This is an optimization exercise on Yosys and OpenROAD, whose aim is small area, a short achievable clock period and few clock cycles per item, not a production implementation.
RTL that was checked went through simulation tests only; none was proved equivalent to the original.
Some runs may be left out. An edit can pass the tests and still lose a function that they never use.
Only the layout flow was run in runs 2 to 5; the RTL was not checked for function there.
Power and IR drop assume default switching activity.

==> flow/design.v <==
`timescale 1ns / 1ps
module booth_multiplier #(
    parameter int N = 64
)(
    input  logic                    clk,
    input  logic                    rst,
    input  logic                    start,
    input  logic signed [N-1:0]     multiplicand,
    input  logic signed [N-1:0]     multiplier,
    output logic signed [(2*N)-1:0] product,
    output logic                    done
);
    logic signed [N:0]   A;         
    logic signed [N-1:0] Q;         
    logic                Q_1;       
    logic signed [N:0]   M;         
    logic [$clog2(N):0]  count;
    logic signed [N:0]   A_temp;
    always_ff @(posedge clk or posedge rst) begin
        if (rst) begin
            A       <= '0;
            Q       <= '0;
            Q_1     <= 1'b0;
            M       <= '0;
            count   <= '0;
            done    <= 1'b0;
            product <= '0;
        end
        else begin
            if (start) begin
                A      <= '0;
                Q      <= multiplier;
                Q_1    <= 1'b0;
                M      <= {multiplicand[N-1], multiplicand};   
                count  <= N;
                done   <= 1'b0;
            end
            else if (count != 0) begin
                case ({Q[0], Q_1})
                    2'b01: A_temp = A + M;
                    2'b10: A_temp = A - M;
                    default: A_temp = A;
                endcase
                {A, Q, Q_1} <= {A_temp[N], A_temp, Q};
                count <= count - 1;
            end
            else if (!done) begin
                product <= {A[N-1:0], Q};
                done    <= 1'b1;
            end
        end
    end
endmodule
==> flow/run.sh <==
#!/bin/bash
# synth_recipe.tcl (not shown) runs the flow's synth.tcl, then flattens the netlist and writes it again
# the make line also repeats each setting of config.mk as NAME=value (left out here)
make -C /OpenROAD-flow-scripts/flow DESIGN_CONFIG=/design/flow/config.mk WORK_HOME=/design/flow/orfs CLKGATE_MAP_FILE= SYNTH_SCRIPT=/design/flow/synth_recipe.tcl finish
==> flow/config.mk <==
export PLATFORM = sky130hd
export DESIGN_NAME = booth_multiplier
export DESIGN_NICKNAME = booth_multiplier
export VERILOG_FILES = /design/flow/design.v
export SDC_FILE = /design/flow/constraint.sdc
export NUM_CORES = 4
export LEC_CHECK = 0
export CAP_MARGIN = 20
export CORE_MARGIN = 2
export CORE_UTILIZATION = 40
export SLEW_MARGIN = 20
==> flow/constraint.sdc <==
create_clock -name core_clock -period 6.0 [get_ports {clk}]
set_input_delay 1.2000 -clock core_clock [delete_from_list [all_inputs] [get_ports {clk}]]
set_output_delay 1.2000 -clock core_clock [all_outputs]
set_load 0.01 [all_outputs]
Fig. 1: run 1, selected gate families
Scale bar: 50 um.
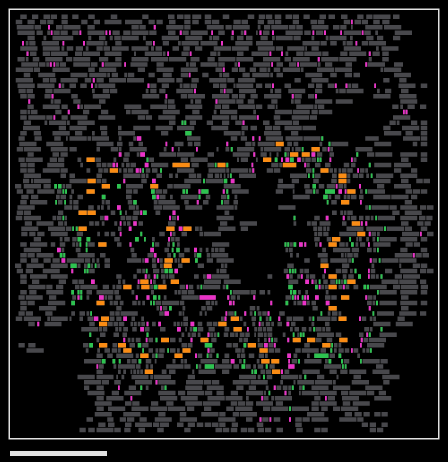
color	family	cells
green	NOR gates	188
orange	adder and majority cells	68
magenta	NAND gates	220

Fig. 2: run 1, routed metal, one color a layer
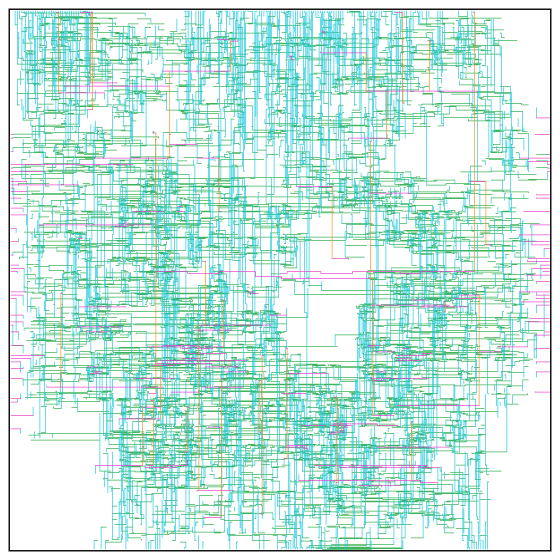
color	layer	wire length
orange	met4	1180 um
magenta	met3	1990 um
cyan	met2	24.4 mm
green	met1	23.5 mm

==> impl_metrics.json, run 1 <==
{
  "critical-path-top-delay-family": "compound AO/OA/AOI/OAI gates",
  "outcome": "no timing/DRC/antenna violations",
  "drt_pre_antenna_iters": 5,
  "routed_wl_um": 51100,
  "worstHoldEndpoint": "product[97]",
  "total_switching_power_w": 0.00430,
  "top_power_group": "combinational cells",
  "fin_hold_ws_ps": 503,
  "cp_common_cell": "sky130_fd_sc_hd__a21o_1",
  "worst_hold_path_type": "flip-flop to flip-flop",
  "yosysTopAreaCell": "sky130_fd_sc_hd__dfrtp_1",
  "grt-ovfl-total": 0,
  "power_frac_comb_pct": 47.6,
  "synthCells": 1856,
  "worst_r2r_path_depth": 18,
  "fin_worst_skew_ps": 16.4,
  "powerClk_w": 0.00231,
  "first_global_vias": 14500,
  "maximum_number_of_pins_on_one_net_before_global_route_repair": 141,
  "drt-wirelength-per-cell_um": 18.9,
  "cts-root-buf": "sky130_fd_sc_hd__clkbuf_16",
  "asyncSetResetFlopFracSynth_pct": 100,
  "cts_buffers": 39,
  "tritoncts": "built",
  "hold_path_startpoint": "product[97]",
  "remaining_drc_errors": 0,
  "p_clk_share_pct": 20.9,
  "synth_top_cell_area_share_pct": 44.2,
  "post_cts_resize_count": 0,
  "slowest_stage": "sky130_fd_sc_hd__or4_4",
  "worst_path_max_fanout": 7,
  "core-area_um2": 46300,
  "floorplan.die.height_um": 220,
  "dpl_worst_slack_ps": 700,
  "floorplan.initialDensity_pct": 40.2,
  "route.vias.total": 14600,
  "post_place_cells": 2630,
  "critical_path.cell_chain": "or4_4 -> nor4_4 -> nand3_2 -> or3_4 -> nor2_1 -> a21oi_1 -> xnor2_1 -> ha_1 -> a21o_1 -> a21o_1 -> a21oi_1 -> o21ai_0 -> a21o_1 -> a31o_2 -> a41o_2 -> a311oi_1 -> xor2_1 -> a211oi_1",
  "proportion_of_layout_cells_with_a_drive_suffix_above_1_pct": 13.8,
  "switching_share_pct": 38.9,
  "synth.area.top_cells": "sky130_fd_sc_hd__dfrtp_1 (44%), sky130_fd_sc_hd__mux2_2 (11%), sky130_fd_sc_hd__o21ai_0 (4.5%)",
  "routed_via_density": 5.43,
  "grt_first_pass_wirelength_um": 81300,
  "worstPathBufferInverterCount": 0,
  "final_design_area_no_fill_um2": 23000,
  "endpoint_kind": "flip-flop",
  "fp-row-count": 79,
  "startpoint": "M[15]",
  "cp_data_required_time_ps": 6460,
  "max-cap-violations": 0,
  "setup_ws_ps": 620,
  "leading_cell_type_by_number_of_instances_after_synthesis": "sky130_fd_sc_hd__dfrtp_1",
  "synth.top_cells.by_count": "sky130_fd_sc_hd__dfrtp_1 (329), sky130_fd_sc_hd__mux2_2 (181), sky130_fd_sc_hd__nand2_1 (169), sky130_fd_sc_hd__o21ai_0 (169), sky130_fd_sc_hd__nor2_1 (133)",
  "post-route-util_pct": 49.7,
  "port_buffers": 259,
  "die_area_um2": 48300,
  "worstMarginPinSlew_ps": 1070,
  "slowest_delay_ps": 590,
  "finalWorstPathRequiredPeriod_ps": 5380,
  "ctsHtreeMaxLevel": 2,
  "leading_cell_types_in_the_layout_fill_and_taps_excluded": "sky130_fd_sc_hd__dfrtp_1 (329), sky130_fd_sc_hd__clkdlybuf4s50_1 (258), sky130_fd_sc_hd__mux2_2 (181)",
  "synth_cell_types": 80,
  "rd_place_congestion": 0.924,
  "postRouteAntennaNets": 0,
  "seq_power_w": 0.00347,
  "drt_iter0_markers": 1020,
  "dp_hpwl_um": 36300,
  "timing_worst_setup_path_type": "flip-flop to flip-flop",
  "finish.cell_count_without_fillers": 2700,
  "clock_insertion_delay_worst_skew_ps": 560,
  "power-per-cell-area_nw_per_um2": 480,
  "clockBufferDepth": 3,
  "pwr.group.combinational_w": 0.00526,
  "ff2ff_setup_slack_ps": 620,
  "cts_hold_repair.buffers": 0,
  "achievable-frequency_ghz": 0.186,
  "grt_usage_pct": 21.2,
  "crit_path_start_kind": "flip-flop",
  "number_of_antenna_violations_at_the_first_check_in_global_routing": 1,
  "r2r_start": "M[15]",
  "worst_ir_drop_vdd_mv": 0.257,
  "synth-warning-count": 1,
  "setup_repair_after_global_routing_missed_its_margin": "false",
  "most_common_cell_after_layout_fill_and_taps_aside": "sky130_fd_sc_hd__dfrtp_1"
}
Testbench counts for the RTL of run 1, summed over its fixed seeds: cycles 19,008, items 288.
Fig. 3: run 1, sequential cells grouped by signal name
Scale bar: 50 um. Other sequential cells in the stronger gray, the rest of the logic in the fainter gray.
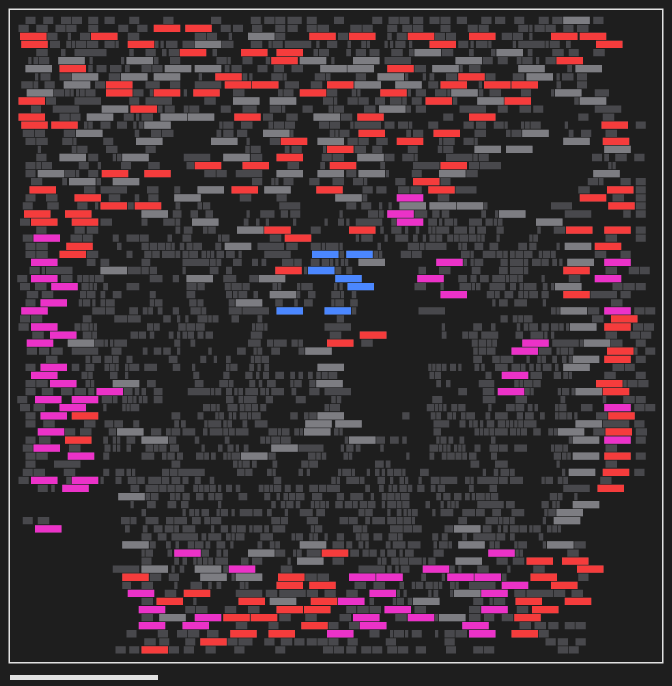
color	name in the netlist	placed flops
magenta	M	64
red	product	128
blue	count	7
not colored	130

-- run 1: registers in the layout, summed over array words and instances (netlist names) --
name	count
product	128
A	64
M	64
Q	64
count	7
Q_1	1
done	1
-- run 1: metal layers --
layer	up-vias	routed length (um)	GRT usage [%]
met2	298	24400	34.3
met4	0	1180	6.47
met1	7203	23500	29.4
met3	72	1990	2.88
li1	7076	-	-
met5	-	0	0
-- run 1: layout make-up --
type	count	area, um2
clock buffers	57	1100
multi-input cells	1382	9860
well taps	607	759
fillers	4296	23300
diodes	1	2.50
repair buffers	276	2770
clock inverters	12	120
inverters	36	139
flip-flops and latches	329	8230
-- run 1: cell families after synthesis --
kind of cell | after synthesis | synth area share, %
flops | 329 | 44.2
buf+inv | 145 | 2.92
fa+ha+maj | 68 | 4.61
xor+xnor | 120 | 5.65
mux | 251 | 14.7
simple gates | 452 | 11.5
compound gates | 491 | 16.4
-- run 1: worst max path at each step --
stage          endpoint  slack [ps]  cells past startpoint
6_report          A[58]         620                     18
5_1_grt           A[58]         280                     18
4_1_cts           A[57]         680                     17
3_5_place_dp      A[57]         700                     17
3_3_place_gp      A[50]         720                     18
2_1_floorplan      A[0]         410                      1
Fig. 4: run 1, track usage over the die
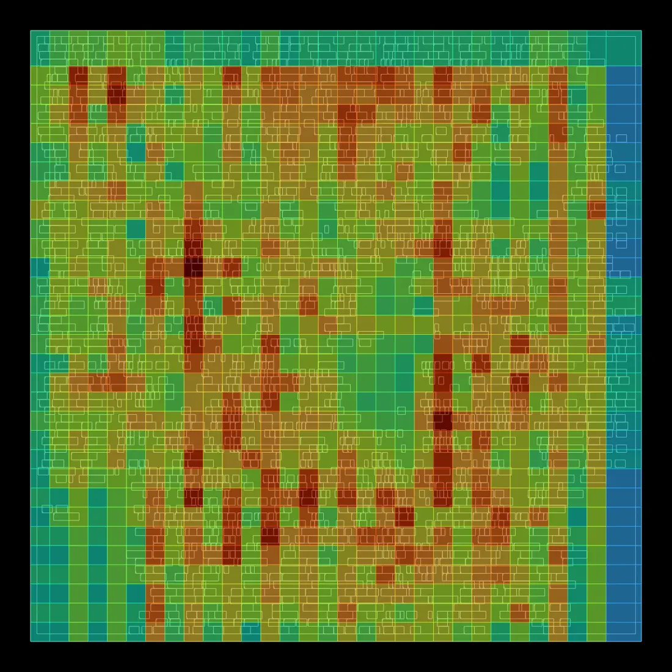

==> run 2: a larger rewrite; changed files in full <==
==> flow/design.v <==
module booth_multiplier #(
    parameter int N = 64
)(
    input  logic                    clk,
    input  logic                    rst,
    input  logic                    start,
    input  logic signed [N-1:0]     multiplicand,
    input  logic signed [N-1:0]     multiplier,
    output logic signed [(2*N)-1:0] product,
    output logic                    done
);
    logic [63:0]   M;           
    logic [63:0]   Q;           
    logic [65:0]   S, C;        
    logic [7:0]    SL, CL;      
    logic [3:0]    one, two, ng;    
    logic [2:0]    cnt;
    logic          busy, fin;
    logic [8:0]    lsum;
    logic          cout;
    assign lsum = {1'b0, SL} + {1'b0, CL};
    assign cout = lsum[8];
    function automatic logic [2:0] recode(input logic [2:0] b);
        recode[2] = b[1] ^ b[0];
        recode[1] = (b[2] & ~b[1] & ~b[0]) | (~b[2] & b[1] & b[0]);
        recode[0] = b[2];
    endfunction
    logic [8:0] nb;       
    logic [3:0] one_n, two_n, ng_n;
    always_comb begin
        if (start) nb = {multiplier[7:0], 1'b0};
        else       nb = Q[15:7];
        for (int j = 0; j < 4; j++)
            {one_n[j], two_n[j], ng_n[j]} = recode(nb[2*j +: 3]);
    end
    logic [65:0] pp0;
    logic [65:0] pp1;
    logic [65:0] pp2;
    logic [65:0] pp3;
    always_comb begin
        pp0[0] = ng[0] ^ (one[0] & M[0]);
        for (int i = 1; i < 64; i++) pp0[i] = ng[0] ^ ((one[0] & M[i]) | (two[0] & M[i-1]));
        pp0[64] = ng[0] ^ ((one[0] | two[0]) & M[63]);
        pp0[65] = ~pp0[64];
        pp1[0] = ng[1] ^ (one[1] & M[0]);
        for (int i = 1; i < 64; i++) pp1[i] = ng[1] ^ ((one[1] & M[i]) | (two[1] & M[i-1]));
        pp1[64] = ng[1] ^ ((one[1] | two[1]) & M[63]);
        pp1[65] = ~pp1[64];
        pp2[0] = ng[2] ^ (one[2] & M[0]);
        for (int i = 1; i < 64; i++) pp2[i] = ng[2] ^ ((one[2] & M[i]) | (two[2] & M[i-1]));
        pp2[64] = ng[2] ^ ((one[2] | two[2]) & M[63]);
        pp2[65] = ~pp2[64];
        pp3[0] = ng[3] ^ (one[3] & M[0]);
        for (int i = 1; i < 64; i++) pp3[i] = ng[3] ^ ((one[3] & M[i]) | (two[3] & M[i-1]));
        pp3[64] = ng[3] ^ ((one[3] | two[3]) & M[63]);
        pp3[65] = ~pp3[64];
    end
    logic hs0, hc0, hs1, hc1, hs2, hc2, hs3, hc3;
    logic hs4, hc4, hs5, hc5, hs6, hc6, hs7, hc7;
    logic hs8, hc8, hs9, hc9, hs10, hc10, hs11, hc11;
    logic hs12, hc12, hs13, hc13, hs14, hc14, hs15, hc15;
    logic hs16, hc16, hs17, hc17, hs18, hc18, hs19, hc19;
    logic hs20, hc20, hs21, hc21, hs22, hc22, hs23, hc23;
    logic hs24, hc24, hs25, hc25, hs26, hc26, hs27, hc27;
    logic hs28, hc28, hs29, hc29, hs30, hc30, hs31, hc31;
    logic hs32, hc32, hs33, hc33, hs34, hc34, hs35, hc35;
    logic hs36, hc36, hs37, hc37, hs38, hc38, hs39, hc39;
    logic hs40, hc40, hs41, hc41, hs42, hc42, hs43, hc43;
    logic hs44, hc44, hs45, hc45, hs46, hc46, hs47, hc47;
    logic hs48, hc48, hs49, hc49, hs50, hc50, hs51, hc51;
    logic hs52, hc52, hs53, hc53, hs54, hc54, hs55, hc55;
    logic hs56, hc56, hs57, hc57, hs58, hc58, hs59, hc59;
    logic hs60, hc60, hs61, hc61, hs62, hc62, fs63, fc63;
    logic hs64, hc64, fs65, fc65, hs66, hc66, fs67, fc67;
    logic fs68, fc68, fs69, fc69, fs70, fc70, fs71, fc71;
    logic fs72, fc72, fs73, fc73, fs74, fc74, fs75, fc75;
    logic fs76, fc76, fs77, fc77, fs78, fc78, fs79, fc79;
    logic fs80, fc80, fs81, fc81, fs82, fc82, fs83, fc83;
    logic fs84, fc84, fs85, fc85, fs86, fc86, fs87, fc87;
    logic fs88, fc88, fs89, fc89, fs90, fc90, fs91, fc91;
    logic fs92, fc92, fs93, fc93, fs94, fc94, fs95, fc95;
    logic fs96, fc96, fs97, fc97, fs98, fc98, fs99, fc99;
    logic fs100, fc100, fs101, fc101, fs102, fc102, fs103, fc103;
    logic fs104, fc104, fs105, fc105, fs106, fc106, fs107, fc107;
    logic fs108, fc108, fs109, fc109, fs110, fc110, fs111, fc111;
    logic fs112, fc112, fs113, fc113, fs114, fc114, fs115, fc115;
    logic fs116, fc116, fs117, fc117, fs118, fc118, fs119, fc119;
    logic fs120, fc120, fs121, fc121, fs122, fc122, fs123, fc123;
    logic fs124, fc124, fs125, fc125, fs126, fc126, fs127, fc127;
    logic fs128, fc128, fs129, fc129, fs130, fc130, fs131, fc131;
    logic fs132, fc132, fs133, fc133, fs134, fc134, fs135, fc135;
    logic fs136, fc136, fs137, fc137, fs138, fc138, fs139, fc139;
    logic fs140, fc140, fs141, fc141, fs142, fc142, fs143, fc143;
    logic fs144, fc144, fs145, fc145, fs146, fc146, fs147, fc147;
    logic fs148, fc148, fs149, fc149, fs150, fc150, fs151, fc151;
    logic fs152, fc152, fs153, fc153, fs154, fc154, fs155, fc155;
    logic fs156, fc156, fs157, fc157, fs158, fc158, fs159, fc159;
    logic fs160, fc160, fs161, fc161, fs162, fc162, fs163, fc163;
    logic fs164, fc164, fs165, fc165, fs166, fc166, fs167, fc167;
    logic fs168, fc168, fs169, fc169, fs170, fc170, fs171, fc171;
    logic fs172, fc172, fs173, fc173, fs174, fc174, fs175, fc175;
    logic fs176, fc176, fs177, fc177, fs178, fc178, fs179, fc179;
    logic fs180, fc180, fs181, fc181, fs182, fc182, fs183, fc183;
    logic fs184, fc184, fs185, fc185, fs186, fc186, fs187, fc187;
    logic hs188, hc188, hs189, hc189, hs190, hc190, fs191, fc191;
    logic fs192, fc192, fs193, fc193, fs194, fc194, fs195, fc195;
    logic fs196, fc196, fs197, fc197, fs198, fc198, fs199, fc199;
    logic fs200, fc200, fs201, fc201, fs202, fc202, fs203, fc203;
    logic fs204, fc204, fs205, fc205, fs206, fc206, fs207, fc207;
    logic fs208, fc208, fs209, fc209, fs210, fc210, fs211, fc211;
    logic fs212, fc212, fs213, fc213, fs214, fc214, fs215, fc215;
    logic fs216, fc216, fs217, fc217, fs218, fc218, fs219, fc219;
    logic fs220, fc220, fs221, fc221, fs222, fc222, fs223, fc223;
    logic fs224, fc224, fs225, fc225, fs226, fc226, fs227, fc227;
    logic fs228, fc228, fs229, fc229, fs230, fc230, fs231, fc231;
    logic fs232, fc232, fs233, fc233, fs234, fc234, fs235, fc235;
    logic fs236, fc236, fs237, fc237, fs238, fc238, fs239, fc239;
    logic fs240, fc240, fs241, fc241, fs242, fc242, fs243, fc243;
    logic fs244, fc244, fs245, fc245, fs246, fc246, fs247, fc247;
    logic fs248, fc248, fs249, fc249, fs250, fc250, fs251, fc251;
    logic fs252, fc252, fs253, fc253, fs254, fc254, fs255, fc255;
    logic fs256, fc256, fs257, fc257, fs258, fc258, hs259, hc259;
    logic fs260, fc260, fs261, fc261, fs262, fc262, fs263, fc263;
    logic fs264, fc264, fs265, fc265, fs266, fc266, fs267, fc267;
    logic fs268, fc268, fs269, fc269, fs270, fc270, fs271, fc271;
    logic fs272, fc272, fs273, fc273, fs274, fc274, fs275, fc275;
    logic fs276, fc276, fs277, fc277, fs278, fc278, fs279, fc279;
    logic fs280, fc280, fs281, fc281, fs282, fc282, fs283, fc283;
    logic fs284, fc284, fs285, fc285, fs286, fc286, fs287, fc287;
    logic fs288, fc288, fs289, fc289, fs290, fc290, fs291, fc291;
    logic fs292, fc292, fs293, fc293, fs294, fc294, fs295, fc295;
    logic fs296, fc296, fs297, fc297, fs298, fc298, fs299, fc299;
    logic fs300, fc300, fs301, fc301, fs302, fc302, fs303, fc303;
    logic fs304, fc304, fs305, fc305, fs306, fc306, fs307, fc307;
    logic fs308, fc308, fs309, fc309, fs310, fc310, fs311, fc311;
    logic fs312, fc312, fs313, fc313, fs314, fc314, fs315, fc315;
    logic fs316, fc316, fs317, fc317, fs318, fc318, fs319, fc319;
    logic fs320, fc320, fs321, fc321, fs322, fc322, fs323, fc323;
    logic fs324, fc324, fs325, fc325, fs326, fc326, fs327, fc327;
    logic fs328, fc328, hs329, hc329;
    bm_ha u_hs0 (.a(S[6]), .b(C[6]), .s(hs0), .co(hc0));
    bm_ha u_hs1 (.a(S[7]), .b(C[7]), .s(hs1), .co(hc1));
    bm_ha u_hs2 (.a(S[8]), .b(C[8]), .s(hs2), .co(hc2));
    bm_ha u_hs3 (.a(S[9]), .b(C[9]), .s(hs3), .co(hc3));
    bm_ha u_hs4 (.a(S[10]), .b(C[10]), .s(hs4), .co(hc4));
    bm_ha u_hs5 (.a(S[11]), .b(C[11]), .s(hs5), .co(hc5));
    bm_ha u_hs6 (.a(S[12]), .b(C[12]), .s(hs6), .co(hc6));
    bm_ha u_hs7 (.a(S[13]), .b(C[13]), .s(hs7), .co(hc7));
    bm_ha u_hs8 (.a(S[14]), .b(C[14]), .s(hs8), .co(hc8));
    bm_ha u_hs9 (.a(S[15]), .b(C[15]), .s(hs9), .co(hc9));
    bm_ha u_hs10 (.a(S[16]), .b(C[16]), .s(hs10), .co(hc10));
    bm_ha u_hs11 (.a(S[17]), .b(C[17]), .s(hs11), .co(hc11));
    bm_ha u_hs12 (.a(S[18]), .b(C[18]), .s(hs12), .co(hc12));
    bm_ha u_hs13 (.a(S[19]), .b(C[19]), .s(hs13), .co(hc13));
    bm_ha u_hs14 (.a(S[20]), .b(C[20]), .s(hs14), .co(hc14));
    bm_ha u_hs15 (.a(S[21]), .b(C[21]), .s(hs15), .co(hc15));
    bm_ha u_hs16 (.a(S[22]), .b(C[22]), .s(hs16), .co(hc16));
    bm_ha u_hs17 (.a(S[23]), .b(C[23]), .s(hs17), .co(hc17));
    bm_ha u_hs18 (.a(S[24]), .b(C[24]), .s(hs18), .co(hc18));
    bm_ha u_hs19 (.a(S[25]), .b(C[25]), .s(hs19), .co(hc19));
    bm_ha u_hs20 (.a(S[26]), .b(C[26]), .s(hs20), .co(hc20));
    bm_ha u_hs21 (.a(S[27]), .b(C[27]), .s(hs21), .co(hc21));
    bm_ha u_hs22 (.a(S[28]), .b(C[28]), .s(hs22), .co(hc22));
    bm_ha u_hs23 (.a(S[29]), .b(C[29]), .s(hs23), .co(hc23));
    bm_ha u_hs24 (.a(S[30]), .b(C[30]), .s(hs24), .co(hc24));
    bm_ha u_hs25 (.a(S[31]), .b(C[31]), .s(hs25), .co(hc25));
    bm_ha u_hs26 (.a(S[32]), .b(C[32]), .s(hs26), .co(hc26));
    bm_ha u_hs27 (.a(S[33]), .b(C[33]), .s(hs27), .co(hc27));
    bm_ha u_hs28 (.a(S[34]), .b(C[34]), .s(hs28), .co(hc28));
    bm_ha u_hs29 (.a(S[35]), .b(C[35]), .s(hs29), .co(hc29));
    bm_ha u_hs30 (.a(S[36]), .b(C[36]), .s(hs30), .co(hc30));
    bm_ha u_hs31 (.a(S[37]), .b(C[37]), .s(hs31), .co(hc31));
    bm_ha u_hs32 (.a(S[38]), .b(C[38]), .s(hs32), .co(hc32));
    bm_ha u_hs33 (.a(S[39]), .b(C[39]), .s(hs33), .co(hc33));
    bm_ha u_hs34 (.a(S[40]), .b(C[40]), .s(hs34), .co(hc34));
    bm_ha u_hs35 (.a(S[41]), .b(C[41]), .s(hs35), .co(hc35));
    bm_ha u_hs36 (.a(S[42]), .b(C[42]), .s(hs36), .co(hc36));
    bm_ha u_hs37 (.a(S[43]), .b(C[43]), .s(hs37), .co(hc37));
    bm_ha u_hs38 (.a(S[44]), .b(C[44]), .s(hs38), .co(hc38));
    bm_ha u_hs39 (.a(S[45]), .b(C[45]), .s(hs39), .co(hc39));
    bm_ha u_hs40 (.a(S[46]), .b(C[46]), .s(hs40), .co(hc40));
    bm_ha u_hs41 (.a(S[47]), .b(C[47]), .s(hs41), .co(hc41));
    bm_ha u_hs42 (.a(S[48]), .b(C[48]), .s(hs42), .co(hc42));
    bm_ha u_hs43 (.a(S[49]), .b(C[49]), .s(hs43), .co(hc43));
    bm_ha u_hs44 (.a(S[50]), .b(C[50]), .s(hs44), .co(hc44));
    bm_ha u_hs45 (.a(S[51]), .b(C[51]), .s(hs45), .co(hc45));
    bm_ha u_hs46 (.a(S[52]), .b(C[52]), .s(hs46), .co(hc46));
    bm_ha u_hs47 (.a(S[53]), .b(C[53]), .s(hs47), .co(hc47));
    bm_ha u_hs48 (.a(S[54]), .b(C[54]), .s(hs48), .co(hc48));
    bm_ha u_hs49 (.a(S[55]), .b(C[55]), .s(hs49), .co(hc49));
    bm_ha u_hs50 (.a(S[56]), .b(C[56]), .s(hs50), .co(hc50));
    bm_ha u_hs51 (.a(S[57]), .b(C[57]), .s(hs51), .co(hc51));
    bm_ha u_hs52 (.a(S[58]), .b(C[58]), .s(hs52), .co(hc52));
    bm_ha u_hs53 (.a(S[59]), .b(C[59]), .s(hs53), .co(hc53));
    bm_ha u_hs54 (.a(S[60]), .b(C[60]), .s(hs54), .co(hc54));
    bm_ha u_hs55 (.a(S[61]), .b(C[61]), .s(hs55), .co(hc55));
    bm_ha u_hs56 (.a(S[62]), .b(C[62]), .s(hs56), .co(hc56));
    bm_ha u_hs57 (.a(S[63]), .b(C[63]), .s(hs57), .co(hc57));
    bm_ha u_hs58 (.a(S[64]), .b(C[64]), .s(hs58), .co(hc58));
    bm_ha u_hs59 (.a(S[65]), .b(C[65]), .s(hs59), .co(hc59));
    bm_ha u_hs60 (.a(S[0]), .b(C[0]), .s(hs60), .co(hc60));
    bm_ha u_hs61 (.a(S[2]), .b(C[2]), .s(hs61), .co(hc61));
    bm_ha u_hs62 (.a(S[3]), .b(C[3]), .s(hs62), .co(hc62));
    bm_fa u_fs63 (.a(S[4]), .b(C[4]), .c(pp0[4]), .s(fs63), .co(fc63));
    bm_ha u_hs64 (.a(pp1[2]), .b(pp2[0]), .s(hs64), .co(hc64));
    bm_fa u_fs65 (.a(S[5]), .b(C[5]), .c(pp0[5]), .s(fs65), .co(fc65));
    bm_ha u_hs66 (.a(pp1[3]), .b(pp2[1]), .s(hs66), .co(hc66));
    bm_fa u_fs67 (.a(hs0), .b(pp0[6]), .c(pp1[4]), .s(fs67), .co(fc67));
    bm_fa u_fs68 (.a(pp2[2]), .b(pp3[0]), .c(ng[3]), .s(fs68), .co(fc68));
    bm_fa u_fs69 (.a(hc0), .b(hs1), .c(pp0[7]), .s(fs69), .co(fc69));
    bm_fa u_fs70 (.a(pp1[5]), .b(pp2[3]), .c(pp3[1]), .s(fs70), .co(fc70));
    bm_fa u_fs71 (.a(hc1), .b(hs2), .c(pp0[8]), .s(fs71), .co(fc71));
    bm_fa u_fs72 (.a(pp1[6]), .b(pp2[4]), .c(pp3[2]), .s(fs72), .co(fc72));
    bm_fa u_fs73 (.a(hc2), .b(hs3), .c(pp0[9]), .s(fs73), .co(fc73));
    bm_fa u_fs74 (.a(pp1[7]), .b(pp2[5]), .c(pp3[3]), .s(fs74), .co(fc74));
    bm_fa u_fs75 (.a(hc3), .b(hs4), .c(pp0[10]), .s(fs75), .co(fc75));
    bm_fa u_fs76 (.a(pp1[8]), .b(pp2[6]), .c(pp3[4]), .s(fs76), .co(fc76));
    bm_fa u_fs77 (.a(hc4), .b(hs5), .c(pp0[11]), .s(fs77), .co(fc77));
    bm_fa u_fs78 (.a(pp1[9]), .b(pp2[7]), .c(pp3[5]), .s(fs78), .co(fc78));
    bm_fa u_fs79 (.a(hc5), .b(hs6), .c(pp0[12]), .s(fs79), .co(fc79));
    bm_fa u_fs80 (.a(pp1[10]), .b(pp2[8]), .c(pp3[6]), .s(fs80), .co(fc80));
    bm_fa u_fs81 (.a(hc6), .b(hs7), .c(pp0[13]), .s(fs81), .co(fc81));
    bm_fa u_fs82 (.a(pp1[11]), .b(pp2[9]), .c(pp3[7]), .s(fs82), .co(fc82));
    bm_fa u_fs83 (.a(hc7), .b(hs8), .c(pp0[14]), .s(fs83), .co(fc83));
    bm_fa u_fs84 (.a(pp1[12]), .b(pp2[10]), .c(pp3[8]), .s(fs84), .co(fc84));
    bm_fa u_fs85 (.a(hc8), .b(hs9), .c(pp0[15]), .s(fs85), .co(fc85));
    bm_fa u_fs86 (.a(pp1[13]), .b(pp2[11]), .c(pp3[9]), .s(fs86), .co(fc86));
    bm_fa u_fs87 (.a(hc9), .b(hs10), .c(pp0[16]), .s(fs87), .co(fc87));
    bm_fa u_fs88 (.a(pp1[14]), .b(pp2[12]), .c(pp3[10]), .s(fs88), .co(fc88));
    bm_fa u_fs89 (.a(hc10), .b(hs11), .c(pp0[17]), .s(fs89), .co(fc89));
    bm_fa u_fs90 (.a(pp1[15]), .b(pp2[13]), .c(pp3[11]), .s(fs90), .co(fc90));
    bm_fa u_fs91 (.a(hc11), .b(hs12), .c(pp0[18]), .s(fs91), .co(fc91));
    bm_fa u_fs92 (.a(pp1[16]), .b(pp2[14]), .c(pp3[12]), .s(fs92), .co(fc92));
    bm_fa u_fs93 (.a(hc12), .b(hs13), .c(pp0[19]), .s(fs93), .co(fc93));
    bm_fa u_fs94 (.a(pp1[17]), .b(pp2[15]), .c(pp3[13]), .s(fs94), .co(fc94));
    bm_fa u_fs95 (.a(hc13), .b(hs14), .c(pp0[20]), .s(fs95), .co(fc95));
    bm_fa u_fs96 (.a(pp1[18]), .b(pp2[16]), .c(pp3[14]), .s(fs96), .co(fc96));
    bm_fa u_fs97 (.a(hc14), .b(hs15), .c(pp0[21]), .s(fs97), .co(fc97));
    bm_fa u_fs98 (.a(pp1[19]), .b(pp2[17]), .c(pp3[15]), .s(fs98), .co(fc98));
    bm_fa u_fs99 (.a(hc15), .b(hs16), .c(pp0[22]), .s(fs99), .co(fc99));
    bm_fa u_fs100 (.a(pp1[20]), .b(pp2[18]), .c(pp3[16]), .s(fs100), .co(fc100));
    bm_fa u_fs101 (.a(hc16), .b(hs17), .c(pp0[23]), .s(fs101), .co(fc101));
    bm_fa u_fs102 (.a(pp1[21]), .b(pp2[19]), .c(pp3[17]), .s(fs102), .co(fc102));
    bm_fa u_fs103 (.a(hc17), .b(hs18), .c(pp0[24]), .s(fs103), .co(fc103));
    bm_fa u_fs104 (.a(pp1[22]), .b(pp2[20]), .c(pp3[18]), .s(fs104), .co(fc104));
    bm_fa u_fs105 (.a(hc18), .b(hs19), .c(pp0[25]), .s(fs105), .co(fc105));
    bm_fa u_fs106 (.a(pp1[23]), .b(pp2[21]), .c(pp3[19]), .s(fs106), .co(fc106));
    bm_fa u_fs107 (.a(hc19), .b(hs20), .c(pp0[26]), .s(fs107), .co(fc107));
    bm_fa u_fs108 (.a(pp1[24]), .b(pp2[22]), .c(pp3[20]), .s(fs108), .co(fc108));
    bm_fa u_fs109 (.a(hc20), .b(hs21), .c(pp0[27]), .s(fs109), .co(fc109));
    bm_fa u_fs110 (.a(pp1[25]), .b(pp2[23]), .c(pp3[21]), .s(fs110), .co(fc110));
    bm_fa u_fs111 (.a(hc21), .b(hs22), .c(pp0[28]), .s(fs111), .co(fc111));
    bm_fa u_fs112 (.a(pp1[26]), .b(pp2[24]), .c(pp3[22]), .s(fs112), .co(fc112));
    bm_fa u_fs113 (.a(hc22), .b(hs23), .c(pp0[29]), .s(fs113), .co(fc113));
    bm_fa u_fs114 (.a(pp1[27]), .b(pp2[25]), .c(pp3[23]), .s(fs114), .co(fc114));
    bm_fa u_fs115 (.a(hc23), .b(hs24), .c(pp0[30]), .s(fs115), .co(fc115));
    bm_fa u_fs116 (.a(pp1[28]), .b(pp2[26]), .c(pp3[24]), .s(fs116), .co(fc116));
    bm_fa u_fs117 (.a(hc24), .b(hs25), .c(pp0[31]), .s(fs117), .co(fc117));
    bm_fa u_fs118 (.a(pp1[29]), .b(pp2[27]), .c(pp3[25]), .s(fs118), .co(fc118));
    bm_fa u_fs119 (.a(hc25), .b(hs26), .c(pp0[32]), .s(fs119), .co(fc119));
    bm_fa u_fs120 (.a(pp1[30]), .b(pp2[28]), .c(pp3[26]), .s(fs120), .co(fc120));
    bm_fa u_fs121 (.a(hc26), .b(hs27), .c(pp0[33]), .s(fs121), .co(fc121));
    bm_fa u_fs122 (.a(pp1[31]), .b(pp2[29]), .c(pp3[27]), .s(fs122), .co(fc122));
    bm_fa u_fs123 (.a(hc27), .b(hs28), .c(pp0[34]), .s(fs123), .co(fc123));
    bm_fa u_fs124 (.a(pp1[32]), .b(pp2[30]), .c(pp3[28]), .s(fs124), .co(fc124));
    bm_fa u_fs125 (.a(hc28), .b(hs29), .c(pp0[35]), .s(fs125), .co(fc125));
    bm_fa u_fs126 (.a(pp1[33]), .b(pp2[31]), .c(pp3[29]), .s(fs126), .co(fc126));
    bm_fa u_fs127 (.a(hc29), .b(hs30), .c(pp0[36]), .s(fs127), .co(fc127));
    bm_fa u_fs128 (.a(pp1[34]), .b(pp2[32]), .c(pp3[30]), .s(fs128), .co(fc128));
    bm_fa u_fs129 (.a(hc30), .b(hs31), .c(pp0[37]), .s(fs129), .co(fc129));
    bm_fa u_fs130 (.a(pp1[35]), .b(pp2[33]), .c(pp3[31]), .s(fs130), .co(fc130));
    bm_fa u_fs131 (.a(hc31), .b(hs32), .c(pp0[38]), .s(fs131), .co(fc131));
    bm_fa u_fs132 (.a(pp1[36]), .b(pp2[34]), .c(pp3[32]), .s(fs132), .co(fc132));
    bm_fa u_fs133 (.a(hc32), .b(hs33), .c(pp0[39]), .s(fs133), .co(fc133));
    bm_fa u_fs134 (.a(pp1[37]), .b(pp2[35]), .c(pp3[33]), .s(fs134), .co(fc134));
    bm_fa u_fs135 (.a(hc33), .b(hs34), .c(pp0[40]), .s(fs135), .co(fc135));
    bm_fa u_fs136 (.a(pp1[38]), .b(pp2[36]), .c(pp3[34]), .s(fs136), .co(fc136));
    bm_fa u_fs137 (.a(hc34), .b(hs35), .c(pp0[41]), .s(fs137), .co(fc137));
    bm_fa u_fs138 (.a(pp1[39]), .b(pp2[37]), .c(pp3[35]), .s(fs138), .co(fc138));
    bm_fa u_fs139 (.a(hc35), .b(hs36), .c(pp0[42]), .s(fs139), .co(fc139));
    bm_fa u_fs140 (.a(pp1[40]), .b(pp2[38]), .c(pp3[36]), .s(fs140), .co(fc140));
    bm_fa u_fs141 (.a(hc36), .b(hs37), .c(pp0[43]), .s(fs141), .co(fc141));
    bm_fa u_fs142 (.a(pp1[41]), .b(pp2[39]), .c(pp3[37]), .s(fs142), .co(fc142));
    bm_fa u_fs143 (.a(hc37), .b(hs38), .c(pp0[44]), .s(fs143), .co(fc143));
    bm_fa u_fs144 (.a(pp1[42]), .b(pp2[40]), .c(pp3[38]), .s(fs144), .co(fc144));
    bm_fa u_fs145 (.a(hc38), .b(hs39), .c(pp0[45]), .s(fs145), .co(fc145));
    bm_fa u_fs146 (.a(pp1[43]), .b(pp2[41]), .c(pp3[39]), .s(fs146), .co(fc146));
    bm_fa u_fs147 (.a(hc39), .b(hs40), .c(pp0[46]), .s(fs147), .co(fc147));
    bm_fa u_fs148 (.a(pp1[44]), .b(pp2[42]), .c(pp3[40]), .s(fs148), .co(fc148));
    bm_fa u_fs149 (.a(hc40), .b(hs41), .c(pp0[47]), .s(fs149), .co(fc149));
    bm_fa u_fs150 (.a(pp1[45]), .b(pp2[43]), .c(pp3[41]), .s(fs150), .co(fc150));
    bm_fa u_fs151 (.a(hc41), .b(hs42), .c(pp0[48]), .s(fs151), .co(fc151));
    bm_fa u_fs152 (.a(pp1[46]), .b(pp2[44]), .c(pp3[42]), .s(fs152), .co(fc152));
    bm_fa u_fs153 (.a(hc42), .b(hs43), .c(pp0[49]), .s(fs153), .co(fc153));
    bm_fa u_fs154 (.a(pp1[47]), .b(pp2[45]), .c(pp3[43]), .s(fs154), .co(fc154));
    bm_fa u_fs155 (.a(hc43), .b(hs44), .c(pp0[50]), .s(fs155), .co(fc155));
    bm_fa u_fs156 (.a(pp1[48]), .b(pp2[46]), .c(pp3[44]), .s(fs156), .co(fc156));
    bm_fa u_fs157 (.a(hc44), .b(hs45), .c(pp0[51]), .s(fs157), .co(fc157));
    bm_fa u_fs158 (.a(pp1[49]), .b(pp2[47]), .c(pp3[45]), .s(fs158), .co(fc158));
    bm_fa u_fs159 (.a(hc45), .b(hs46), .c(pp0[52]), .s(fs159), .co(fc159));
    bm_fa u_fs160 (.a(pp1[50]), .b(pp2[48]), .c(pp3[46]), .s(fs160), .co(fc160));
    bm_fa u_fs161 (.a(hc46), .b(hs47), .c(pp0[53]), .s(fs161), .co(fc161));
    bm_fa u_fs162 (.a(pp1[51]), .b(pp2[49]), .c(pp3[47]), .s(fs162), .co(fc162));
    bm_fa u_fs163 (.a(hc47), .b(hs48), .c(pp0[54]), .s(fs163), .co(fc163));
    bm_fa u_fs164 (.a(pp1[52]), .b(pp2[50]), .c(pp3[48]), .s(fs164), .co(fc164));
    bm_fa u_fs165 (.a(hc48), .b(hs49), .c(pp0[55]), .s(fs165), .co(fc165));
    bm_fa u_fs166 (.a(pp1[53]), .b(pp2[51]), .c(pp3[49]), .s(fs166), .co(fc166));
    bm_fa u_fs167 (.a(hc49), .b(hs50), .c(pp0[56]), .s(fs167), .co(fc167));
    bm_fa u_fs168 (.a(pp1[54]), .b(pp2[52]), .c(pp3[50]), .s(fs168), .co(fc168));
    bm_fa u_fs169 (.a(hc50), .b(hs51), .c(pp0[57]), .s(fs169), .co(fc169));
    bm_fa u_fs170 (.a(pp1[55]), .b(pp2[53]), .c(pp3[51]), .s(fs170), .co(fc170));
    bm_fa u_fs171 (.a(hc51), .b(hs52), .c(pp0[58]), .s(fs171), .co(fc171));
    bm_fa u_fs172 (.a(pp1[56]), .b(pp2[54]), .c(pp3[52]), .s(fs172), .co(fc172));
    bm_fa u_fs173 (.a(hc52), .b(hs53), .c(pp0[59]), .s(fs173), .co(fc173));
    bm_fa u_fs174 (.a(pp1[57]), .b(pp2[55]), .c(pp3[53]), .s(fs174), .co(fc174));
    bm_fa u_fs175 (.a(hc53), .b(hs54), .c(pp0[60]), .s(fs175), .co(fc175));
    bm_fa u_fs176 (.a(pp1[58]), .b(pp2[56]), .c(pp3[54]), .s(fs176), .co(fc176));
    bm_fa u_fs177 (.a(hc54), .b(hs55), .c(pp0[61]), .s(fs177), .co(fc177));
    bm_fa u_fs178 (.a(pp1[59]), .b(pp2[57]), .c(pp3[55]), .s(fs178), .co(fc178));
    bm_fa u_fs179 (.a(hc55), .b(hs56), .c(pp0[62]), .s(fs179), .co(fc179));
    bm_fa u_fs180 (.a(pp1[60]), .b(pp2[58]), .c(pp3[56]), .s(fs180), .co(fc180));
    bm_fa u_fs181 (.a(hc56), .b(hs57), .c(pp0[63]), .s(fs181), .co(fc181));
    bm_fa u_fs182 (.a(pp1[61]), .b(pp2[59]), .c(pp3[57]), .s(fs182), .co(fc182));
    bm_fa u_fs183 (.a(hc57), .b(hs58), .c(pp0[64]), .s(fs183), .co(fc183));
    bm_fa u_fs184 (.a(pp1[62]), .b(pp2[60]), .c(pp3[58]), .s(fs184), .co(fc184));
    bm_fa u_fs185 (.a(hc58), .b(hs59), .c(pp0[65]), .s(fs185), .co(fc185));
    bm_fa u_fs186 (.a(pp1[63]), .b(pp2[61]), .c(pp3[59]), .s(fs186), .co(fc186));
    bm_fa u_fs187 (.a(hc59), .b(pp1[64]), .c(pp2[62]), .s(fs187), .co(fc187));
    bm_ha u_hs188 (.a(pp3[60]), .b(1'b1), .s(hs188), .co(hc188));
    bm_ha u_hs189 (.a(pp1[65]), .b(pp2[63]), .s(hs189), .co(hc189));
    bm_ha u_hs190 (.a(hs60), .b(pp0[0]), .s(hs190), .co(hc190));
    bm_fa u_fs191 (.a(hc60), .b(S[1]), .c(C[1]), .s(fs191), .co(fc191));
    bm_fa u_fs192 (.a(hs61), .b(pp0[2]), .c(pp1[0]), .s(fs192), .co(fc192));
    bm_fa u_fs193 (.a(hc61), .b(hs62), .c(pp0[3]), .s(fs193), .co(fc193));
    bm_fa u_fs194 (.a(hc62), .b(fs63), .c(hs64), .s(fs194), .co(fc194));
    bm_fa u_fs195 (.a(fc63), .b(hc64), .c(fs65), .s(fs195), .co(fc195));
    bm_fa u_fs196 (.a(fc65), .b(hc66), .c(fs67), .s(fs196), .co(fc196));
    bm_fa u_fs197 (.a(fc67), .b(fc68), .c(fs69), .s(fs197), .co(fc197));
    bm_fa u_fs198 (.a(fc69), .b(fc70), .c(fs71), .s(fs198), .co(fc198));
    bm_fa u_fs199 (.a(fc71), .b(fc72), .c(fs73), .s(fs199), .co(fc199));
    bm_fa u_fs200 (.a(fc73), .b(fc74), .c(fs75), .s(fs200), .co(fc200));
    bm_fa u_fs201 (.a(fc75), .b(fc76), .c(fs77), .s(fs201), .co(fc201));
    bm_fa u_fs202 (.a(fc77), .b(fc78), .c(fs79), .s(fs202), .co(fc202));
    bm_fa u_fs203 (.a(fc79), .b(fc80), .c(fs81), .s(fs203), .co(fc203));
    bm_fa u_fs204 (.a(fc81), .b(fc82), .c(fs83), .s(fs204), .co(fc204));
    bm_fa u_fs205 (.a(fc83), .b(fc84), .c(fs85), .s(fs205), .co(fc205));
    bm_fa u_fs206 (.a(fc85), .b(fc86), .c(fs87), .s(fs206), .co(fc206));
    bm_fa u_fs207 (.a(fc87), .b(fc88), .c(fs89), .s(fs207), .co(fc207));
    bm_fa u_fs208 (.a(fc89), .b(fc90), .c(fs91), .s(fs208), .co(fc208));
    bm_fa u_fs209 (.a(fc91), .b(fc92), .c(fs93), .s(fs209), .co(fc209));
    bm_fa u_fs210 (.a(fc93), .b(fc94), .c(fs95), .s(fs210), .co(fc210));
    bm_fa u_fs211 (.a(fc95), .b(fc96), .c(fs97), .s(fs211), .co(fc211));
    bm_fa u_fs212 (.a(fc97), .b(fc98), .c(fs99), .s(fs212), .co(fc212));
    bm_fa u_fs213 (.a(fc99), .b(fc100), .c(fs101), .s(fs213), .co(fc213));
    bm_fa u_fs214 (.a(fc101), .b(fc102), .c(fs103), .s(fs214), .co(fc214));
    bm_fa u_fs215 (.a(fc103), .b(fc104), .c(fs105), .s(fs215), .co(fc215));
    bm_fa u_fs216 (.a(fc105), .b(fc106), .c(fs107), .s(fs216), .co(fc216));
    bm_fa u_fs217 (.a(fc107), .b(fc108), .c(fs109), .s(fs217), .co(fc217));
    bm_fa u_fs218 (.a(fc109), .b(fc110), .c(fs111), .s(fs218), .co(fc218));
    bm_fa u_fs219 (.a(fc111), .b(fc112), .c(fs113), .s(fs219), .co(fc219));
    bm_fa u_fs220 (.a(fc113), .b(fc114), .c(fs115), .s(fs220), .co(fc220));
    bm_fa u_fs221 (.a(fc115), .b(fc116), .c(fs117), .s(fs221), .co(fc221));
    bm_fa u_fs222 (.a(fc117), .b(fc118), .c(fs119), .s(fs222), .co(fc222));
    bm_fa u_fs223 (.a(fc119), .b(fc120), .c(fs121), .s(fs223), .co(fc223));
    bm_fa u_fs224 (.a(fc121), .b(fc122), .c(fs123), .s(fs224), .co(fc224));
    bm_fa u_fs225 (.a(fc123), .b(fc124), .c(fs125), .s(fs225), .co(fc225));
    bm_fa u_fs226 (.a(fc125), .b(fc126), .c(fs127), .s(fs226), .co(fc226));
    bm_fa u_fs227 (.a(fc127), .b(fc128), .c(fs129), .s(fs227), .co(fc227));
    bm_fa u_fs228 (.a(fc129), .b(fc130), .c(fs131), .s(fs228), .co(fc228));
    bm_fa u_fs229 (.a(fc131), .b(fc132), .c(fs133), .s(fs229), .co(fc229));
    bm_fa u_fs230 (.a(fc133), .b(fc134), .c(fs135), .s(fs230), .co(fc230));
    bm_fa u_fs231 (.a(fc135), .b(fc136), .c(fs137), .s(fs231), .co(fc231));
    bm_fa u_fs232 (.a(fc137), .b(fc138), .c(fs139), .s(fs232), .co(fc232));
    bm_fa u_fs233 (.a(fc139), .b(fc140), .c(fs141), .s(fs233), .co(fc233));
    bm_fa u_fs234 (.a(fc141), .b(fc142), .c(fs143), .s(fs234), .co(fc234));
    bm_fa u_fs235 (.a(fc143), .b(fc144), .c(fs145), .s(fs235), .co(fc235));
    bm_fa u_fs236 (.a(fc145), .b(fc146), .c(fs147), .s(fs236), .co(fc236));
    bm_fa u_fs237 (.a(fc147), .b(fc148), .c(fs149), .s(fs237), .co(fc237));
    bm_fa u_fs238 (.a(fc149), .b(fc150), .c(fs151), .s(fs238), .co(fc238));
    bm_fa u_fs239 (.a(fc151), .b(fc152), .c(fs153), .s(fs239), .co(fc239));
    bm_fa u_fs240 (.a(fc153), .b(fc154), .c(fs155), .s(fs240), .co(fc240));
    bm_fa u_fs241 (.a(fc155), .b(fc156), .c(fs157), .s(fs241), .co(fc241));
    bm_fa u_fs242 (.a(fc157), .b(fc158), .c(fs159), .s(fs242), .co(fc242));
    bm_fa u_fs243 (.a(fc159), .b(fc160), .c(fs161), .s(fs243), .co(fc243));
    bm_fa u_fs244 (.a(fc161), .b(fc162), .c(fs163), .s(fs244), .co(fc244));
    bm_fa u_fs245 (.a(fc163), .b(fc164), .c(fs165), .s(fs245), .co(fc245));
    bm_fa u_fs246 (.a(fc165), .b(fc166), .c(fs167), .s(fs246), .co(fc246));
    bm_fa u_fs247 (.a(fc167), .b(fc168), .c(fs169), .s(fs247), .co(fc247));
    bm_fa u_fs248 (.a(fc169), .b(fc170), .c(fs171), .s(fs248), .co(fc248));
    bm_fa u_fs249 (.a(fc171), .b(fc172), .c(fs173), .s(fs249), .co(fc249));
    bm_fa u_fs250 (.a(fc173), .b(fc174), .c(fs175), .s(fs250), .co(fc250));
    bm_fa u_fs251 (.a(fc175), .b(fc176), .c(fs177), .s(fs251), .co(fc251));
    bm_fa u_fs252 (.a(fc177), .b(fc178), .c(fs179), .s(fs252), .co(fc252));
    bm_fa u_fs253 (.a(fc179), .b(fc180), .c(fs181), .s(fs253), .co(fc253));
    bm_fa u_fs254 (.a(fc181), .b(fc182), .c(fs183), .s(fs254), .co(fc254));
    bm_fa u_fs255 (.a(fc183), .b(fc184), .c(fs185), .s(fs255), .co(fc255));
    bm_fa u_fs256 (.a(fc185), .b(fc186), .c(fs187), .s(fs256), .co(fc256));
    bm_fa u_fs257 (.a(fc187), .b(hc188), .c(hs189), .s(fs257), .co(fc257));
    bm_fa u_fs258 (.a(hc189), .b(pp2[64]), .c(pp3[62]), .s(fs258), .co(fc258));
    bm_ha u_hs259 (.a(hs190), .b(ng[0]), .s(hs259), .co(hc259));
    bm_fa u_fs260 (.a(hc190), .b(fs191), .c(pp0[1]), .s(fs260), .co(fc260));
    bm_fa u_fs261 (.a(fc191), .b(fs192), .c(ng[1]), .s(fs261), .co(fc261));
    bm_fa u_fs262 (.a(fc192), .b(fs193), .c(pp1[1]), .s(fs262), .co(fc262));
    bm_fa u_fs263 (.a(fc193), .b(fs194), .c(ng[2]), .s(fs263), .co(fc263));
    bm_fa u_fs264 (.a(fc194), .b(fs195), .c(hs66), .s(fs264), .co(fc264));
    bm_fa u_fs265 (.a(fc195), .b(fs196), .c(fs68), .s(fs265), .co(fc265));
    bm_fa u_fs266 (.a(fc196), .b(fs197), .c(fs70), .s(fs266), .co(fc266));
    bm_fa u_fs267 (.a(fc197), .b(fs198), .c(fs72), .s(fs267), .co(fc267));
    bm_fa u_fs268 (.a(fc198), .b(fs199), .c(fs74), .s(fs268), .co(fc268));
    bm_fa u_fs269 (.a(fc199), .b(fs200), .c(fs76), .s(fs269), .co(fc269));
    bm_fa u_fs270 (.a(fc200), .b(fs201), .c(fs78), .s(fs270), .co(fc270));
    bm_fa u_fs271 (.a(fc201), .b(fs202), .c(fs80), .s(fs271), .co(fc271));
    bm_fa u_fs272 (.a(fc202), .b(fs203), .c(fs82), .s(fs272), .co(fc272));
    bm_fa u_fs273 (.a(fc203), .b(fs204), .c(fs84), .s(fs273), .co(fc273));
    bm_fa u_fs274 (.a(fc204), .b(fs205), .c(fs86), .s(fs274), .co(fc274));
    bm_fa u_fs275 (.a(fc205), .b(fs206), .c(fs88), .s(fs275), .co(fc275));
    bm_fa u_fs276 (.a(fc206), .b(fs207), .c(fs90), .s(fs276), .co(fc276));
    bm_fa u_fs277 (.a(fc207), .b(fs208), .c(fs92), .s(fs277), .co(fc277));
    bm_fa u_fs278 (.a(fc208), .b(fs209), .c(fs94), .s(fs278), .co(fc278));
    bm_fa u_fs279 (.a(fc209), .b(fs210), .c(fs96), .s(fs279), .co(fc279));
    bm_fa u_fs280 (.a(fc210), .b(fs211), .c(fs98), .s(fs280), .co(fc280));
    bm_fa u_fs281 (.a(fc211), .b(fs212), .c(fs100), .s(fs281), .co(fc281));
    bm_fa u_fs282 (.a(fc212), .b(fs213), .c(fs102), .s(fs282), .co(fc282));
    bm_fa u_fs283 (.a(fc213), .b(fs214), .c(fs104), .s(fs283), .co(fc283));
    bm_fa u_fs284 (.a(fc214), .b(fs215), .c(fs106), .s(fs284), .co(fc284));
    bm_fa u_fs285 (.a(fc215), .b(fs216), .c(fs108), .s(fs285), .co(fc285));
    bm_fa u_fs286 (.a(fc216), .b(fs217), .c(fs110), .s(fs286), .co(fc286));
    bm_fa u_fs287 (.a(fc217), .b(fs218), .c(fs112), .s(fs287), .co(fc287));
    bm_fa u_fs288 (.a(fc218), .b(fs219), .c(fs114), .s(fs288), .co(fc288));
    bm_fa u_fs289 (.a(fc219), .b(fs220), .c(fs116), .s(fs289), .co(fc289));
    bm_fa u_fs290 (.a(fc220), .b(fs221), .c(fs118), .s(fs290), .co(fc290));
    bm_fa u_fs291 (.a(fc221), .b(fs222), .c(fs120), .s(fs291), .co(fc291));
    bm_fa u_fs292 (.a(fc222), .b(fs223), .c(fs122), .s(fs292), .co(fc292));
    bm_fa u_fs293 (.a(fc223), .b(fs224), .c(fs124), .s(fs293), .co(fc293));
    bm_fa u_fs294 (.a(fc224), .b(fs225), .c(fs126), .s(fs294), .co(fc294));
    bm_fa u_fs295 (.a(fc225), .b(fs226), .c(fs128), .s(fs295), .co(fc295));
    bm_fa u_fs296 (.a(fc226), .b(fs227), .c(fs130), .s(fs296), .co(fc296));
    bm_fa u_fs297 (.a(fc227), .b(fs228), .c(fs132), .s(fs297), .co(fc297));
    bm_fa u_fs298 (.a(fc228), .b(fs229), .c(fs134), .s(fs298), .co(fc298));
    bm_fa u_fs299 (.a(fc229), .b(fs230), .c(fs136), .s(fs299), .co(fc299));
    bm_fa u_fs300 (.a(fc230), .b(fs231), .c(fs138), .s(fs300), .co(fc300));
    bm_fa u_fs301 (.a(fc231), .b(fs232), .c(fs140), .s(fs301), .co(fc301));
    bm_fa u_fs302 (.a(fc232), .b(fs233), .c(fs142), .s(fs302), .co(fc302));
    bm_fa u_fs303 (.a(fc233), .b(fs234), .c(fs144), .s(fs303), .co(fc303));
    bm_fa u_fs304 (.a(fc234), .b(fs235), .c(fs146), .s(fs304), .co(fc304));
    bm_fa u_fs305 (.a(fc235), .b(fs236), .c(fs148), .s(fs305), .co(fc305));
    bm_fa u_fs306 (.a(fc236), .b(fs237), .c(fs150), .s(fs306), .co(fc306));
    bm_fa u_fs307 (.a(fc237), .b(fs238), .c(fs152), .s(fs307), .co(fc307));
    bm_fa u_fs308 (.a(fc238), .b(fs239), .c(fs154), .s(fs308), .co(fc308));
    bm_fa u_fs309 (.a(fc239), .b(fs240), .c(fs156), .s(fs309), .co(fc309));
    bm_fa u_fs310 (.a(fc240), .b(fs241), .c(fs158), .s(fs310), .co(fc310));
    bm_fa u_fs311 (.a(fc241), .b(fs242), .c(fs160), .s(fs311), .co(fc311));
    bm_fa u_fs312 (.a(fc242), .b(fs243), .c(fs162), .s(fs312), .co(fc312));
    bm_fa u_fs313 (.a(fc243), .b(fs244), .c(fs164), .s(fs313), .co(fc313));
    bm_fa u_fs314 (.a(fc244), .b(fs245), .c(fs166), .s(fs314), .co(fc314));
    bm_fa u_fs315 (.a(fc245), .b(fs246), .c(fs168), .s(fs315), .co(fc315));
    bm_fa u_fs316 (.a(fc246), .b(fs247), .c(fs170), .s(fs316), .co(fc316));
    bm_fa u_fs317 (.a(fc247), .b(fs248), .c(fs172), .s(fs317), .co(fc317));
    bm_fa u_fs318 (.a(fc248), .b(fs249), .c(fs174), .s(fs318), .co(fc318));
    bm_fa u_fs319 (.a(fc249), .b(fs250), .c(fs176), .s(fs319), .co(fc319));
    bm_fa u_fs320 (.a(fc250), .b(fs251), .c(fs178), .s(fs320), .co(fc320));
    bm_fa u_fs321 (.a(fc251), .b(fs252), .c(fs180), .s(fs321), .co(fc321));
    bm_fa u_fs322 (.a(fc252), .b(fs253), .c(fs182), .s(fs322), .co(fc322));
    bm_fa u_fs323 (.a(fc253), .b(fs254), .c(fs184), .s(fs323), .co(fc323));
    bm_fa u_fs324 (.a(fc254), .b(fs255), .c(fs186), .s(fs324), .co(fc324));
    bm_fa u_fs325 (.a(fc255), .b(fs256), .c(hs188), .s(fs325), .co(fc325));
    bm_fa u_fs326 (.a(fc256), .b(fs257), .c(pp3[61]), .s(fs326), .co(fc326));
    bm_fa u_fs327 (.a(fc257), .b(fs258), .c(1'b1), .s(fs327), .co(fc327));
    bm_fa u_fs328 (.a(fc258), .b(pp2[65]), .c(pp3[63]), .s(fs328), .co(fc328));
    bm_ha u_hs329 (.a(pp3[64]), .b(1'b1), .s(hs329), .co(hc329));
    logic [65:0] S_t, C_t;
    logic [7:0] SL_t, CL_t;
    assign SL_t[0] = hs259;
    assign CL_t[0] = cout;
    assign SL_t[1] = hc259;
    assign CL_t[1] = fs260;
    assign SL_t[2] = fc260;
    assign CL_t[2] = fs261;
    assign SL_t[3] = fc261;
    assign CL_t[3] = fs262;
    assign SL_t[4] = fc262;
    assign CL_t[4] = fs263;
    assign SL_t[5] = fc263;
    assign CL_t[5] = fs264;
    assign SL_t[6] = fc264;
    assign CL_t[6] = fs265;
    assign SL_t[7] = fc265;
    assign CL_t[7] = fs266;
    assign S_t[0] = fc266;
    assign C_t[0] = fs267;
    assign S_t[1] = fc267;
    assign C_t[1] = fs268;
    assign S_t[2] = fc268;
    assign C_t[2] = fs269;
    assign S_t[3] = fc269;
    assign C_t[3] = fs270;
    assign S_t[4] = fc270;
    assign C_t[4] = fs271;
    assign S_t[5] = fc271;
    assign C_t[5] = fs272;
    assign S_t[6] = fc272;
    assign C_t[6] = fs273;
    assign S_t[7] = fc273;
    assign C_t[7] = fs274;
    assign S_t[8] = fc274;
    assign C_t[8] = fs275;
    assign S_t[9] = fc275;
    assign C_t[9] = fs276;
    assign S_t[10] = fc276;
    assign C_t[10] = fs277;
    assign S_t[11] = fc277;
    assign C_t[11] = fs278;
    assign S_t[12] = fc278;
    assign C_t[12] = fs279;
    assign S_t[13] = fc279;
    assign C_t[13] = fs280;
    assign S_t[14] = fc280;
    assign C_t[14] = fs281;
    assign S_t[15] = fc281;
    assign C_t[15] = fs282;
    assign S_t[16] = fc282;
    assign C_t[16] = fs283;
    assign S_t[17] = fc283;
    assign C_t[17] = fs284;
    assign S_t[18] = fc284;
    assign C_t[18] = fs285;
    assign S_t[19] = fc285;
    assign C_t[19] = fs286;
    assign S_t[20] = fc286;
    assign C_t[20] = fs287;
    assign S_t[21] = fc287;
    assign C_t[21] = fs288;
    assign S_t[22] = fc288;
    assign C_t[22] = fs289;
    assign S_t[23] = fc289;
    assign C_t[23] = fs290;
    assign S_t[24] = fc290;
    assign C_t[24] = fs291;
    assign S_t[25] = fc291;
    assign C_t[25] = fs292;
    assign S_t[26] = fc292;
    assign C_t[26] = fs293;
    assign S_t[27] = fc293;
    assign C_t[27] = fs294;
    assign S_t[28] = fc294;
    assign C_t[28] = fs295;
    assign S_t[29] = fc295;
    assign C_t[29] = fs296;
    assign S_t[30] = fc296;
    assign C_t[30] = fs297;
    assign S_t[31] = fc297;
    assign C_t[31] = fs298;
    assign S_t[32] = fc298;
    assign C_t[32] = fs299;
    assign S_t[33] = fc299;
    assign C_t[33] = fs300;
    assign S_t[34] = fc300;
    assign C_t[34] = fs301;
    assign S_t[35] = fc301;
    assign C_t[35] = fs302;
    assign S_t[36] = fc302;
    assign C_t[36] = fs303;
    assign S_t[37] = fc303;
    assign C_t[37] = fs304;
    assign S_t[38] = fc304;
    assign C_t[38] = fs305;
    assign S_t[39] = fc305;
    assign C_t[39] = fs306;
    assign S_t[40] = fc306;
    assign C_t[40] = fs307;
    assign S_t[41] = fc307;
    assign C_t[41] = fs308;
    assign S_t[42] = fc308;
    assign C_t[42] = fs309;
    assign S_t[43] = fc309;
    assign C_t[43] = fs310;
    assign S_t[44] = fc310;
    assign C_t[44] = fs311;
    assign S_t[45] = fc311;
    assign C_t[45] = fs312;
    assign S_t[46] = fc312;
    assign C_t[46] = fs313;
    assign S_t[47] = fc313;
    assign C_t[47] = fs314;
    assign S_t[48] = fc314;
    assign C_t[48] = fs315;
    assign S_t[49] = fc315;
    assign C_t[49] = fs316;
    assign S_t[50] = fc316;
    assign C_t[50] = fs317;
    assign S_t[51] = fc317;
    assign C_t[51] = fs318;
    assign S_t[52] = fc318;
    assign C_t[52] = fs319;
    assign S_t[53] = fc319;
    assign C_t[53] = fs320;
    assign S_t[54] = fc320;
    assign C_t[54] = fs321;
    assign S_t[55] = fc321;
    assign C_t[55] = fs322;
    assign S_t[56] = fc322;
    assign C_t[56] = fs323;
    assign S_t[57] = fc323;
    assign C_t[57] = fs324;
    assign S_t[58] = fc324;
    assign C_t[58] = fs325;
    assign S_t[59] = fc325;
    assign C_t[59] = fs326;
    assign S_t[60] = fc326;
    assign C_t[60] = fs327;
    assign S_t[61] = fc327;
    assign C_t[61] = fs328;
    assign S_t[62] = fc328;
    assign C_t[62] = hs329;
    assign S_t[63] = hc329;
    assign C_t[63] = pp3[65];
    assign S_t[64] = 1'b1;
    assign C_t[64] = 1'b0;
    assign S_t[65] = 1'b0;
    assign C_t[65] = 1'b0;
    logic [71:0] cpa;
    assign cpa = {S[63:0], SL} + {C[63:0], CL};
    localparam logic [65:0] S_INIT = 66'd1 << 65;
    always_ff @(posedge clk) begin
        if (start) begin
            M   <= multiplicand;
            Q   <= multiplier;
            S   <= S_INIT;
            C   <= '0;
            SL  <= '0;
            CL  <= '0;
            cnt <= '0;
        end else if (busy) begin
            Q   <= {lsum[7:0], Q[63:8]};
            S   <= S_t;
            C   <= C_t;
            SL  <= SL_t;
            CL  <= CL_t;
            cnt <= cnt + 1'b1;
        end else begin
            if (fin) Q <= {cpa[7:0], Q[63:8]};
            S   <= {2'd0, cpa[71:8]};
            C   <= '0;
            SL  <= '0;
            CL  <= '0;
        end
        if (start || busy) begin
            one <= one_n;
            two <= two_n;
            ng  <= ng_n;
        end
    end
    always_ff @(posedge clk or posedge rst) begin
        if (rst) begin
            busy <= 1'b0;
            fin  <= 1'b0;
            done <= 1'b0;
        end else begin
            if (start) begin
                busy <= 1'b1;
                fin  <= 1'b0;
                done <= 1'b0;
            end else begin
                if (busy && cnt == 7) begin
                    busy <= 1'b0;
                    fin  <= 1'b1;
                end
                if (fin) begin
                    fin  <= 1'b0;
                    done <= 1'b1;
                end
            end
        end
    end
    assign product = {S[63:0], Q};
endmodule
module bm_fa (input logic a, input logic b, input logic c, output logic s, output logic co);
    assign s  = a ^ b ^ c;
    assign co = (a & b) | (a & c) | (b & c);
endmodule
module bm_ha (input logic a, input logic b, output logic s, output logic co);
    assign s  = a ^ b;
    assign co = a & b;
endmodule
==> flow/config.mk <==
export PLATFORM = sky130hd
export DESIGN_NAME = booth_multiplier
export DESIGN_NICKNAME = booth_multiplier
export VERILOG_FILES = /design/flow/design.v
export SDC_FILE = /design/flow/constraint.sdc
export NUM_CORES = 4
export LEC_CHECK = 0
export CAP_MARGIN = 20
export CORE_MARGIN = 2
export CORE_UTILIZATION = 40
export SETUP_SLACK_MARGIN = 3.0
export SLEW_MARGIN = 20
export SYNTH_HIERARCHICAL = 1
export SYNTH_MINIMUM_KEEP_SIZE = 0
Fig. 5: run 2, track usage over the die
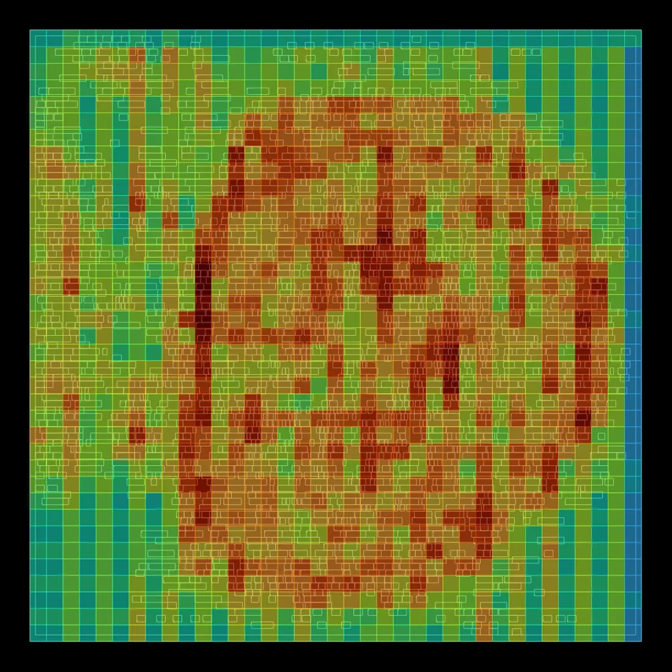
Avg WL per Cell: 24.0 um
layer with the highest usage: met2
met2 usage in global routing: 37.9%
GRT Overall Usage: 22.1%
global routing usage on met3: 4.38%

Fig. 6: run 2, selected gate families
Scale bar: 100 um.
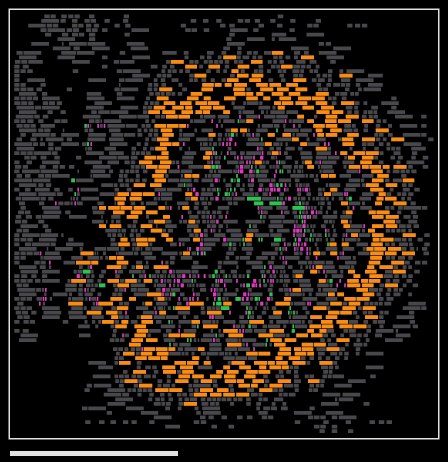
color	family	cells
orange	adder and majority cells	404
magenta	NAND gates	200
green	NOR gates	102

Fig. 7: run 2, routed metal, one color a layer
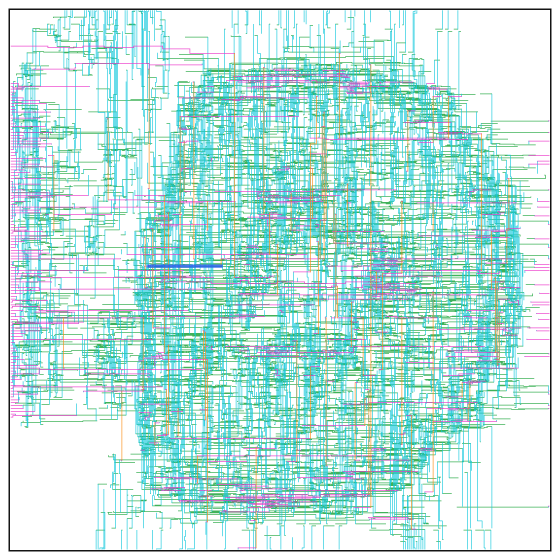
color	layer	wire length
orange	met4	2750 um
green	met1	32.7 mm
cyan	met2	38.9 mm
blue	met5	34.0 um
magenta	met3	6440 um

==> run 2 against run 1 <==
Net effect:
- clock-buffer cell count down 8
- die area rose by 35%
- final area increased by 37%
- critical endpoint is now S[56]
==> impl_metrics.json, run 2 <==
{
  "outcome": "no timing/DRC/antenna violations",
  "post-route-util_pct": 50.0,
  "drt-met1-wl_um": 32700,
  "clockBufferDepth": 3,
  "number_of_antenna_violations_at_the_first_check_in_global_routing": 1,
  "worst_path_max_fanout": 5,
  "layout.non_clock_buffers": 344,
  "cts-root-buf": "sky130_fd_sc_hd__clkbuf_16",
  "total_power_w": 0.0179,
  "leakage_nw": 11.8,
  "top_power_group": "combinational cells",
  "nonClockInverterCount": 39,
  "slowest_stage": "sky130_fd_sc_hd__fa_2",
  "p_clk_share_pct": 13.4,
  "proportion_of_layout_cells_with_a_drive_suffix_above_1_pct": 18.6,
  "synth_compound_gate_area_share_pct": 15.9,
  "global_route.usage.met1_pct": 28.4,
  "cp_data_required_time_ps": 6460,
  "route.vias.total": 19100,
  "fillCellCount": 5541,
  "grt_first_pass_wirelength_um": 115000,
  "multi_input_area_share_pct": 56.6,
  "finalNetCount": 3032,
  "critical-path-top-delay-family": "compound AO/OA/AOI/OAI gates",
  "fin_hold_ws_ps": 484,
  "fp-row-count": 92,
  "asyncSetResetFlopFracSynth_pct": 1.03,
  "most_common_cell_after_layout_fill_and_taps_aside": "sky130_fd_sc_hd__xnor2_1",
  "synth-warning-count": 7,
  "timing_worst_setup_path_type": "flip-flop to flip-flop",
  "tritoncts": "built",
  "cts_hold_repair.buffers": 0,
  "setup_repair_after_global_routing_missed_its_margin": "true",
  "multi_input_combinational_cell_area_um2": 17800,
  "clock_transition_at_path_regs_ps": 60,
  "fin_worst_skew_ps": 14.1,
  "post_place_cells": 3239,
  "wp_data_arrival_ps": 3690,
  "finalCritPeriodShare_pct": 54.0,
  "area_delta_synth_final_pct": 24.2,
  "dpl_worst_slack_ps": 2330,
  "max-cap-violations": 0,
  "critical_path.cell_chain": "ha_4 -> inv_2 -> fa_2 -> nor2b_4 -> o2111ai_2 -> a21o_1 -> a211o_1 -> a211o_1 -> a31oi_4 -> a41o_4 -> a21oi_2 -> o2111a_1 -> a221o_1",
  "met2WireLength_um": 38900,
  "synth_top_cell_area_share_pct": 20.7,
  "crit_path_start_kind": "flip-flop",
  "yosysTopAreaCell": "sky130_fd_sc_hd__fa_1",
  "area_dominant_class": "multi-input combinational cells",
  "cp_common_cell": "sky130_fd_sc_hd__a211o_1",
  "synth.mux.area_fraction_pct": 2.59,
  "floorplan.die.width_um": 255,
  "synth_enable_flop_cells": 140,
  "floorplan.die.height_um": 255,
  "signal_buffer_area_fraction_pct": 12.1,
  "drt_pre_antenna_iters": 7,
  "power_frac_comb_pct": 67.9,
  "synth.yosys.seq_area_share_pct": 28.7,
  "num_tap_cells": 846,
  "ctsHtreeMaxLevel": 2,
  "finish.cell_count_without_fillers": 3373,
  "synth_area_um2": 25300,
  "slowest_delay_ps": 360,
  "cts_buffers": 38,
  "grt-ovfl-total": 0,
  "sequentialPowerShare_pct": 18.7,
  "dpl-instance-area_um2": 27700,
  "clock_buffers": 49,
  "synth.top_cells.by_count": "sky130_fd_sc_hd__xnor2_1 (307), sky130_fd_sc_hd__fa_1 (261), sky130_fd_sc_hd__a22oi_1 (252)",
  "area_share_of_fa_ha_maj_cells_after_synthesis_pct": 27.7,
  "finalSetupTns_ps": 0,
  "synth_cell_types": 75,
  "setup_viol": 0,
  "achievable-frequency_ghz": 0.309,
  "first_global_vias": 19900,
  "layout.sequential_cells": 292,
  "drt_iter0_markers": 1356,
  "powerClk_w": 0.00240,
  "cellInternalPower_w": 0.0101,
  "antennaDiodeCount": 0,
  "synth.area.top_cells": "sky130_fd_sc_hd__fa_1 (21%), sky130_fd_sc_hd__edfxtp_1 (17%), sky130_fd_sc_hd__dfxtp_1 (12%)",
  "synth_top_family_by_area": "adder cells",
  "timing.final.max_slew_violations": 0,
  "finalWorstPathRequiredPeriod_ps": 3240,
  "seq_area_share_pct": 23.2,
  "regMostFlops": "S",
  "final_design_area_no_fill_um2": 31400,
  "power-per-cell-area_nw_per_um2": 571,
  "floorplan.initialDensity_pct": 40.3,
  "largest_register_ffs": 66,
  "headroom_to_the_max_slew_limit_pct": 35.6,
  "total_number_of_multi_input_combinational_cells": 1782,
  "die_area_um2": 65200,
  "syn-mean-instance-area_um2": 10.6,
  "rd_place_congestion": 0.883,
  "synth_seq_cells": 292,
  "seq_power_w": 0.00335,
  "pwr.group.combinational_w": 0.0122,
  "routed_via_density": 5.67,
  "post_synth_xor_area_fraction_pct": 11.3,
  "endpoint_kind": "flip-flop",
  "core-area_um2": 62700,
  "hold_violations": 0,
  "cts_sinks": 292,
  "synthCells": 2389,
  "remaining_drc_errors": 0,
  "worstPathBufferInverterCount": 1,
  "final-seq-area_um2": 7300,
  "detailroute.wirelength.met3_um": 6440,
  "routed_wl_um": 80800,
  "total_switching_power_w": 0.00781,
  "setup_ws_ps": 2760,
  "dp_hpwl_um": 53200,
  "clock_insertion_delay_worst_skew_ps": 570,
  "worst_ir_drop_vdd_mv": 0.239,
  "worstMarginPinSlew_ps": 966,
  "routed.top_layer": "met5",
  "postRouteAntennaNets": 0,
  "top_reg_cell_synth": "sky130_fd_sc_hd__dfxtp_1",
  "maximum_number_of_pins_on_one_net_before_global_route_repair": 66,
  "port_buffers": 259,
  "switching_share_pct": 43.6,
  "clock_area_share_pct": 4.16,
  "design.portCount": 260,
  "synth_simple_gate_area_share_pct": 7.69,
  "worst_hold_path_type": "flip-flop to flip-flop",
  "ff2ff_setup_slack_ps": 2760,
  "leading_cell_types_in_the_layout_fill_and_taps_excluded": "sky130_fd_sc_hd__xnor2_1 (288), sky130_fd_sc_hd__clkdlybuf4s50_1 (258), sky130_fd_sc_hd__a22oi_1 (201)",
  "leading_cell_type_by_number_of_instances_after_synthesis": "sky130_fd_sc_hd__xnor2_1"
}
-- run 2: cell count changes in the layout (fill, tap and decap cells not counted), moves of 70 or more --
cell / previous run / this run
sky130_fd_sc_hd__a22oi_1: 1 / 201
sky130_fd_sc_hd__and2_1: 9 / 81
sky130_fd_sc_hd__dfrtp_1: 329 / 3
sky130_fd_sc_hd__dfxtp_1: 0 / 123
sky130_fd_sc_hd__edfxtp_1: 0 / 140
sky130_fd_sc_hd__fa_1: 1 / 191
sky130_fd_sc_hd__fa_2: 0 / 70
sky130_fd_sc_hd__mux2_2: 181 / 51
sky130_fd_sc_hd__o21ai_0: 169 / 71
sky130_fd_sc_hd__xnor2_1: 88 / 288
-- run 2: worst paths after layout --
path                            start     to  depth (start not counted)
worst max-delay path            SL[0]  S[56]                         13
worst min-delay path              fin    fin                          1
worst max register to register  SL[0]  S[56]                         13
worst min register to register    fin    fin                          1
max in group asynchronous         rst   done                          2
min in group asynchronous         rst   busy                          2
-- run 2: repair_timing --
action                                  4_1_cts  5_1_grt
gates resized for setup                     100      280
endpoints found under the setup margin      133      127
pin swaps                                    27      113
gates cloned                                  0       15
setup buffers                                16       33
## Run 3: what changed since run 2
--- a/flow/config.mk
+++ b/flow/config.mk
@@ -8,7 +8,6 @@
 export CAP_MARGIN = 20
 export CORE_MARGIN = 2
 export CORE_UTILIZATION = 40
-export SETUP_SLACK_MARGIN = 3.0
 export SLEW_MARGIN = 20
 export SYNTH_HIERARCHICAL = 1
 export SYNTH_MINIMUM_KEEP_SIZE = 0
Fig. 8: run 3, track usage over the die
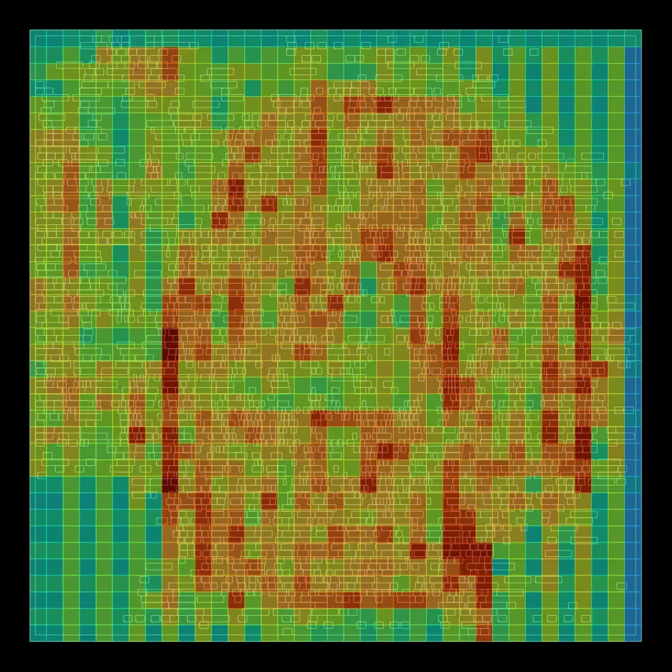
utilization after layout: 46.1%
GRT Overall Usage: 22.0%
met2 usage in global routing: 37.5%
Avg WL per Cell: 21.7 um

Fig. 9: run 3, sequential cells grouped by signal name
Scale bar: 100 um. Other sequential cells in the stronger gray, the rest of the logic in the fainter gray.
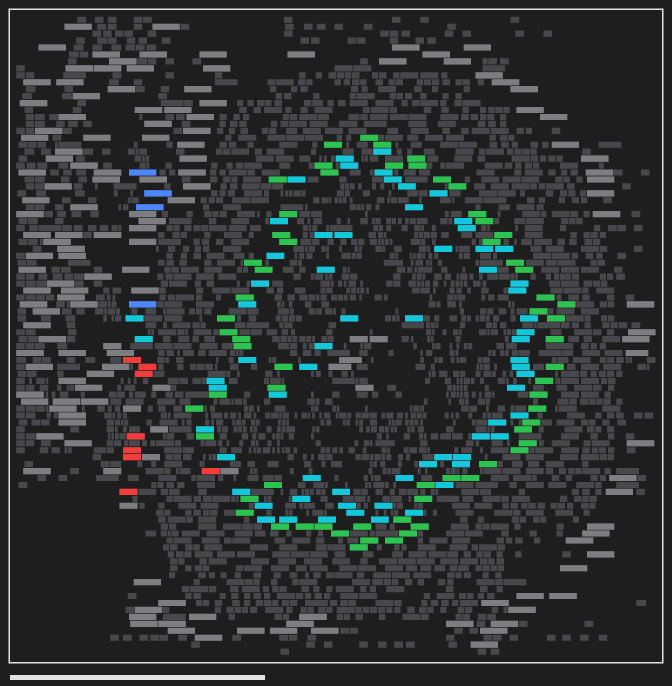
color	name in the netlist	placed flops
green	C	64
cyan	S	66
blue	one	4
red	SL	8

==> run 3 against run 2 <==
Net effect:
- core utilization decreased by 3.9 points
- worst setup slack got worse by 430 ps
- combinational power decreased by 9.8%
- sequential cell count unchanged
- synthesized area unchanged
- still clean
- non-clock buffer count decreased by 62
- largest power group unchanged
- first-iteration DRC count decreased by 4.0%
- final area decreased by 7.9%
- fmax decreased by 12%
==> impl_metrics.json, run 3 <==
{
  "outcome": "no timing/DRC/antenna violations",
  "crit_end": "S[50]",
  "synth-warning-count": 7,
  "crit_path_start_kind": "flip-flop",
  "proportion_of_layout_cells_with_a_drive_suffix_above_1_pct": 6.14,
  "number_of_antenna_violations_at_the_first_check_in_global_routing": 0,
  "rd_place_congestion": 0.907,
  "cts_buffers": 37,
  "synth.yosys.seq_area_share_pct": 28.7,
  "cp_common_cell": "sky130_fd_sc_hd__nor3_1",
  "grt_first_pass_wirelength_um": 115000,
  "asyncSetResetFlopFracSynth_pct": 1.03,
  "clockBufferDepth": 3,
  "dp_hpwl_um": 53700,
  "synth_area_um2": 25300,
  "cts_sinks": 292,
  "drt_pre_antenna_iters": 6,
  "top_power_group": "combinational cells",
  "hold_path_depth": 2,
  "final-seq-area_um2": 7260,
  "clock_transition_at_path_regs_ps": 60,
  "route.vias.total": 18400,
  "routed_via_density": 5.55,
  "synthCells": 2389,
  "worstMarginPinSlew_ps": 1080,
  "hold_path_startpoint": "done",
  "design.portCount": 260,
  "tritoncts": "built",
  "critical-path-top-delay-family": "compound AO/OA/AOI/OAI gates",
  "worst_hold_path_type": "flip-flop to flip-flop",
  "seq_area_share_pct": 25.1,
  "hold_violations": 0,
  "final_design_area_no_fill_um2": 28900,
  "post_place_cells": 3241,
  "clock_area_share_pct": 4.06,
  "multi_input_combinational_cell_area_um2": 16500,
  "layout.non_clock_buffers": 282,
  "maximum_number_of_pins_on_one_net_before_global_route_repair": 66,
  "worst_ir_drop_vdd_mv": 0.256,
  "pwr.group.combinational_w": 0.0110,
  "post_cts_resize_count": 0,
  "ff2ff_setup_slack_ps": 2330,
  "finalWorstPathRequiredPeriod_ps": 3670,
  "worstSetupPathDepth": 11,
  "fillCellCount": 5843,
  "postCtsSetupBuffers": 0,
  "leading_cell_types_in_the_layout_fill_and_taps_excluded": "sky130_fd_sc_hd__xnor2_1 (307), sky130_fd_sc_hd__fa_1 (261), sky130_fd_sc_hd__clkdlybuf4s50_1 (258)",
  "drt_iter0_markers": 1302,
  "clock_insertion_delay_worst_skew_ps": 570,
  "finish.cell_count_without_fillers": 3306,
  "seq_power_w": 0.00326,
  "switching_share_pct": 44.3,
  "num_tap_cells": 846,
  "top_reg_cell_synth": "sky130_fd_sc_hd__dfxtp_1",
  "fin_worst_skew_ps": 21.9,
  "finalSetupTns_ps": 0,
  "nonClockInverterCount": 39,
  "timing.rr.end": "S[50]",
  "first_global_vias": 19600,
  "slowest_stage": "sky130_fd_sc_hd__nor3_1",
  "powerClk_w": 0.00221,
  "ctsHtreeMaxLevel": 2,
  "headroom_to_the_max_slew_limit_pct": 28.0,
  "core-area_um2": 62700,
  "setup_ws_ps": 2330,
  "finalNetCount": 2969,
  "timing.final.max_slew_violations": 0,
  "sequentialPowerShare_pct": 19.8,
  "largest_register_ffs": 66,
  "setup_viol": 0,
  "regMostFlops": "S",
  "synth_cell_types": 75,
  "floorplan.die.height_um": 255,
  "wp_data_arrival_ps": 4070,
  "yosysTopAreaCell": "sky130_fd_sc_hd__fa_1",
  "worstPathBufferInverterCount": 0,
  "p_clk_share_pct": 13.4,
  "area_dominant_class": "multi-input combinational cells",
  "worst_path_max_fanout": 8,
  "synth.top_cells.by_count": "sky130_fd_sc_hd__xnor2_1 (307), sky130_fd_sc_hd__fa_1 (261), sky130_fd_sc_hd__a22oi_1 (252)",
  "finalCritPeriodShare_pct": 61.2,
  "grt-ovfl-total": 0,
  "max-cap-violations": 0,
  "die_area_um2": 65200,
  "signal_buffer_area_fraction_pct": 9.56,
  "endpoint_kind": "flip-flop",
  "total_number_of_multi_input_combinational_cells": 1782,
  "dpl-instance-area_um2": 27700,
  "setup_repair_after_global_routing_missed_its_margin": "false",
  "syn-mean-instance-area_um2": 10.6,
  "routed_wl_um": 71800,
  "critical_path.cell_chain": "ha_1 -> nand4_1 -> nor3_1 -> and3_1 -> a32o_1 -> a2111oi_0 -> a2111oi_1 -> nor3_1 -> o21bai_1 -> xnor2_1 -> o21ai_1",
  "power_frac_comb_pct": 66.7,
  "r2r_start": "S[10]",
  "dpl_worst_slack_ps": 2190,
  "cts_hold_repair.buffers": 0,
  "achievable-frequency_ghz": 0.272,
  "worst_r2r_path_depth": 11,
  "layout.sequential_cells": 292,
  "fp-row-count": 92,
  "synth.area.top_cells": "sky130_fd_sc_hd__fa_1 (21%), sky130_fd_sc_hd__edfxtp_1 (17%), sky130_fd_sc_hd__dfxtp_1 (12%)",
  "synth_enable_flop_cells": 140,
  "startpoint": "S[10]",
  "port_buffers": 259,
  "postRouteAntennaNets": 0,
  "cts-root-buf": "sky130_fd_sc_hd__clkbuf_16",
  "leakage_nw": 11.1,
  "synth_top_cell_area_share_pct": 20.7,
  "leading_cell_type_by_number_of_instances_after_synthesis": "sky130_fd_sc_hd__xnor2_1",
  "antennaDiodeCount": 0,
  "worstHoldEndpoint": "done",
  "floorplan.initialDensity_pct": 40.3,
  "cp_data_required_time_ps": 6400,
  "clock_buffers": 49,
  "timing_worst_setup_path_type": "flip-flop to flip-flop",
  "cellInternalPower_w": 0.00916,
  "area_delta_synth_final_pct": 14.4,
  "most_common_cell_after_layout_fill_and_taps_aside": "sky130_fd_sc_hd__xnor2_1",
  "remaining_drc_errors": 0,
  "total_switching_power_w": 0.00727,
  "synth_seq_cells": 292,
  "floorplan.die.width_um": 255,
  "power-per-cell-area_nw_per_um2": 568,
  "slowest_delay_ps": 670,
  "multi_input_area_share_pct": 57.1
}
Fig. 10: run 3, routed metal, one color a layer
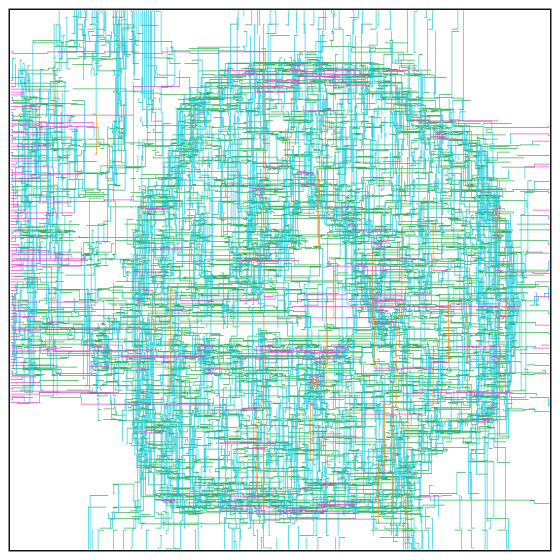
color	layer	wire length
green	met1	30.7 mm
cyan	met2	35.2 mm
orange	met4	1510 um
magenta	met3	4490 um

run 3: routing by layer:
layer  vias to the layer above  GRT usage [%]  wire (um)
met3                       105           4.23       4490
met1                      9190           28.8      30700
li1                       8404              -          -
met5                         -              0          0
met4                         0           5.65       1510
met2                       659           37.5      35200
run 3: worst register-to-register path: cells and delay by family, from the launching register on:
| kind | cells | cell delay [ps] |
|---|---|---|
| XOR/XNOR | 1 | 190 |
| AND/OR/NAND/NOR | 4 | 1240 |
| adder cells (fa/ha/maj) | 1 | 350 |
| flip-flops | 1 | 410 |
| AO/OA/AOI/OAI | 5 | 1330 |
run 3: logic make-up (layout without fill, tap and decap cells):
group           count (synthesis)  count (layout)  share of synthesized area [%]
compound gates                586             586                           15.9
xor+xnor                      327             327                           11.3
fa+ha+maj                     404             404                           27.7
buf+inv                       318             386                           6.01
flops                         292             292                           28.7
mux                            59              59                           2.59
other cells                     2               5                         0.0297
simple gates                  401             401                           7.69
run 3: per-stage QoR:
stage	total power (W)	hold WS, ps
6_report	0.0164	495
4_1_cts	0.0167	504
3_5_place_dp	0.0143	491
2_1_floorplan	0.0108	423
3_3_place_gp	0.0143	478
5_1_grt	0.0182	540
## Run 4: large edit since run 3, in outline
flow/design.v: 684 -> 605 lines; modules unchanged: 2
  booth_multiplier: edited, 676 -> 597 lines
--- a/flow/config.mk
+++ b/flow/config.mk
@@ -9,4 +9,5 @@
 export CORE_MARGIN = 2
 export CORE_UTILIZATION = 40
+export SETUP_SLACK_MARGIN = 3.5
 export SLEW_MARGIN = 20
 export SYNTH_HIERARCHICAL = 1
==> run 4 against run 3 <==
Net effect:
- worst setup slack better by 380 ps
- sequential share of layout area down 2.4 points
- critical path depth up 2
- final area up 13%
- hold slack worse by 36 ps
- fmax up 11%
- clock skew about the same
==> impl_metrics.json, run 4 <==
{
  "top_reg_cell_synth": "sky130_fd_sc_hd__dfxtp_1",
  "switching_share_pct": 44.6,
  "busiest_layer": "met2",
  "finalCritPeriodShare_pct": 54.9,
  "fin_hold_ws_ps": 459,
  "drt_pre_antenna_iters": 8,
  "synth_seq_cells": 292,
  "power_frac_comb_pct": 68.3,
  "die_area_um2": 63300,
  "largest_register_ffs": 66,
  "synth.top_cells.by_count": "sky130_fd_sc_hd__xnor2_1 (300), sky130_fd_sc_hd__fa_1 (257), sky130_fd_sc_hd__a22oi_1 (255)",
  "setup_ws_ps": 2710,
  "cts_hold_repair.buffers": 0,
  "total_number_of_multi_input_combinational_cells": 1724,
  "worst_r2r_path_depth": 13,
  "achievable-frequency_ghz": 0.304,
  "synthCells": 2335,
  "postRouteAntennaNets": 0,
  "startpoint": "SL[0]",
  "syn-mean-instance-area_um2": 10.5,
  "route.vias.total": 20000,
  "fillCellCount": 5056,
  "cts_buffers": 39,
  "final-seq-area_um2": 7400,
  "setup_viol": 0,
  "synth_area_um2": 24500,
  "synth_compound_gate_area_share_pct": 17.6,
  "routed_wl_um": 93900,
  "layout.non_clock_buffers": 410,
  "area_share_of_fa_ha_maj_cells_after_synthesis_pct": 25.1,
  "nonClockInverterCount": 42,
  "grt_first_pass_wirelength_um": 138000,
  "drt_iter0_markers": 1829,
  "timing.final.max_slew_violations": 0,
  "fp-row-count": 90,
  "seq_area_share_pct": 22.7,
  "design.portCount": 260,
  "crit_end": "S[58]",
  "ff2ff_setup_slack_ps": 2710,
  "fin_worst_skew_ps": 22.1,
  "sequentialPowerShare_pct": 19.1,
  "finalWorstPathRequiredPeriod_ps": 3290,
  "port_buffers": 259,
  "maximum_number_of_pins_on_one_net_before_global_route_repair": 67,
  "clockBufferDepth": 3,
  "synth_cell_types": 73,
  "cellInternalPower_w": 0.0105,
  "multi_input_combinational_cell_area_um2": 18100,
  "asyncSetResetFlopFracSynth_pct": 1.03,
  "cp_data_required_time_ps": 6430,
  "core-area_um2": 60500,
  "number_of_antenna_violations_at_the_first_check_in_global_routing": 3,
  "worst_path_max_fanout": 4,
  "leakage_nw": 12.1,
  "clock_transition_at_path_regs_ps": 60,
  "num_tap_cells": 782,
  "cts-root-buf": "sky130_fd_sc_hd__clkbuf_16",
  "rd_place_congestion": 0.920,
  "floorplan.die.width_um": 252,
  "global_route.usage.met1_pct": 38.3,
  "hold_violations": 0,
  "routed_via_density": 6.02,
  "dpl-instance-area_um2": 27600,
  "synth_enable_flop_cells": 140,
  "layout.sequential_cells": 292,
  "max-cap-violations": 0,
  "most_common_cell_after_layout_fill_and_taps_aside": "sky130_fd_sc_hd__xnor2_1",
  "slowest_delay_ps": 550,
  "total_power_w": 0.0189,
  "detailroute.wirelength.met3_um": 7920,
  "signal_buffer_area_fraction_pct": 14.2,
  "area_dominant_class": "multi-input combinational cells",
  "post_place_cells": 3124,
  "worstMarginPinSlew_ps": 1030,
  "finalSetupTns_ps": 0,
  "ctsHtreeMaxLevel": 2,
  "remaining_drc_errors": 0,
  "area_delta_synth_final_pct": 32.9,
  "final_design_area_no_fill_um2": 32600,
  "crit_path_start_kind": "flip-flop",
  "outcome": "no timing/DRC/antenna violations",
  "tritoncts": "built",
  "synth.area.top_cells": "sky130_fd_sc_hd__fa_1 (21%), sky130_fd_sc_hd__edfxtp_1 (17%), sky130_fd_sc_hd__dfxtp_1 (12%)",
  "timing_worst_setup_path_type": "flip-flop to flip-flop",
  "setup_repair_after_global_routing_missed_its_margin": "true",
  "wp_data_arrival_ps": 3720,
  "dp_hpwl_um": 56900,
  "synth_top_family_by_area": "adder cells",
  "leading_cell_types_in_the_layout_fill_and_taps_excluded": "sky130_fd_sc_hd__xnor2_1 (264), sky130_fd_sc_hd__fa_2 (149), sky130_fd_sc_hd__a22oi_1 (147)"
}
run 4: power groups by stage:
stage          registers, W  clock network [W]  logic [W]
6_report            0.00362            0.00238     0.0129
5_1_grt             0.00368            0.00250     0.0142
4_1_cts             0.00361            0.00242     0.0124
3_5_place_dp        0.00349                  0     0.0111
3_3_place_gp        0.00350                  0     0.0110
2_1_floorplan       0.00313                  0    0.00819
run 4: repair_timing:
action | in CTS | in global routing
buffers inserted | 78 | 21
setup endpoints to repair | 364 | 183
cloned | 26 | 1
pin swaps | 230 | 106
gates resized for setup | 635 | 146
run 4: worst register-to-register path: cells and delay by family (launching register included):
family | cells | cell delay, ps
AO/OA/AOI/OAI | 8 | 1990
adder cells (fa/ha/maj) | 2 | 460
flip-flops | 1 | 340
XOR/XNOR | 1 | 190
AND/OR/NAND/NOR | 1 | 150
buffers and inverters | 1 | 30
run 4: cell families (layout without fill, tap and decap cells):
kind of cell	count (synthesis)	count (layout)
xor gates and xnor gates	330	330
buffers and inverters	322	522
other	2	9
DFF	292	292
adders and majority gates	337	337
AOI/OAI and AO/OA	632	632
and+or+nand+nor	362	362
muxes	58	58
Fig. 11: run 4, track usage over the die
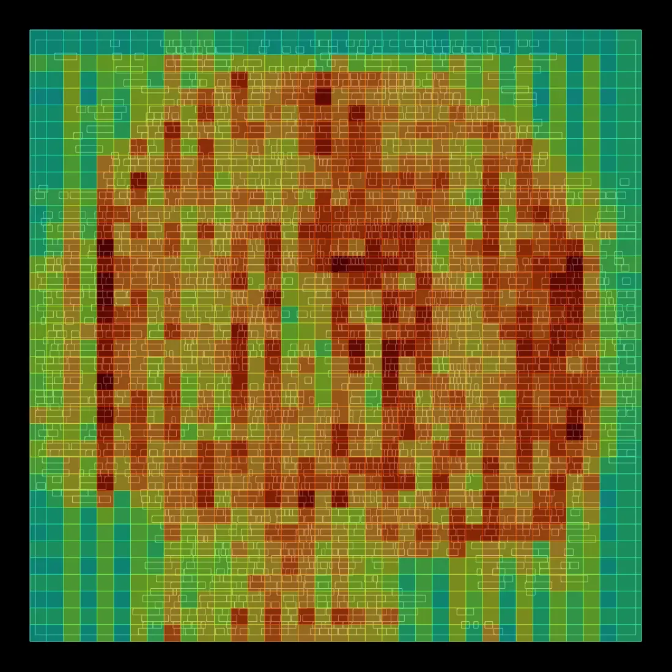
met2 usage in global routing: 47.3%
utilization after layout: 53.9%
Avg WL per Cell: 28.3 um
global routing usage on met3: 6.64%
GRT Overall Usage: 29.3%

Fig. 12: run 4, selected gate families
Scale bar: 100 um.
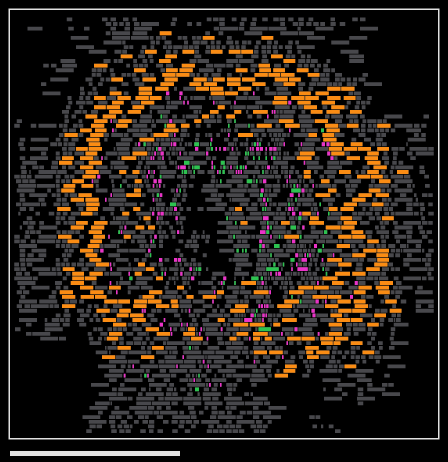
color	family	cells
magenta	NAND gates	192
orange	adder and majority cells	337
green	NOR gates	99

Fig. 13: run 4, sequential cells grouped by signal name
Scale bar: 100 um. Other sequential cells in the stronger gray, the rest of the logic in the fainter gray.
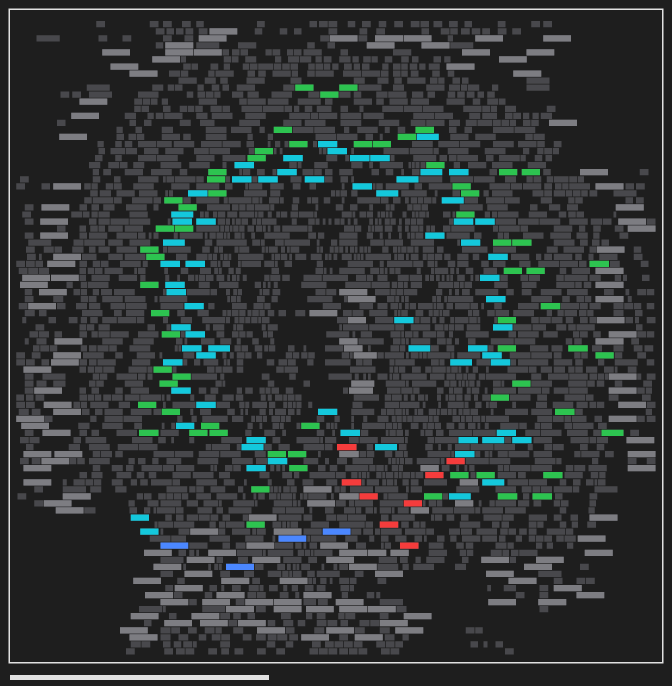
color	name in the netlist	placed flops
red	SL	8
green	C	64
cyan	S	66
blue	one	4

## Run 5: what changed since run 4
--- a/flow/config.mk
+++ b/flow/config.mk
@@ -8,7 +8,7 @@
 export CAP_MARGIN = 20
 export CORE_MARGIN = 2
 export CORE_UTILIZATION = 40
-export SETUP_SLACK_MARGIN = 3.5
+export SETUP_SLACK_MARGIN = 3.0
 export SLEW_MARGIN = 20
 export SYNTH_HIERARCHICAL = 1
 export SYNTH_MINIMUM_KEEP_SIZE = 0
Fig. 14: run 5, track usage over the die
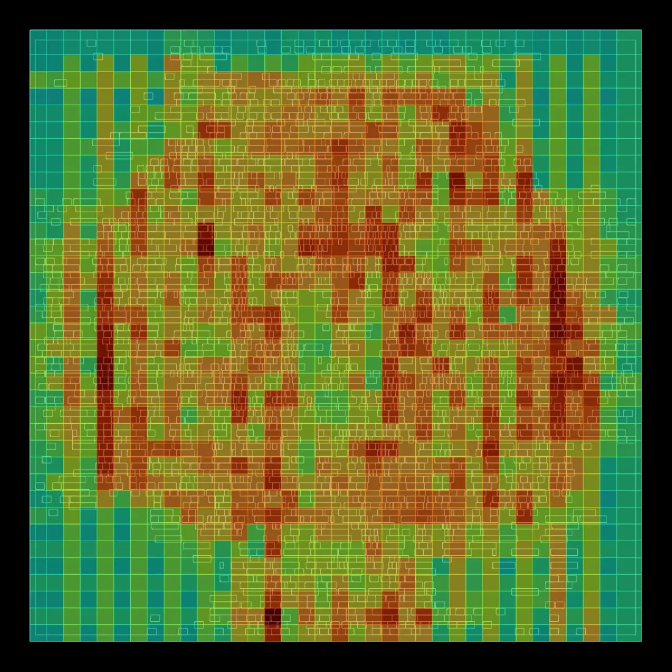
utilization after layout: 47.5%
global routing usage on met3: 3.35%
met2 usage in global routing: 38.0%
met1 Usage GRT: 32.7%

Fig. 15: run 5, selected gate families
Scale bar: 100 um.
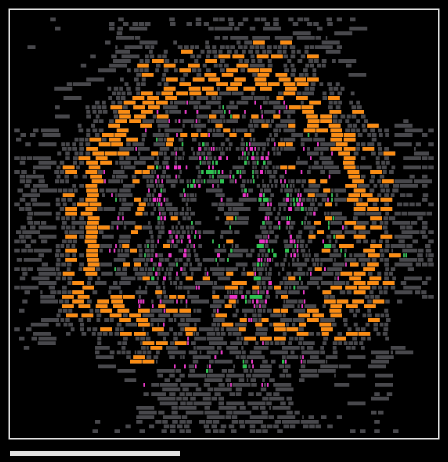
color	family	cells
green	NOR gates	99
magenta	NAND gates	192
orange	adder and majority cells	337

Fig. 16: run 5, port wiring
Scale bar: 100 um.
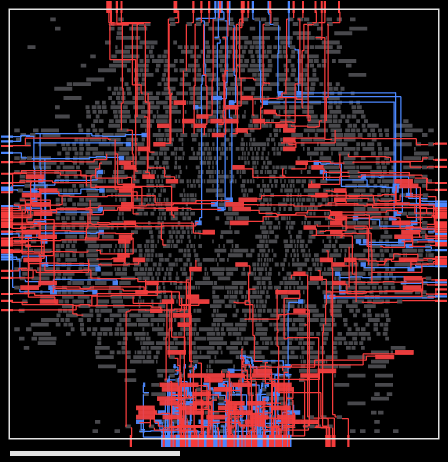
color	port	bits	direction	end cells	buffers	wire
blue	multiplier	64	input	93	64	3780 um
red	product	128	output	128	128	10400 um

==> run 5 against run 4 <==
Net effect:
- synthesized area unchanged
- sequential power shrank 4%
- worst setup slack improved by 59 ps
==> impl_metrics.json, run 5 <==
{
  "drt_iter0_markers": 1679,
  "finalWorstPathRequiredPeriod_ps": 3230,
  "rd_place_congestion": 0.931,
  "cts_hold_repair.buffers": 0,
  "grt_first_pass_wirelength_um": 115000,
  "synth_seq_cells": 292,
  "total_number_of_multi_input_combinational_cells": 1724,
  "fin_hold_ws_ps": 498,
  "achievable-frequency_ghz": 0.309,
  "grt_usage_pct": 23.3,
  "max-cap-violations": 0,
  "multi_input_combinational_cell_area_um2": 16000,
  "outcome": "no timing/DRC/antenna violations",
  "largest_register_ffs": 66,
  "slowest_delay_ps": 390,
  "drt_pre_antenna_iters": 6,
  "leakage_nw": 10.8,
  "cts-root-buf": "sky130_fd_sc_hd__clkbuf_16",
  "ctsHtreeMaxLevel": 2,
  "power_frac_comb_pct": 66.1,
  "synth_top_family_by_area": "adder cells",
  "dp_hpwl_um": 55700,
  "design.portCount": 260,
  "syn-mean-instance-area_um2": 10.5,
  "area_share_of_fa_ha_maj_cells_after_synthesis_pct": 25.1,
  "switching_share_pct": 44.9,
  "number_of_antenna_violations_at_the_first_check_in_global_routing": 1,
  "top_reg_cell_synth": "sky130_fd_sc_hd__dfxtp_1",
  "layout.sequential_cells": 292,
  "area_delta_synth_final_pct": 17.1,
  "top_power_group": "combinational cells",
  "drt-wirelength-per-cell_um": 23.4,
  "asyncSetResetFlopFracSynth_pct": 1.03,
  "route.vias.total": 18600,
  "fin_worst_skew_ps": 12.4,
  "most_common_cell_after_layout_fill_and_taps_aside": "sky130_fd_sc_hd__xnor2_1",
  "timing_worst_setup_path_type": "flip-flop to flip-flop",
  "synth_cell_types": 73,
  "area_dominant_class": "multi-input combinational cells",
  "finalCritPeriodShare_pct": 53.9,
  "postCtsSetupBuffers": 12,
  "signal_buffer_area_fraction_pct": 10.9,
  "die_area_um2": 63300,
  "postRouteAntennaNets": 0,
  "sequentialPowerShare_pct": 21.0,
  "synth_compound_gate_area_share_pct": 17.6,
  "wp_data_arrival_ps": 3660,
  "hold_violations": 0,
  "worstMarginPinSlew_ps": 1000,
  "fillCellCount": 5489,
  "total_power_w": 0.0166,
  "remaining_drc_errors": 0,
  "powerClk_w": 0.00215,
  "nonClockInverterCount": 42,
  "floorplan.die.width_um": 252,
  "leading_cell_types_in_the_layout_fill_and_taps_excluded": "sky130_fd_sc_hd__xnor2_1 (300), sky130_fd_sc_hd__clkdlybuf4s50_1 (258), sky130_fd_sc_hd__fa_1 (256)",
  "layout.non_clock_buffers": 304,
  "final-seq-area_um2": 7270,
  "synth_enable_flop_cells": 140,
  "core-area_um2": 60500,
  "synth.top_cells.by_count": "sky130_fd_sc_hd__xnor2_1 (300), sky130_fd_sc_hd__fa_1 (257), sky130_fd_sc_hd__a22oi_1 (255)",
  "post_cts_resize_count": 77,
  "pwr.group.combinational_w": 0.0110,
  "num_tap_cells": 782,
  "synth.area.top_cells": "sky130_fd_sc_hd__fa_1 (21%), sky130_fd_sc_hd__edfxtp_1 (17%), sky130_fd_sc_hd__dfxtp_1 (12%)",
  "clock_transition_at_path_regs_ps": 60,
  "port_buffers": 259,
  "routed_via_density": 5.80,
  "worst_path_max_fanout": 4
}
[run 5: worst paths after layout]
path	startpoint	to	slack (ps)	cells after the start
worst max-delay path	SL[0]	S[58]	2770	13
worst min-delay path	done	done	500	2
worst max register to register	SL[0]	S[58]	2770	13
worst min register to register	done	done	500	2
max in group asynchronous	rst	fin	4900	2
min in group asynchronous	rst	done	880	2
[run 5: routing by layer]
layer	routed length, um	GRT usage, %	share of wire [%]
met5	0	0	0
met4	1830	5.48	2.4
met3	4620	3.35	6.2
met2	35500	38.0	47
met1	33000	32.7	44
[run 5: per-stage QoR]
stage / cell area, um2 / cells / worst slack, ps
final: 28700 / 3207 / 2770
after global routing: 28700 / 3207 / 2670
after CTS: 28400 / 3197 / 2650
after detailed placement: 26900 / 3122 / 2290
after global placement: 26900 / 3122 / 2380
after floorplan: 24500 / 2338 / 3000
[run 5: Yosys stat by module (local to each module, per instance)]
| module | flip-flops and latches | cells inside | area (um2) |
|---|---|---|---|
| bm_fa | 0 | 1 | 20.0 |
| booth_multiplier | 292 | 2072 | 19300 |
| bm_ha | 0 | 1 | 12.5 |
## Run 6: large edit since run 5, in outline
flow/design.v: 605 -> 617 lines; modules unchanged: 2
  booth_multiplier: edited, 597 -> 609 lines
--- a/flow/config.mk
+++ b/flow/config.mk
@@ -9,4 +9,5 @@
 export CORE_MARGIN = 2
 export CORE_UTILIZATION = 40
+export CTS_BUF_LIST = sky130_fd_sc_hd__clkbuf_4 sky130_fd_sc_hd__clkbuf_8
 export SETUP_SLACK_MARGIN = 3.0
 export SLEW_MARGIN = 20
Fig. 17: run 6, routed metal, one color a layer
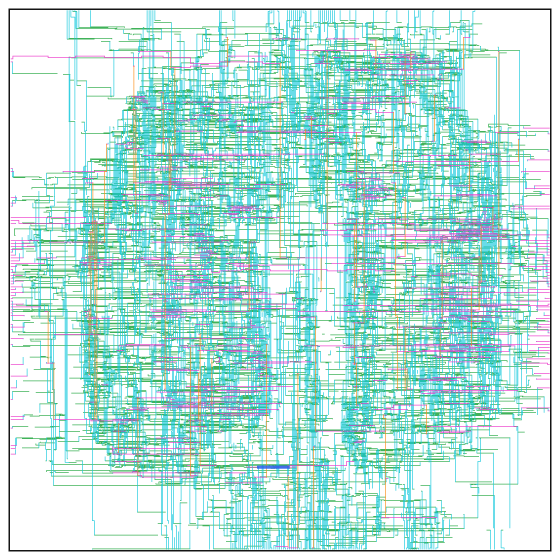
color	layer	wire length
orange	met4	2290 um
green	met1	35.9 mm
cyan	met2	39.0 mm
blue	met5	13.8 um
magenta	met3	6800 um

Fig. 18: run 6, sequential cells grouped by signal name
Scale bar: 100 um. Other sequential cells in the stronger gray, the rest of the logic in the fainter gray.
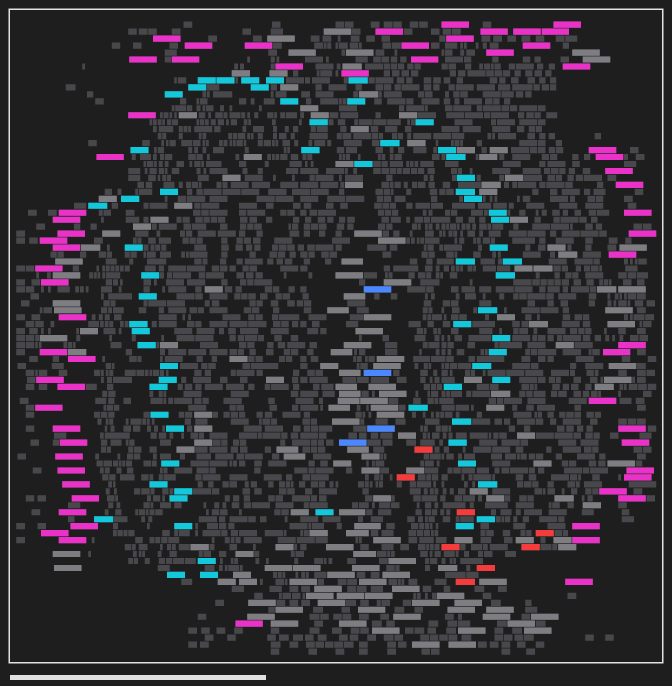
color	name in the netlist	placed flops
magenta	M	64
blue	one	4
cyan	S	65
red	SL	8

==> run 6 against run 5 <==
Net effect:
- largest power group unchanged
- largest cell class unchanged
- wire length rose by 12%
- critical endpoint is now S[52]
- clock-buffer cell count grew 38
- still clean
- hold slack worse by 11 ps
- register-to-register slack improved by 140 ps
- worst setup slack improved by 140 ps
==> impl_metrics.json, run 6 <==
{
  "outcome": "no timing/DRC/antenna violations",
  "timing.rr.end": "S[52]",
  "synth_area_um2": 25100,
  "yosysTopAreaCell": "sky130_fd_sc_hd__fa_1",
  "postRouteAntennaNets": 0,
  "slowest_delay_ps": 420,
  "signal_buffer_area_fraction_pct": 11.1,
  "cp_data_required_time_ps": 6520,
  "ctsHtreeMaxLevel": 2,
  "seq_area_share_pct": 25.3,
  "total_switching_power_w": 0.0102,
  "first_global_vias": 20100,
  "final_design_area_no_fill_um2": 30100,
  "grt_first_pass_wirelength_um": 123000,
  "top_power_group": "combinational cells",
  "layout.non_clock_buffers": 339,
  "fillCellCount": 5756,
  "synth_simple_gate_area_share_pct": 9.17,
  "critical_path.cell_chain": "ha_4 -> inv_2 -> fa_2 -> nand2b_4 -> a21oi_4 -> o21ai_4 -> a2111oi_4 -> nor3_2 -> buf_4 -> o211ai_4 -> o21ai_4 -> buf_4 -> o31ai_4 -> xnor2_1 -> o21ai_1",
  "synth.yosys.seq_area_share_pct": 30.0,
  "leakage_nw": 11.4,
  "worst_hold_path_type": "flip-flop to flip-flop",
  "powerClk_w": 0.00238,
  "synth.top_cells.by_count": "sky130_fd_sc_hd__xnor2_1 (303), sky130_fd_sc_hd__fa_1 (257), sky130_fd_sc_hd__a22oi_1 (253)",
  "hold_violations": 0,
  "leading_cell_type_by_number_of_instances_after_synthesis": "sky130_fd_sc_hd__xnor2_1",
  "cts_hold_repair.buffers": 0,
  "area_share_of_fa_ha_maj_cells_after_synthesis_pct": 24.5,
  "grt_usage_pct": 25.1,
  "hold_path_depth": 1,
  "headroom_to_the_max_slew_limit_pct": 27.7,
  "syn-mean-instance-area_um2": 10.2,
  "crit_path_start_kind": "flip-flop",
  "final-seq-area_um2": 7610,
  "post_place_cells": 3298,
  "ff2ff_setup_slack_ps": 2900,
  "setup_ws_ps": 2900,
  "port_buffers": 259,
  "worstPathBufferInverterCount": 3,
  "sequentialPowerShare_pct": 18.7,
  "synth-warning-count": 7,
  "asyncSetResetFlopFracSynth_pct": 1.31,
  "p_clk_share_pct": 11.0,
  "timing.final.max_slew_violations": 0,
  "dp_hpwl_um": 60800,
  "synthCells": 2459,
  "synth.mux.area_fraction_pct": 1.57,
  "synth_top_cell_area_share_pct": 20.5,
  "endpoint_kind": "flip-flop",
  "max-cap-violations": 0,
  "synth_enable_flop_cells": 140,
  "total_power_w": 0.0217,
  "synth_top_family_by_area": "adder cells",
  "core-area_um2": 61900,
  "synth_compound_gate_area_share_pct": 16.8,
  "hold_path_startpoint": "fin",
  "proportion_of_layout_cells_with_a_drive_suffix_above_1_pct": 14.1,
  "cts-root-buf": "sky130_fd_sc_hd__clkbuf_8",
  "nonClockInverterCount": 57,
  "fin_hold_ws_ps": 487,
  "worstMarginPinSlew_ps": 1080,
  "slowest_stage": "sky130_fd_sc_hd__a2111oi_4",
  "drt-wirelength-per-cell_um": 24.2,
  "achievable-frequency_ghz": 0.323,
  "cts_buffers": 60,
  "rd_place_congestion": 0.906,
  "remaining_drc_errors": 0,
  "setup_repair_after_global_routing_missed_its_margin": "true",
  "drt-met1-wl_um": 35900,
  "design.portCount": 260,
  "fin_worst_skew_ps": 56.1,
  "busiest_layer": "met2",
  "clock_insertion_delay_worst_skew_ps": 710,
  "met2WireLength_um": 39000,
  "layout.sequential_cells": 305,
  "setup_viol": 0,
  "synth_cell_types": 71,
  "pwr.group.combinational_w": 0.0153,
  "area_delta_synth_final_pct": 20.0,
  "finalWorstPathRequiredPeriod_ps": 3100,
  "clock_buffers": 91,
  "timing_worst_setup_path_type": "flip-flop to flip-flop",
  "routed_via_density": 5.68,
  "r2r_start": "SL[0]",
  "finalSetupTns_ps": 0,
  "synth.area.top_cells": "sky130_fd_sc_hd__fa_1 (20%), sky130_fd_sc_hd__edfxtp_1 (17%), sky130_fd_sc_hd__dfxtp_1 (13%)",
  "clock_area_share_pct": 4.44,
  "num_tap_cells": 837,
  "drt_iter0_markers": 1912,
  "synth_seq_cells": 305,
  "finalCritPeriodShare_pct": 51.6,
  "tritoncts": "built",
  "power-per-cell-area_nw_per_um2": 720,
  "power_frac_comb_pct": 70.3,
  "cts_sinks": 305,
  "multi_input_combinational_cell_area_um2": 16600,
  "cellInternalPower_w": 0.0115,
  "top_reg_cell_synth": "sky130_fd_sc_hd__dfxtp_1",
  "routed.top_layer": "met5",
  "maximum_number_of_pins_on_one_net_before_global_route_repair": 89,
  "worst_path_max_fanout": 5,
  "global_route.usage.met2_pct": 39.6,
  "worst_r2r_path_depth": 15,
  "leading_cell_types_in_the_layout_fill_and_taps_excluded": "sky130_fd_sc_hd__xnor2_1 (303), sky130_fd_sc_hd__fa_1 (254), sky130_fd_sc_hd__clkdlybuf4s50_1 (253)",
  "antennaDiodeCount": 0,
  "clockBufferDepth": 3,
  "critical-path-top-delay-family": "compound AO/OA/AOI/OAI gates",
  "most_common_cell_after_layout_fill_and_taps_aside": "sky130_fd_sc_hd__xnor2_1",
  "seq_power_w": 0.00406,
  "gr-usage-met3_pct": 5.42,
  "global_route.usage.met1_pct": 34.5,
  "wp_data_arrival_ps": 3620,
  "total_number_of_multi_input_combinational_cells": 1821,
  "area_dominant_class": "multi-input combinational cells",
  "dpl-instance-area_um2": 27600,
  "clock_transition_at_path_regs_ps": 70,
  "worst_ir_drop_vdd_mv": 0.272,
  "multi_input_area_share_pct": 55.0,
  "worstHoldEndpoint": "fin",
  "route.vias.total": 19700,
  "finalNetCount": 3052,
  "drt_pre_antenna_iters": 7,
  "dpl_worst_slack_ps": 2370,
  "switching_share_pct": 47.0,
  "detailroute.wirelength.met3_um": 6800,
  "floorplan.initialDensity_pct": 40.6,
  "number_of_antenna_violations_at_the_first_check_in_global_routing": 1
}
Testbench counts for the RTL of run 6, summed over its fixed seeds: cycles 2,880, items 288.
Fig. 19: run 6, finished layout with every layer on
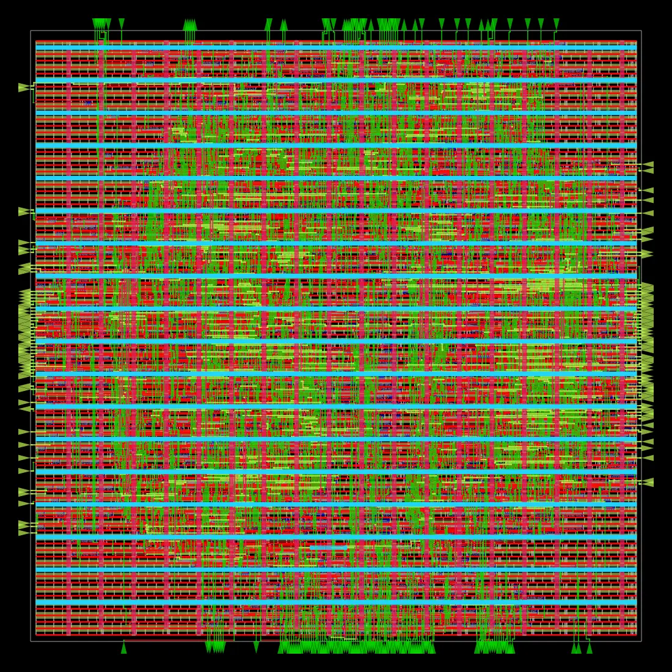
utilization after layout: 48.7%
width of the die: 255 um
Die ar.: 64800 um2
fin cells: 3472
Total Wirelength: 84000 um

run 6: cell types whose count changed after synthesis, moves of 19 or more:
cell | previous run | this run
sky130_fd_sc_hd__nand2_1 | 138 | 205
sky130_fd_sc_hd__nor2b_1 | 3 | 73
sky130_fd_sc_hd__o21ai_0 | 94 | 170
sky130_fd_sc_hd__a21oi_1 | 110 | 85
sky130_fd_sc_hd__a21o_1 | 48 | 29
sky130_fd_sc_hd__mux2_2 | 51 | 28
sky130_fd_sc_hd__a22o_1 | 30 | 0
run 6: timing repair:
| item | in CTS | in global routing |
|---|---|---|
| gates resized for setup | 90 | 93 |
| buffers inserted | 29 | 31 |
| cloned | 0 | 1 |
| endpoints found under the setup margin | 139 | 56 |
| pin swaps | 23 | 32 |
run 6: worst max path at each step:
stage / startpoint / endpoint / depth (start not counted) / slack (ps)
global route: SL[0] / S[52] / 15 / 2810
floorplan: ngb[1] / S[58] / 8 / 3140
detailed placement: twob[0] / S[58] / 8 / 2370
CTS: S[35] / S[58] / 9 / 2890
finish: SL[0] / S[52] / 15 / 2900
global placement: twob[1] / C[44] / 7 / 2420
Fig. 20: run 6, port wiring
Scale bar: 100 um.
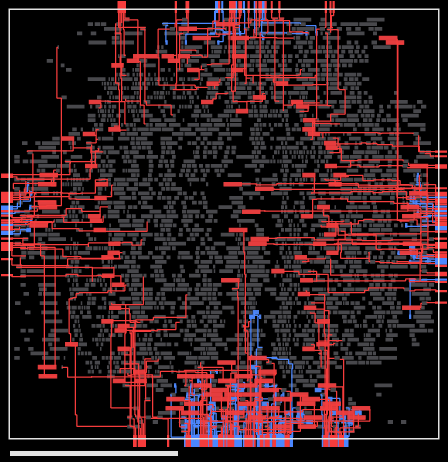

## Run 7: what changed since run 6
--- a/flow/config.mk
+++ b/flow/config.mk
@@ -8,7 +8,6 @@
 export CAP_MARGIN = 20
 export CORE_MARGIN = 2
 export CORE_UTILIZATION = 40
-export CTS_BUF_LIST = sky130_fd_sc_hd__clkbuf_4 sky130_fd_sc_hd__clkbuf_8
 export SETUP_SLACK_MARGIN = 3.0
 export SLEW_MARGIN = 20
 export SYNTH_HIERARCHICAL = 1
Fig. 21: run 7, port wiring
Scale bar: 100 um.
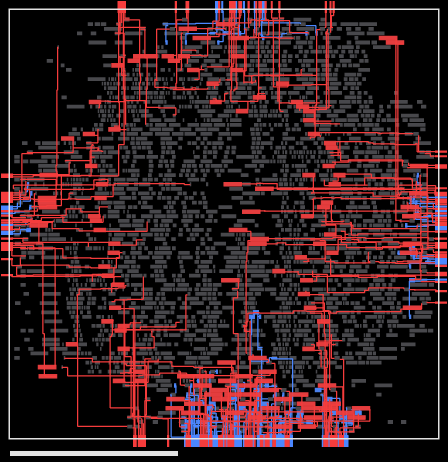
color	port	bits	direction	end cells	buffers	wire
blue	multiplier	64	input	68	64	1780 um
red	product	128	output	128	128	9550 um

Fig. 22: run 7, sequential cells grouped by signal name
Scale bar: 100 um. Other sequential cells in the stronger gray, the rest of the logic in the fainter gray.
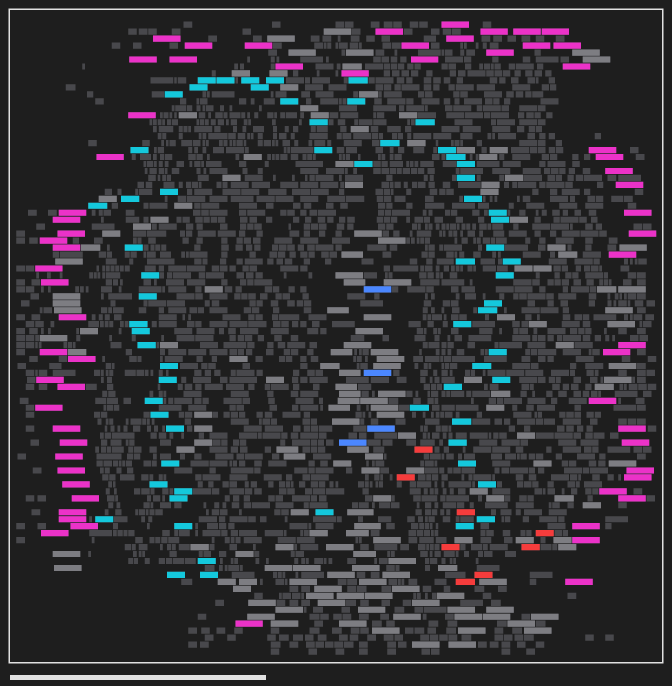
color	name in the netlist	placed flops
cyan	S	65
red	SL	8
blue	one	4
magenta	M	64
not colored	164

Fig. 23: run 7, selected gate families
Scale bar: 100 um.
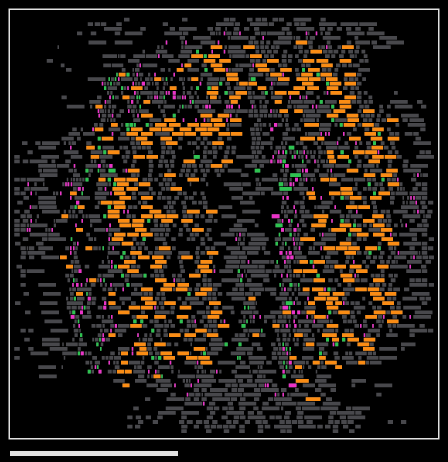
color	family	cells
magenta	NAND gates	248
green	NOR gates	145
orange	adder and majority cells	337

==> run 7 against run 6 <==
Net effect:
- still clean on timing, DRC and antenna
- die area unchanged
- clock-buffer cell count decreased by 36
- final cell count fell by 1.3%
- synthesized area did not move
- power grew 0.20%
- critical path depth is 1 lower
- combinational power about the same
- first-iteration DRC count shrank 1.6%
- register-to-register slack better by 30 ps
- largest cell class unchanged
==> impl_metrics.json, run 7 <==
{
  "endpoint_kind": "flip-flop",
  "finalWorstPathRequiredPeriod_ps": 3060,
  "route.vias.total": 19600,
  "synth_top_family_by_area": "adder cells",
  "finalCritPeriodShare_pct": 51.1,
  "drt_pre_antenna_iters": 6,
  "global_route.usage.met1_pct": 34.6,
  "clock_area_share_pct": 4.51,
  "grt_usage_pct": 25.0,
  "p_clk_share_pct": 11.6,
  "finalSetupTns_ps": 0,
  "most_common_cell_after_layout_fill_and_taps_aside": "sky130_fd_sc_hd__xnor2_1",
  "top_reg_cell_synth": "sky130_fd_sc_hd__dfxtp_1",
  "synth_top_cell_area_share_pct": 20.5,
  "busiest_layer": "met2",
  "area_dominant_class": "multi-input combinational cells",
  "post-route-util_pct": 48.6,
  "leading_cell_types_in_the_layout_fill_and_taps_excluded": "sky130_fd_sc_hd__xnor2_1 (303), sky130_fd_sc_hd__clkdlybuf4s50_1 (258), sky130_fd_sc_hd__fa_1 (255)",
  "clock_transition_at_path_regs_ps": 60,
  "total_switching_power_w": 0.0101,
  "rd_place_congestion": 0.906,
  "hold_violations": 0,
  "signal_buffer_area_fraction_pct": 11.0,
  "maximum_number_of_pins_on_one_net_before_global_route_repair": 89,
  "synth.yosys.seq_area_share_pct": 30.0,
  "slowest_stage": "sky130_fd_sc_hd__a2111oi_4",
  "total_power_w": 0.0217,
  "worst_path_max_fanout": 5,
  "die_area_um2": 64800,
  "design.portCount": 260,
  "leakage_nw": 11.3,
  "floorplan.die.width_um": 255,
  "post_cts_resize_count": 79,
  "routed_wl_um": 83600,
  "cts_buffers": 40,
  "synth_simple_gate_area_share_pct": 9.17,
  "power-per-cell-area_nw_per_um2": 722,
  "final-seq-area_um2": 7610,
  "final_design_area_no_fill_um2": 30100,
  "wp_data_arrival_ps": 3480,
  "dpl_worst_slack_ps": 2370,
  "dpl-instance-area_um2": 27600,
  "layout.non_clock_buffers": 334,
  "setup_ws_ps": 2940,
  "cts_hold_repair.buffers": 0,
  "dp_hpwl_um": 60800,
  "synth.area.top_cells": "sky130_fd_sc_hd__fa_1 (20%), sky130_fd_sc_hd__edfxtp_1 (17%), sky130_fd_sc_hd__dfxtp_1 (13%)",
  "max-cap-violations": 0,
  "gr-usage-met3_pct": 5.22,
  "synthCells": 2459,
  "nonClockInverterCount": 57,
  "multi_input_area_share_pct": 55.0,
  "grt_first_pass_wirelength_um": 123000,
  "finish.cell_count_without_fillers": 3427,
  "seq_area_share_pct": 25.3,
  "syn-mean-instance-area_um2": 10.2,
  "fin_hold_ws_ps": 487,
  "fin_worst_skew_ps": 28.8,
  "global_route.usage.met2_pct": 39.5,
  "core-area_um2": 61900,
  "area_share_of_fa_ha_maj_cells_after_synthesis_pct": 24.5,
  "headroom_to_the_max_slew_limit_pct": 26.8,
  "post_place_cells": 3298,
  "synth_seq_cells": 305,
  "yosysTopAreaCell": "sky130_fd_sc_hd__fa_1",
  "drt_iter0_markers": 1882,
  "switching_share_pct": 46.5,
  "layout.sequential_cells": 305,
  "synth_compound_gate_area_share_pct": 16.8,
  "floorplan.initialDensity_pct": 40.6,
  "setup_repair_after_global_routing_missed_its_margin": "true",
  "leading_cell_type_by_number_of_instances_after_synthesis": "sky130_fd_sc_hd__xnor2_1",
  "antennaDiodeCount": 0,
  "synth-warning-count": 7,
  "area_delta_synth_final_pct": 19.9,
  "clockBufferDepth": 3,
  "synth.mux.area_fraction_pct": 1.57,
  "power_frac_comb_pct": 69.8,
  "total_number_of_multi_input_combinational_cells": 1821,
  "asyncSetResetFlopFracSynth_pct": 1.31,
  "synth.top_cells.by_count": "sky130_fd_sc_hd__xnor2_1 (303), sky130_fd_sc_hd__fa_1 (257), sky130_fd_sc_hd__a22oi_1 (253)",
  "postCtsSetupBuffers": 27,
  "timing.final.max_slew_violations": 0,
  "clock_insertion_delay_worst_skew_ps": 590,
  "achievable-frequency_ghz": 0.326,
  "synth_cell_types": 71,
  "post_synth_xor_area_fraction_pct": 11.7,
  "timing_worst_setup_path_type": "flip-flop to flip-flop",
  "clock_buffers": 55,
  "synth_area_um2": 25100,
  "fillCellCount": 5740,
  "postRouteAntennaNets": 0,
  "proportion_of_layout_cells_with_a_drive_suffix_above_1_pct": 12.0,
  "worstMarginPinSlew_ps": 1100,
  "multi_input_combinational_cell_area_um2": 16600,
  "remaining_drc_errors": 0,
  "synth_enable_flop_cells": 140,
  "worst_hold_path_type": "flip-flop to flip-flop",
  "setup_viol": 0,
  "worst_ir_drop_vdd_mv": 0.289,
  "critical_path.cell_chain": "ha_4 -> inv_2 -> fa_2 -> nand2b_4 -> a21oi_4 -> o21ai_4 -> a2111oi_4 -> nor3_2 -> buf_4 -> o211ai_4 -> o21ai_4 -> o41ai_4 -> xnor2_1 -> o21ai_1",
  "routed_via_density": 5.71,
  "first_global_vias": 19900,
  "cp_data_required_time_ps": 6420,
  "sequentialPowerShare_pct": 18.7,
  "num_tap_cells": 837,
  "crit_path_start_kind": "flip-flop",
  "cts-root-buf": "sky130_fd_sc_hd__clkbuf_16",
  "port_buffers": 259,
  "tritoncts": "built",
  "cellInternalPower_w": 0.0116,
  "slowest_delay_ps": 420,
  "cts_sinks": 305,
  "outcome": "no timing/DRC/antenna violations"
}
==> run 7: power by group through the flow <==
stage / logic, W / clock network, W / registers (W)
after global placement: 0.0140 / 0 / 0.00410
after CTS: 0.0147 / 0.00256 / 0.00405
final: 0.0152 / 0.00252 / 0.00406
after floorplan: 0.0102 / 0 / 0.00352
after detailed placement: 0.0140 / 0 / 0.00410
after global routing: 0.0168 / 0.00264 / 0.00413
==> run 7: per-layer routing <==
layer | up-vias | share of wire (%)
met4 | 2 | 2.8
met3 | 140 | 8.1
met2 | 902 | 46
met5 | - | 0.016
met1 | 9890 | 43
li1 | 8641 | -
==> run 7: worst paths after layout <==
| path | to | from | depth (start not counted) | slack (ps) |
|---|---|---|---|---|
| min | fin | fin | 1 | 490 |
| max reg2reg | S[56] | SL[0] | 14 | 2940 |
| min in group asynchronous | busy | rst | 2 | 790 |
| max in group asynchronous | first | rst | 2 | 5040 |
| min reg2reg | fin | fin | 1 | 490 |
| max | S[56] | SL[0] | 14 | 2940 |
==> run 7: worst max-delay path, delay by kind of cell (launching register included) <==
kind            cells  cell delay, ps
xor+xnor            1             160
flops               1             340
fa+ha+maj           2             470
buf+inv             2             210
compound gates      7            1470
simple gates        2             230

==> screenshots <==
Routed metal, one color a layer.
(a)
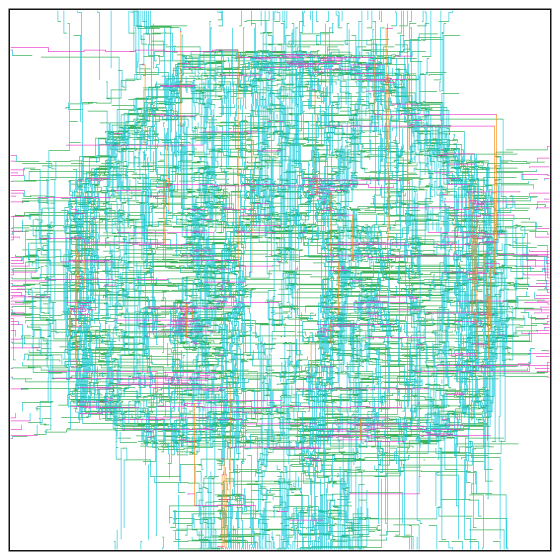
(b)
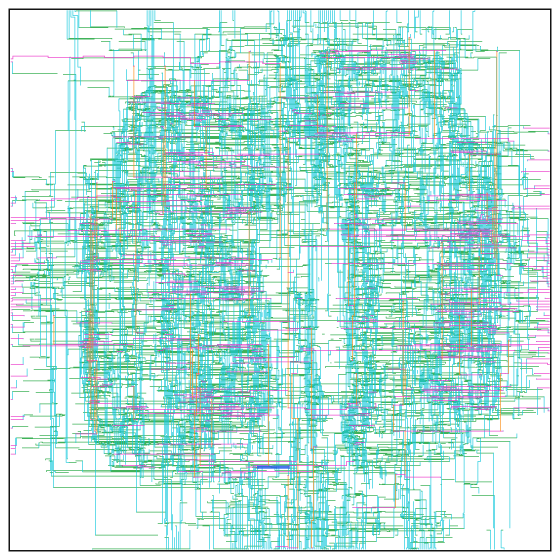
(c)
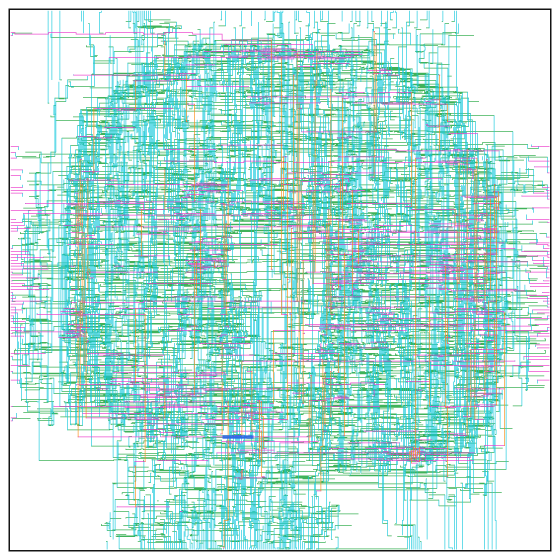
For run 7, see (b).
For run 4, see (c).
For run 5, see (a).

Key to (c):
color	layer	wire length
green	met1	38.3 mm
magenta	met3	7920 um
orange	met4	4220 um
blue	met5	12.9 um
cyan	met2	43.5 mm


==> gallery <==
Finished layout with every layer on.
picture 1
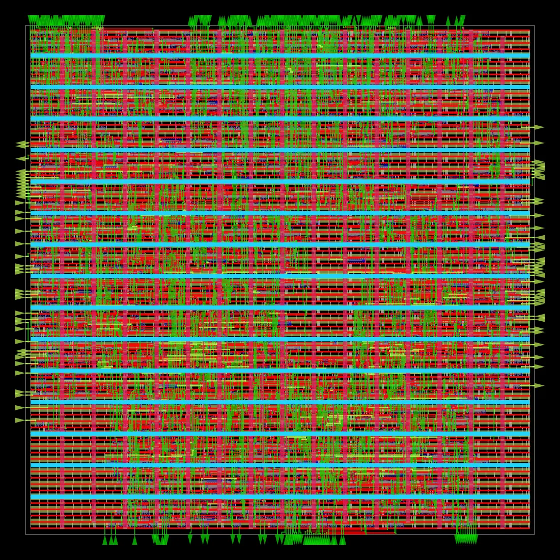
picture 2
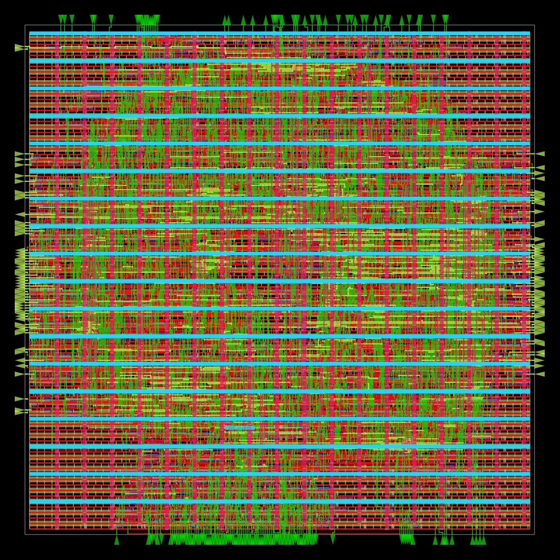
picture 3
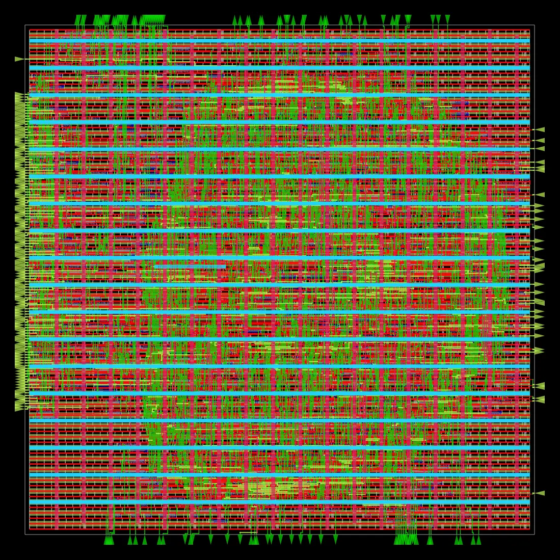
picture 4
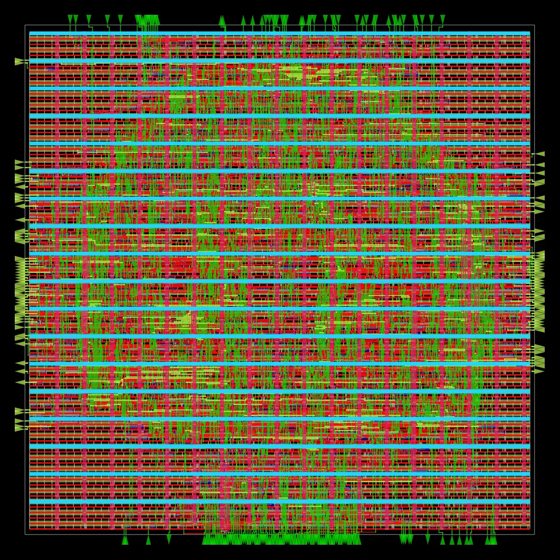
picture 5
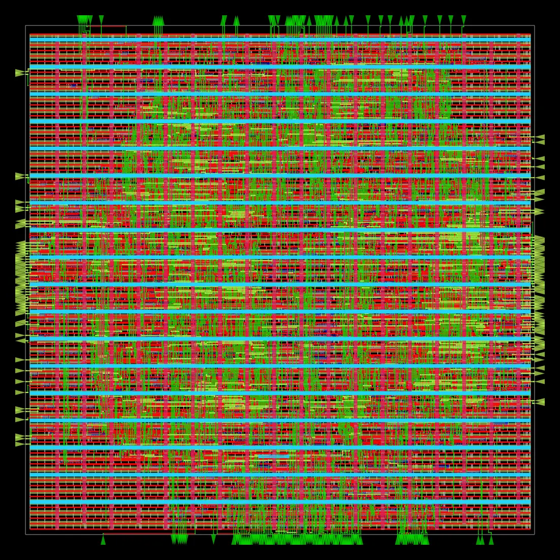
Of these, least wire: picture 1
Of these, fewest cells: picture 1
Picture 4 is run 5.
Picture 3 is run 2.
Picture 2 is run 4.
Picture 1 is run 1.
Picture 5 is run 7.

-- separate check: timing with driven ports --
How much do the figures lean on ideal ports? The routed layouts below were timed once more, with nothing changed but the port constraints.
Step 1: set_driving_cell puts a clkbuf_16 on clk and a buf_2 on each other input, an assumption about the parent block.
Step 2 moves the port delays by t, midway between the first and last clock arrival at a register: inputs arrive t later, outputs are due t later. That takes back most of the time a late clock gives input paths.
a / b / c = ideal ports / drivers / drivers and shift; a / b = the first two.
run	shift t [ns]	slack for setup (ns)	hold WS [ns]	worst slew at a driven data input, ns
run 1	0.609	0.620 / 0.620 / 0.620	0.503 / 0.503 / 0.503	0.08
run 2	0.627	2.762 / 2.762 / 2.562	0.484 / 0.484 / 0.484	0.07
run 3	0.625	2.329 / 2.329 / 2.199	0.495 / 0.495 / 0.495	0.07
run 4	0.620	2.706 / 2.706 / 2.493	0.459 / 0.459 / 0.459	0.07
run 5	0.607	2.765 / 2.765 / 2.253	0.498 / 0.498 / 0.498	0.06
run 6	0.742	2.903 / 2.903 / 2.558	0.487 / 0.487 / 0.487	0.07
run 7	0.637	2.936 / 2.936 / 2.610	0.487 / 0.487 / 0.487	0.07
After both steps setup and hold are still met in every run listed. For run 5, which loses most, drivers alone change the setup slack by 0.000 ns; drivers and shift together by -0.512 ns.
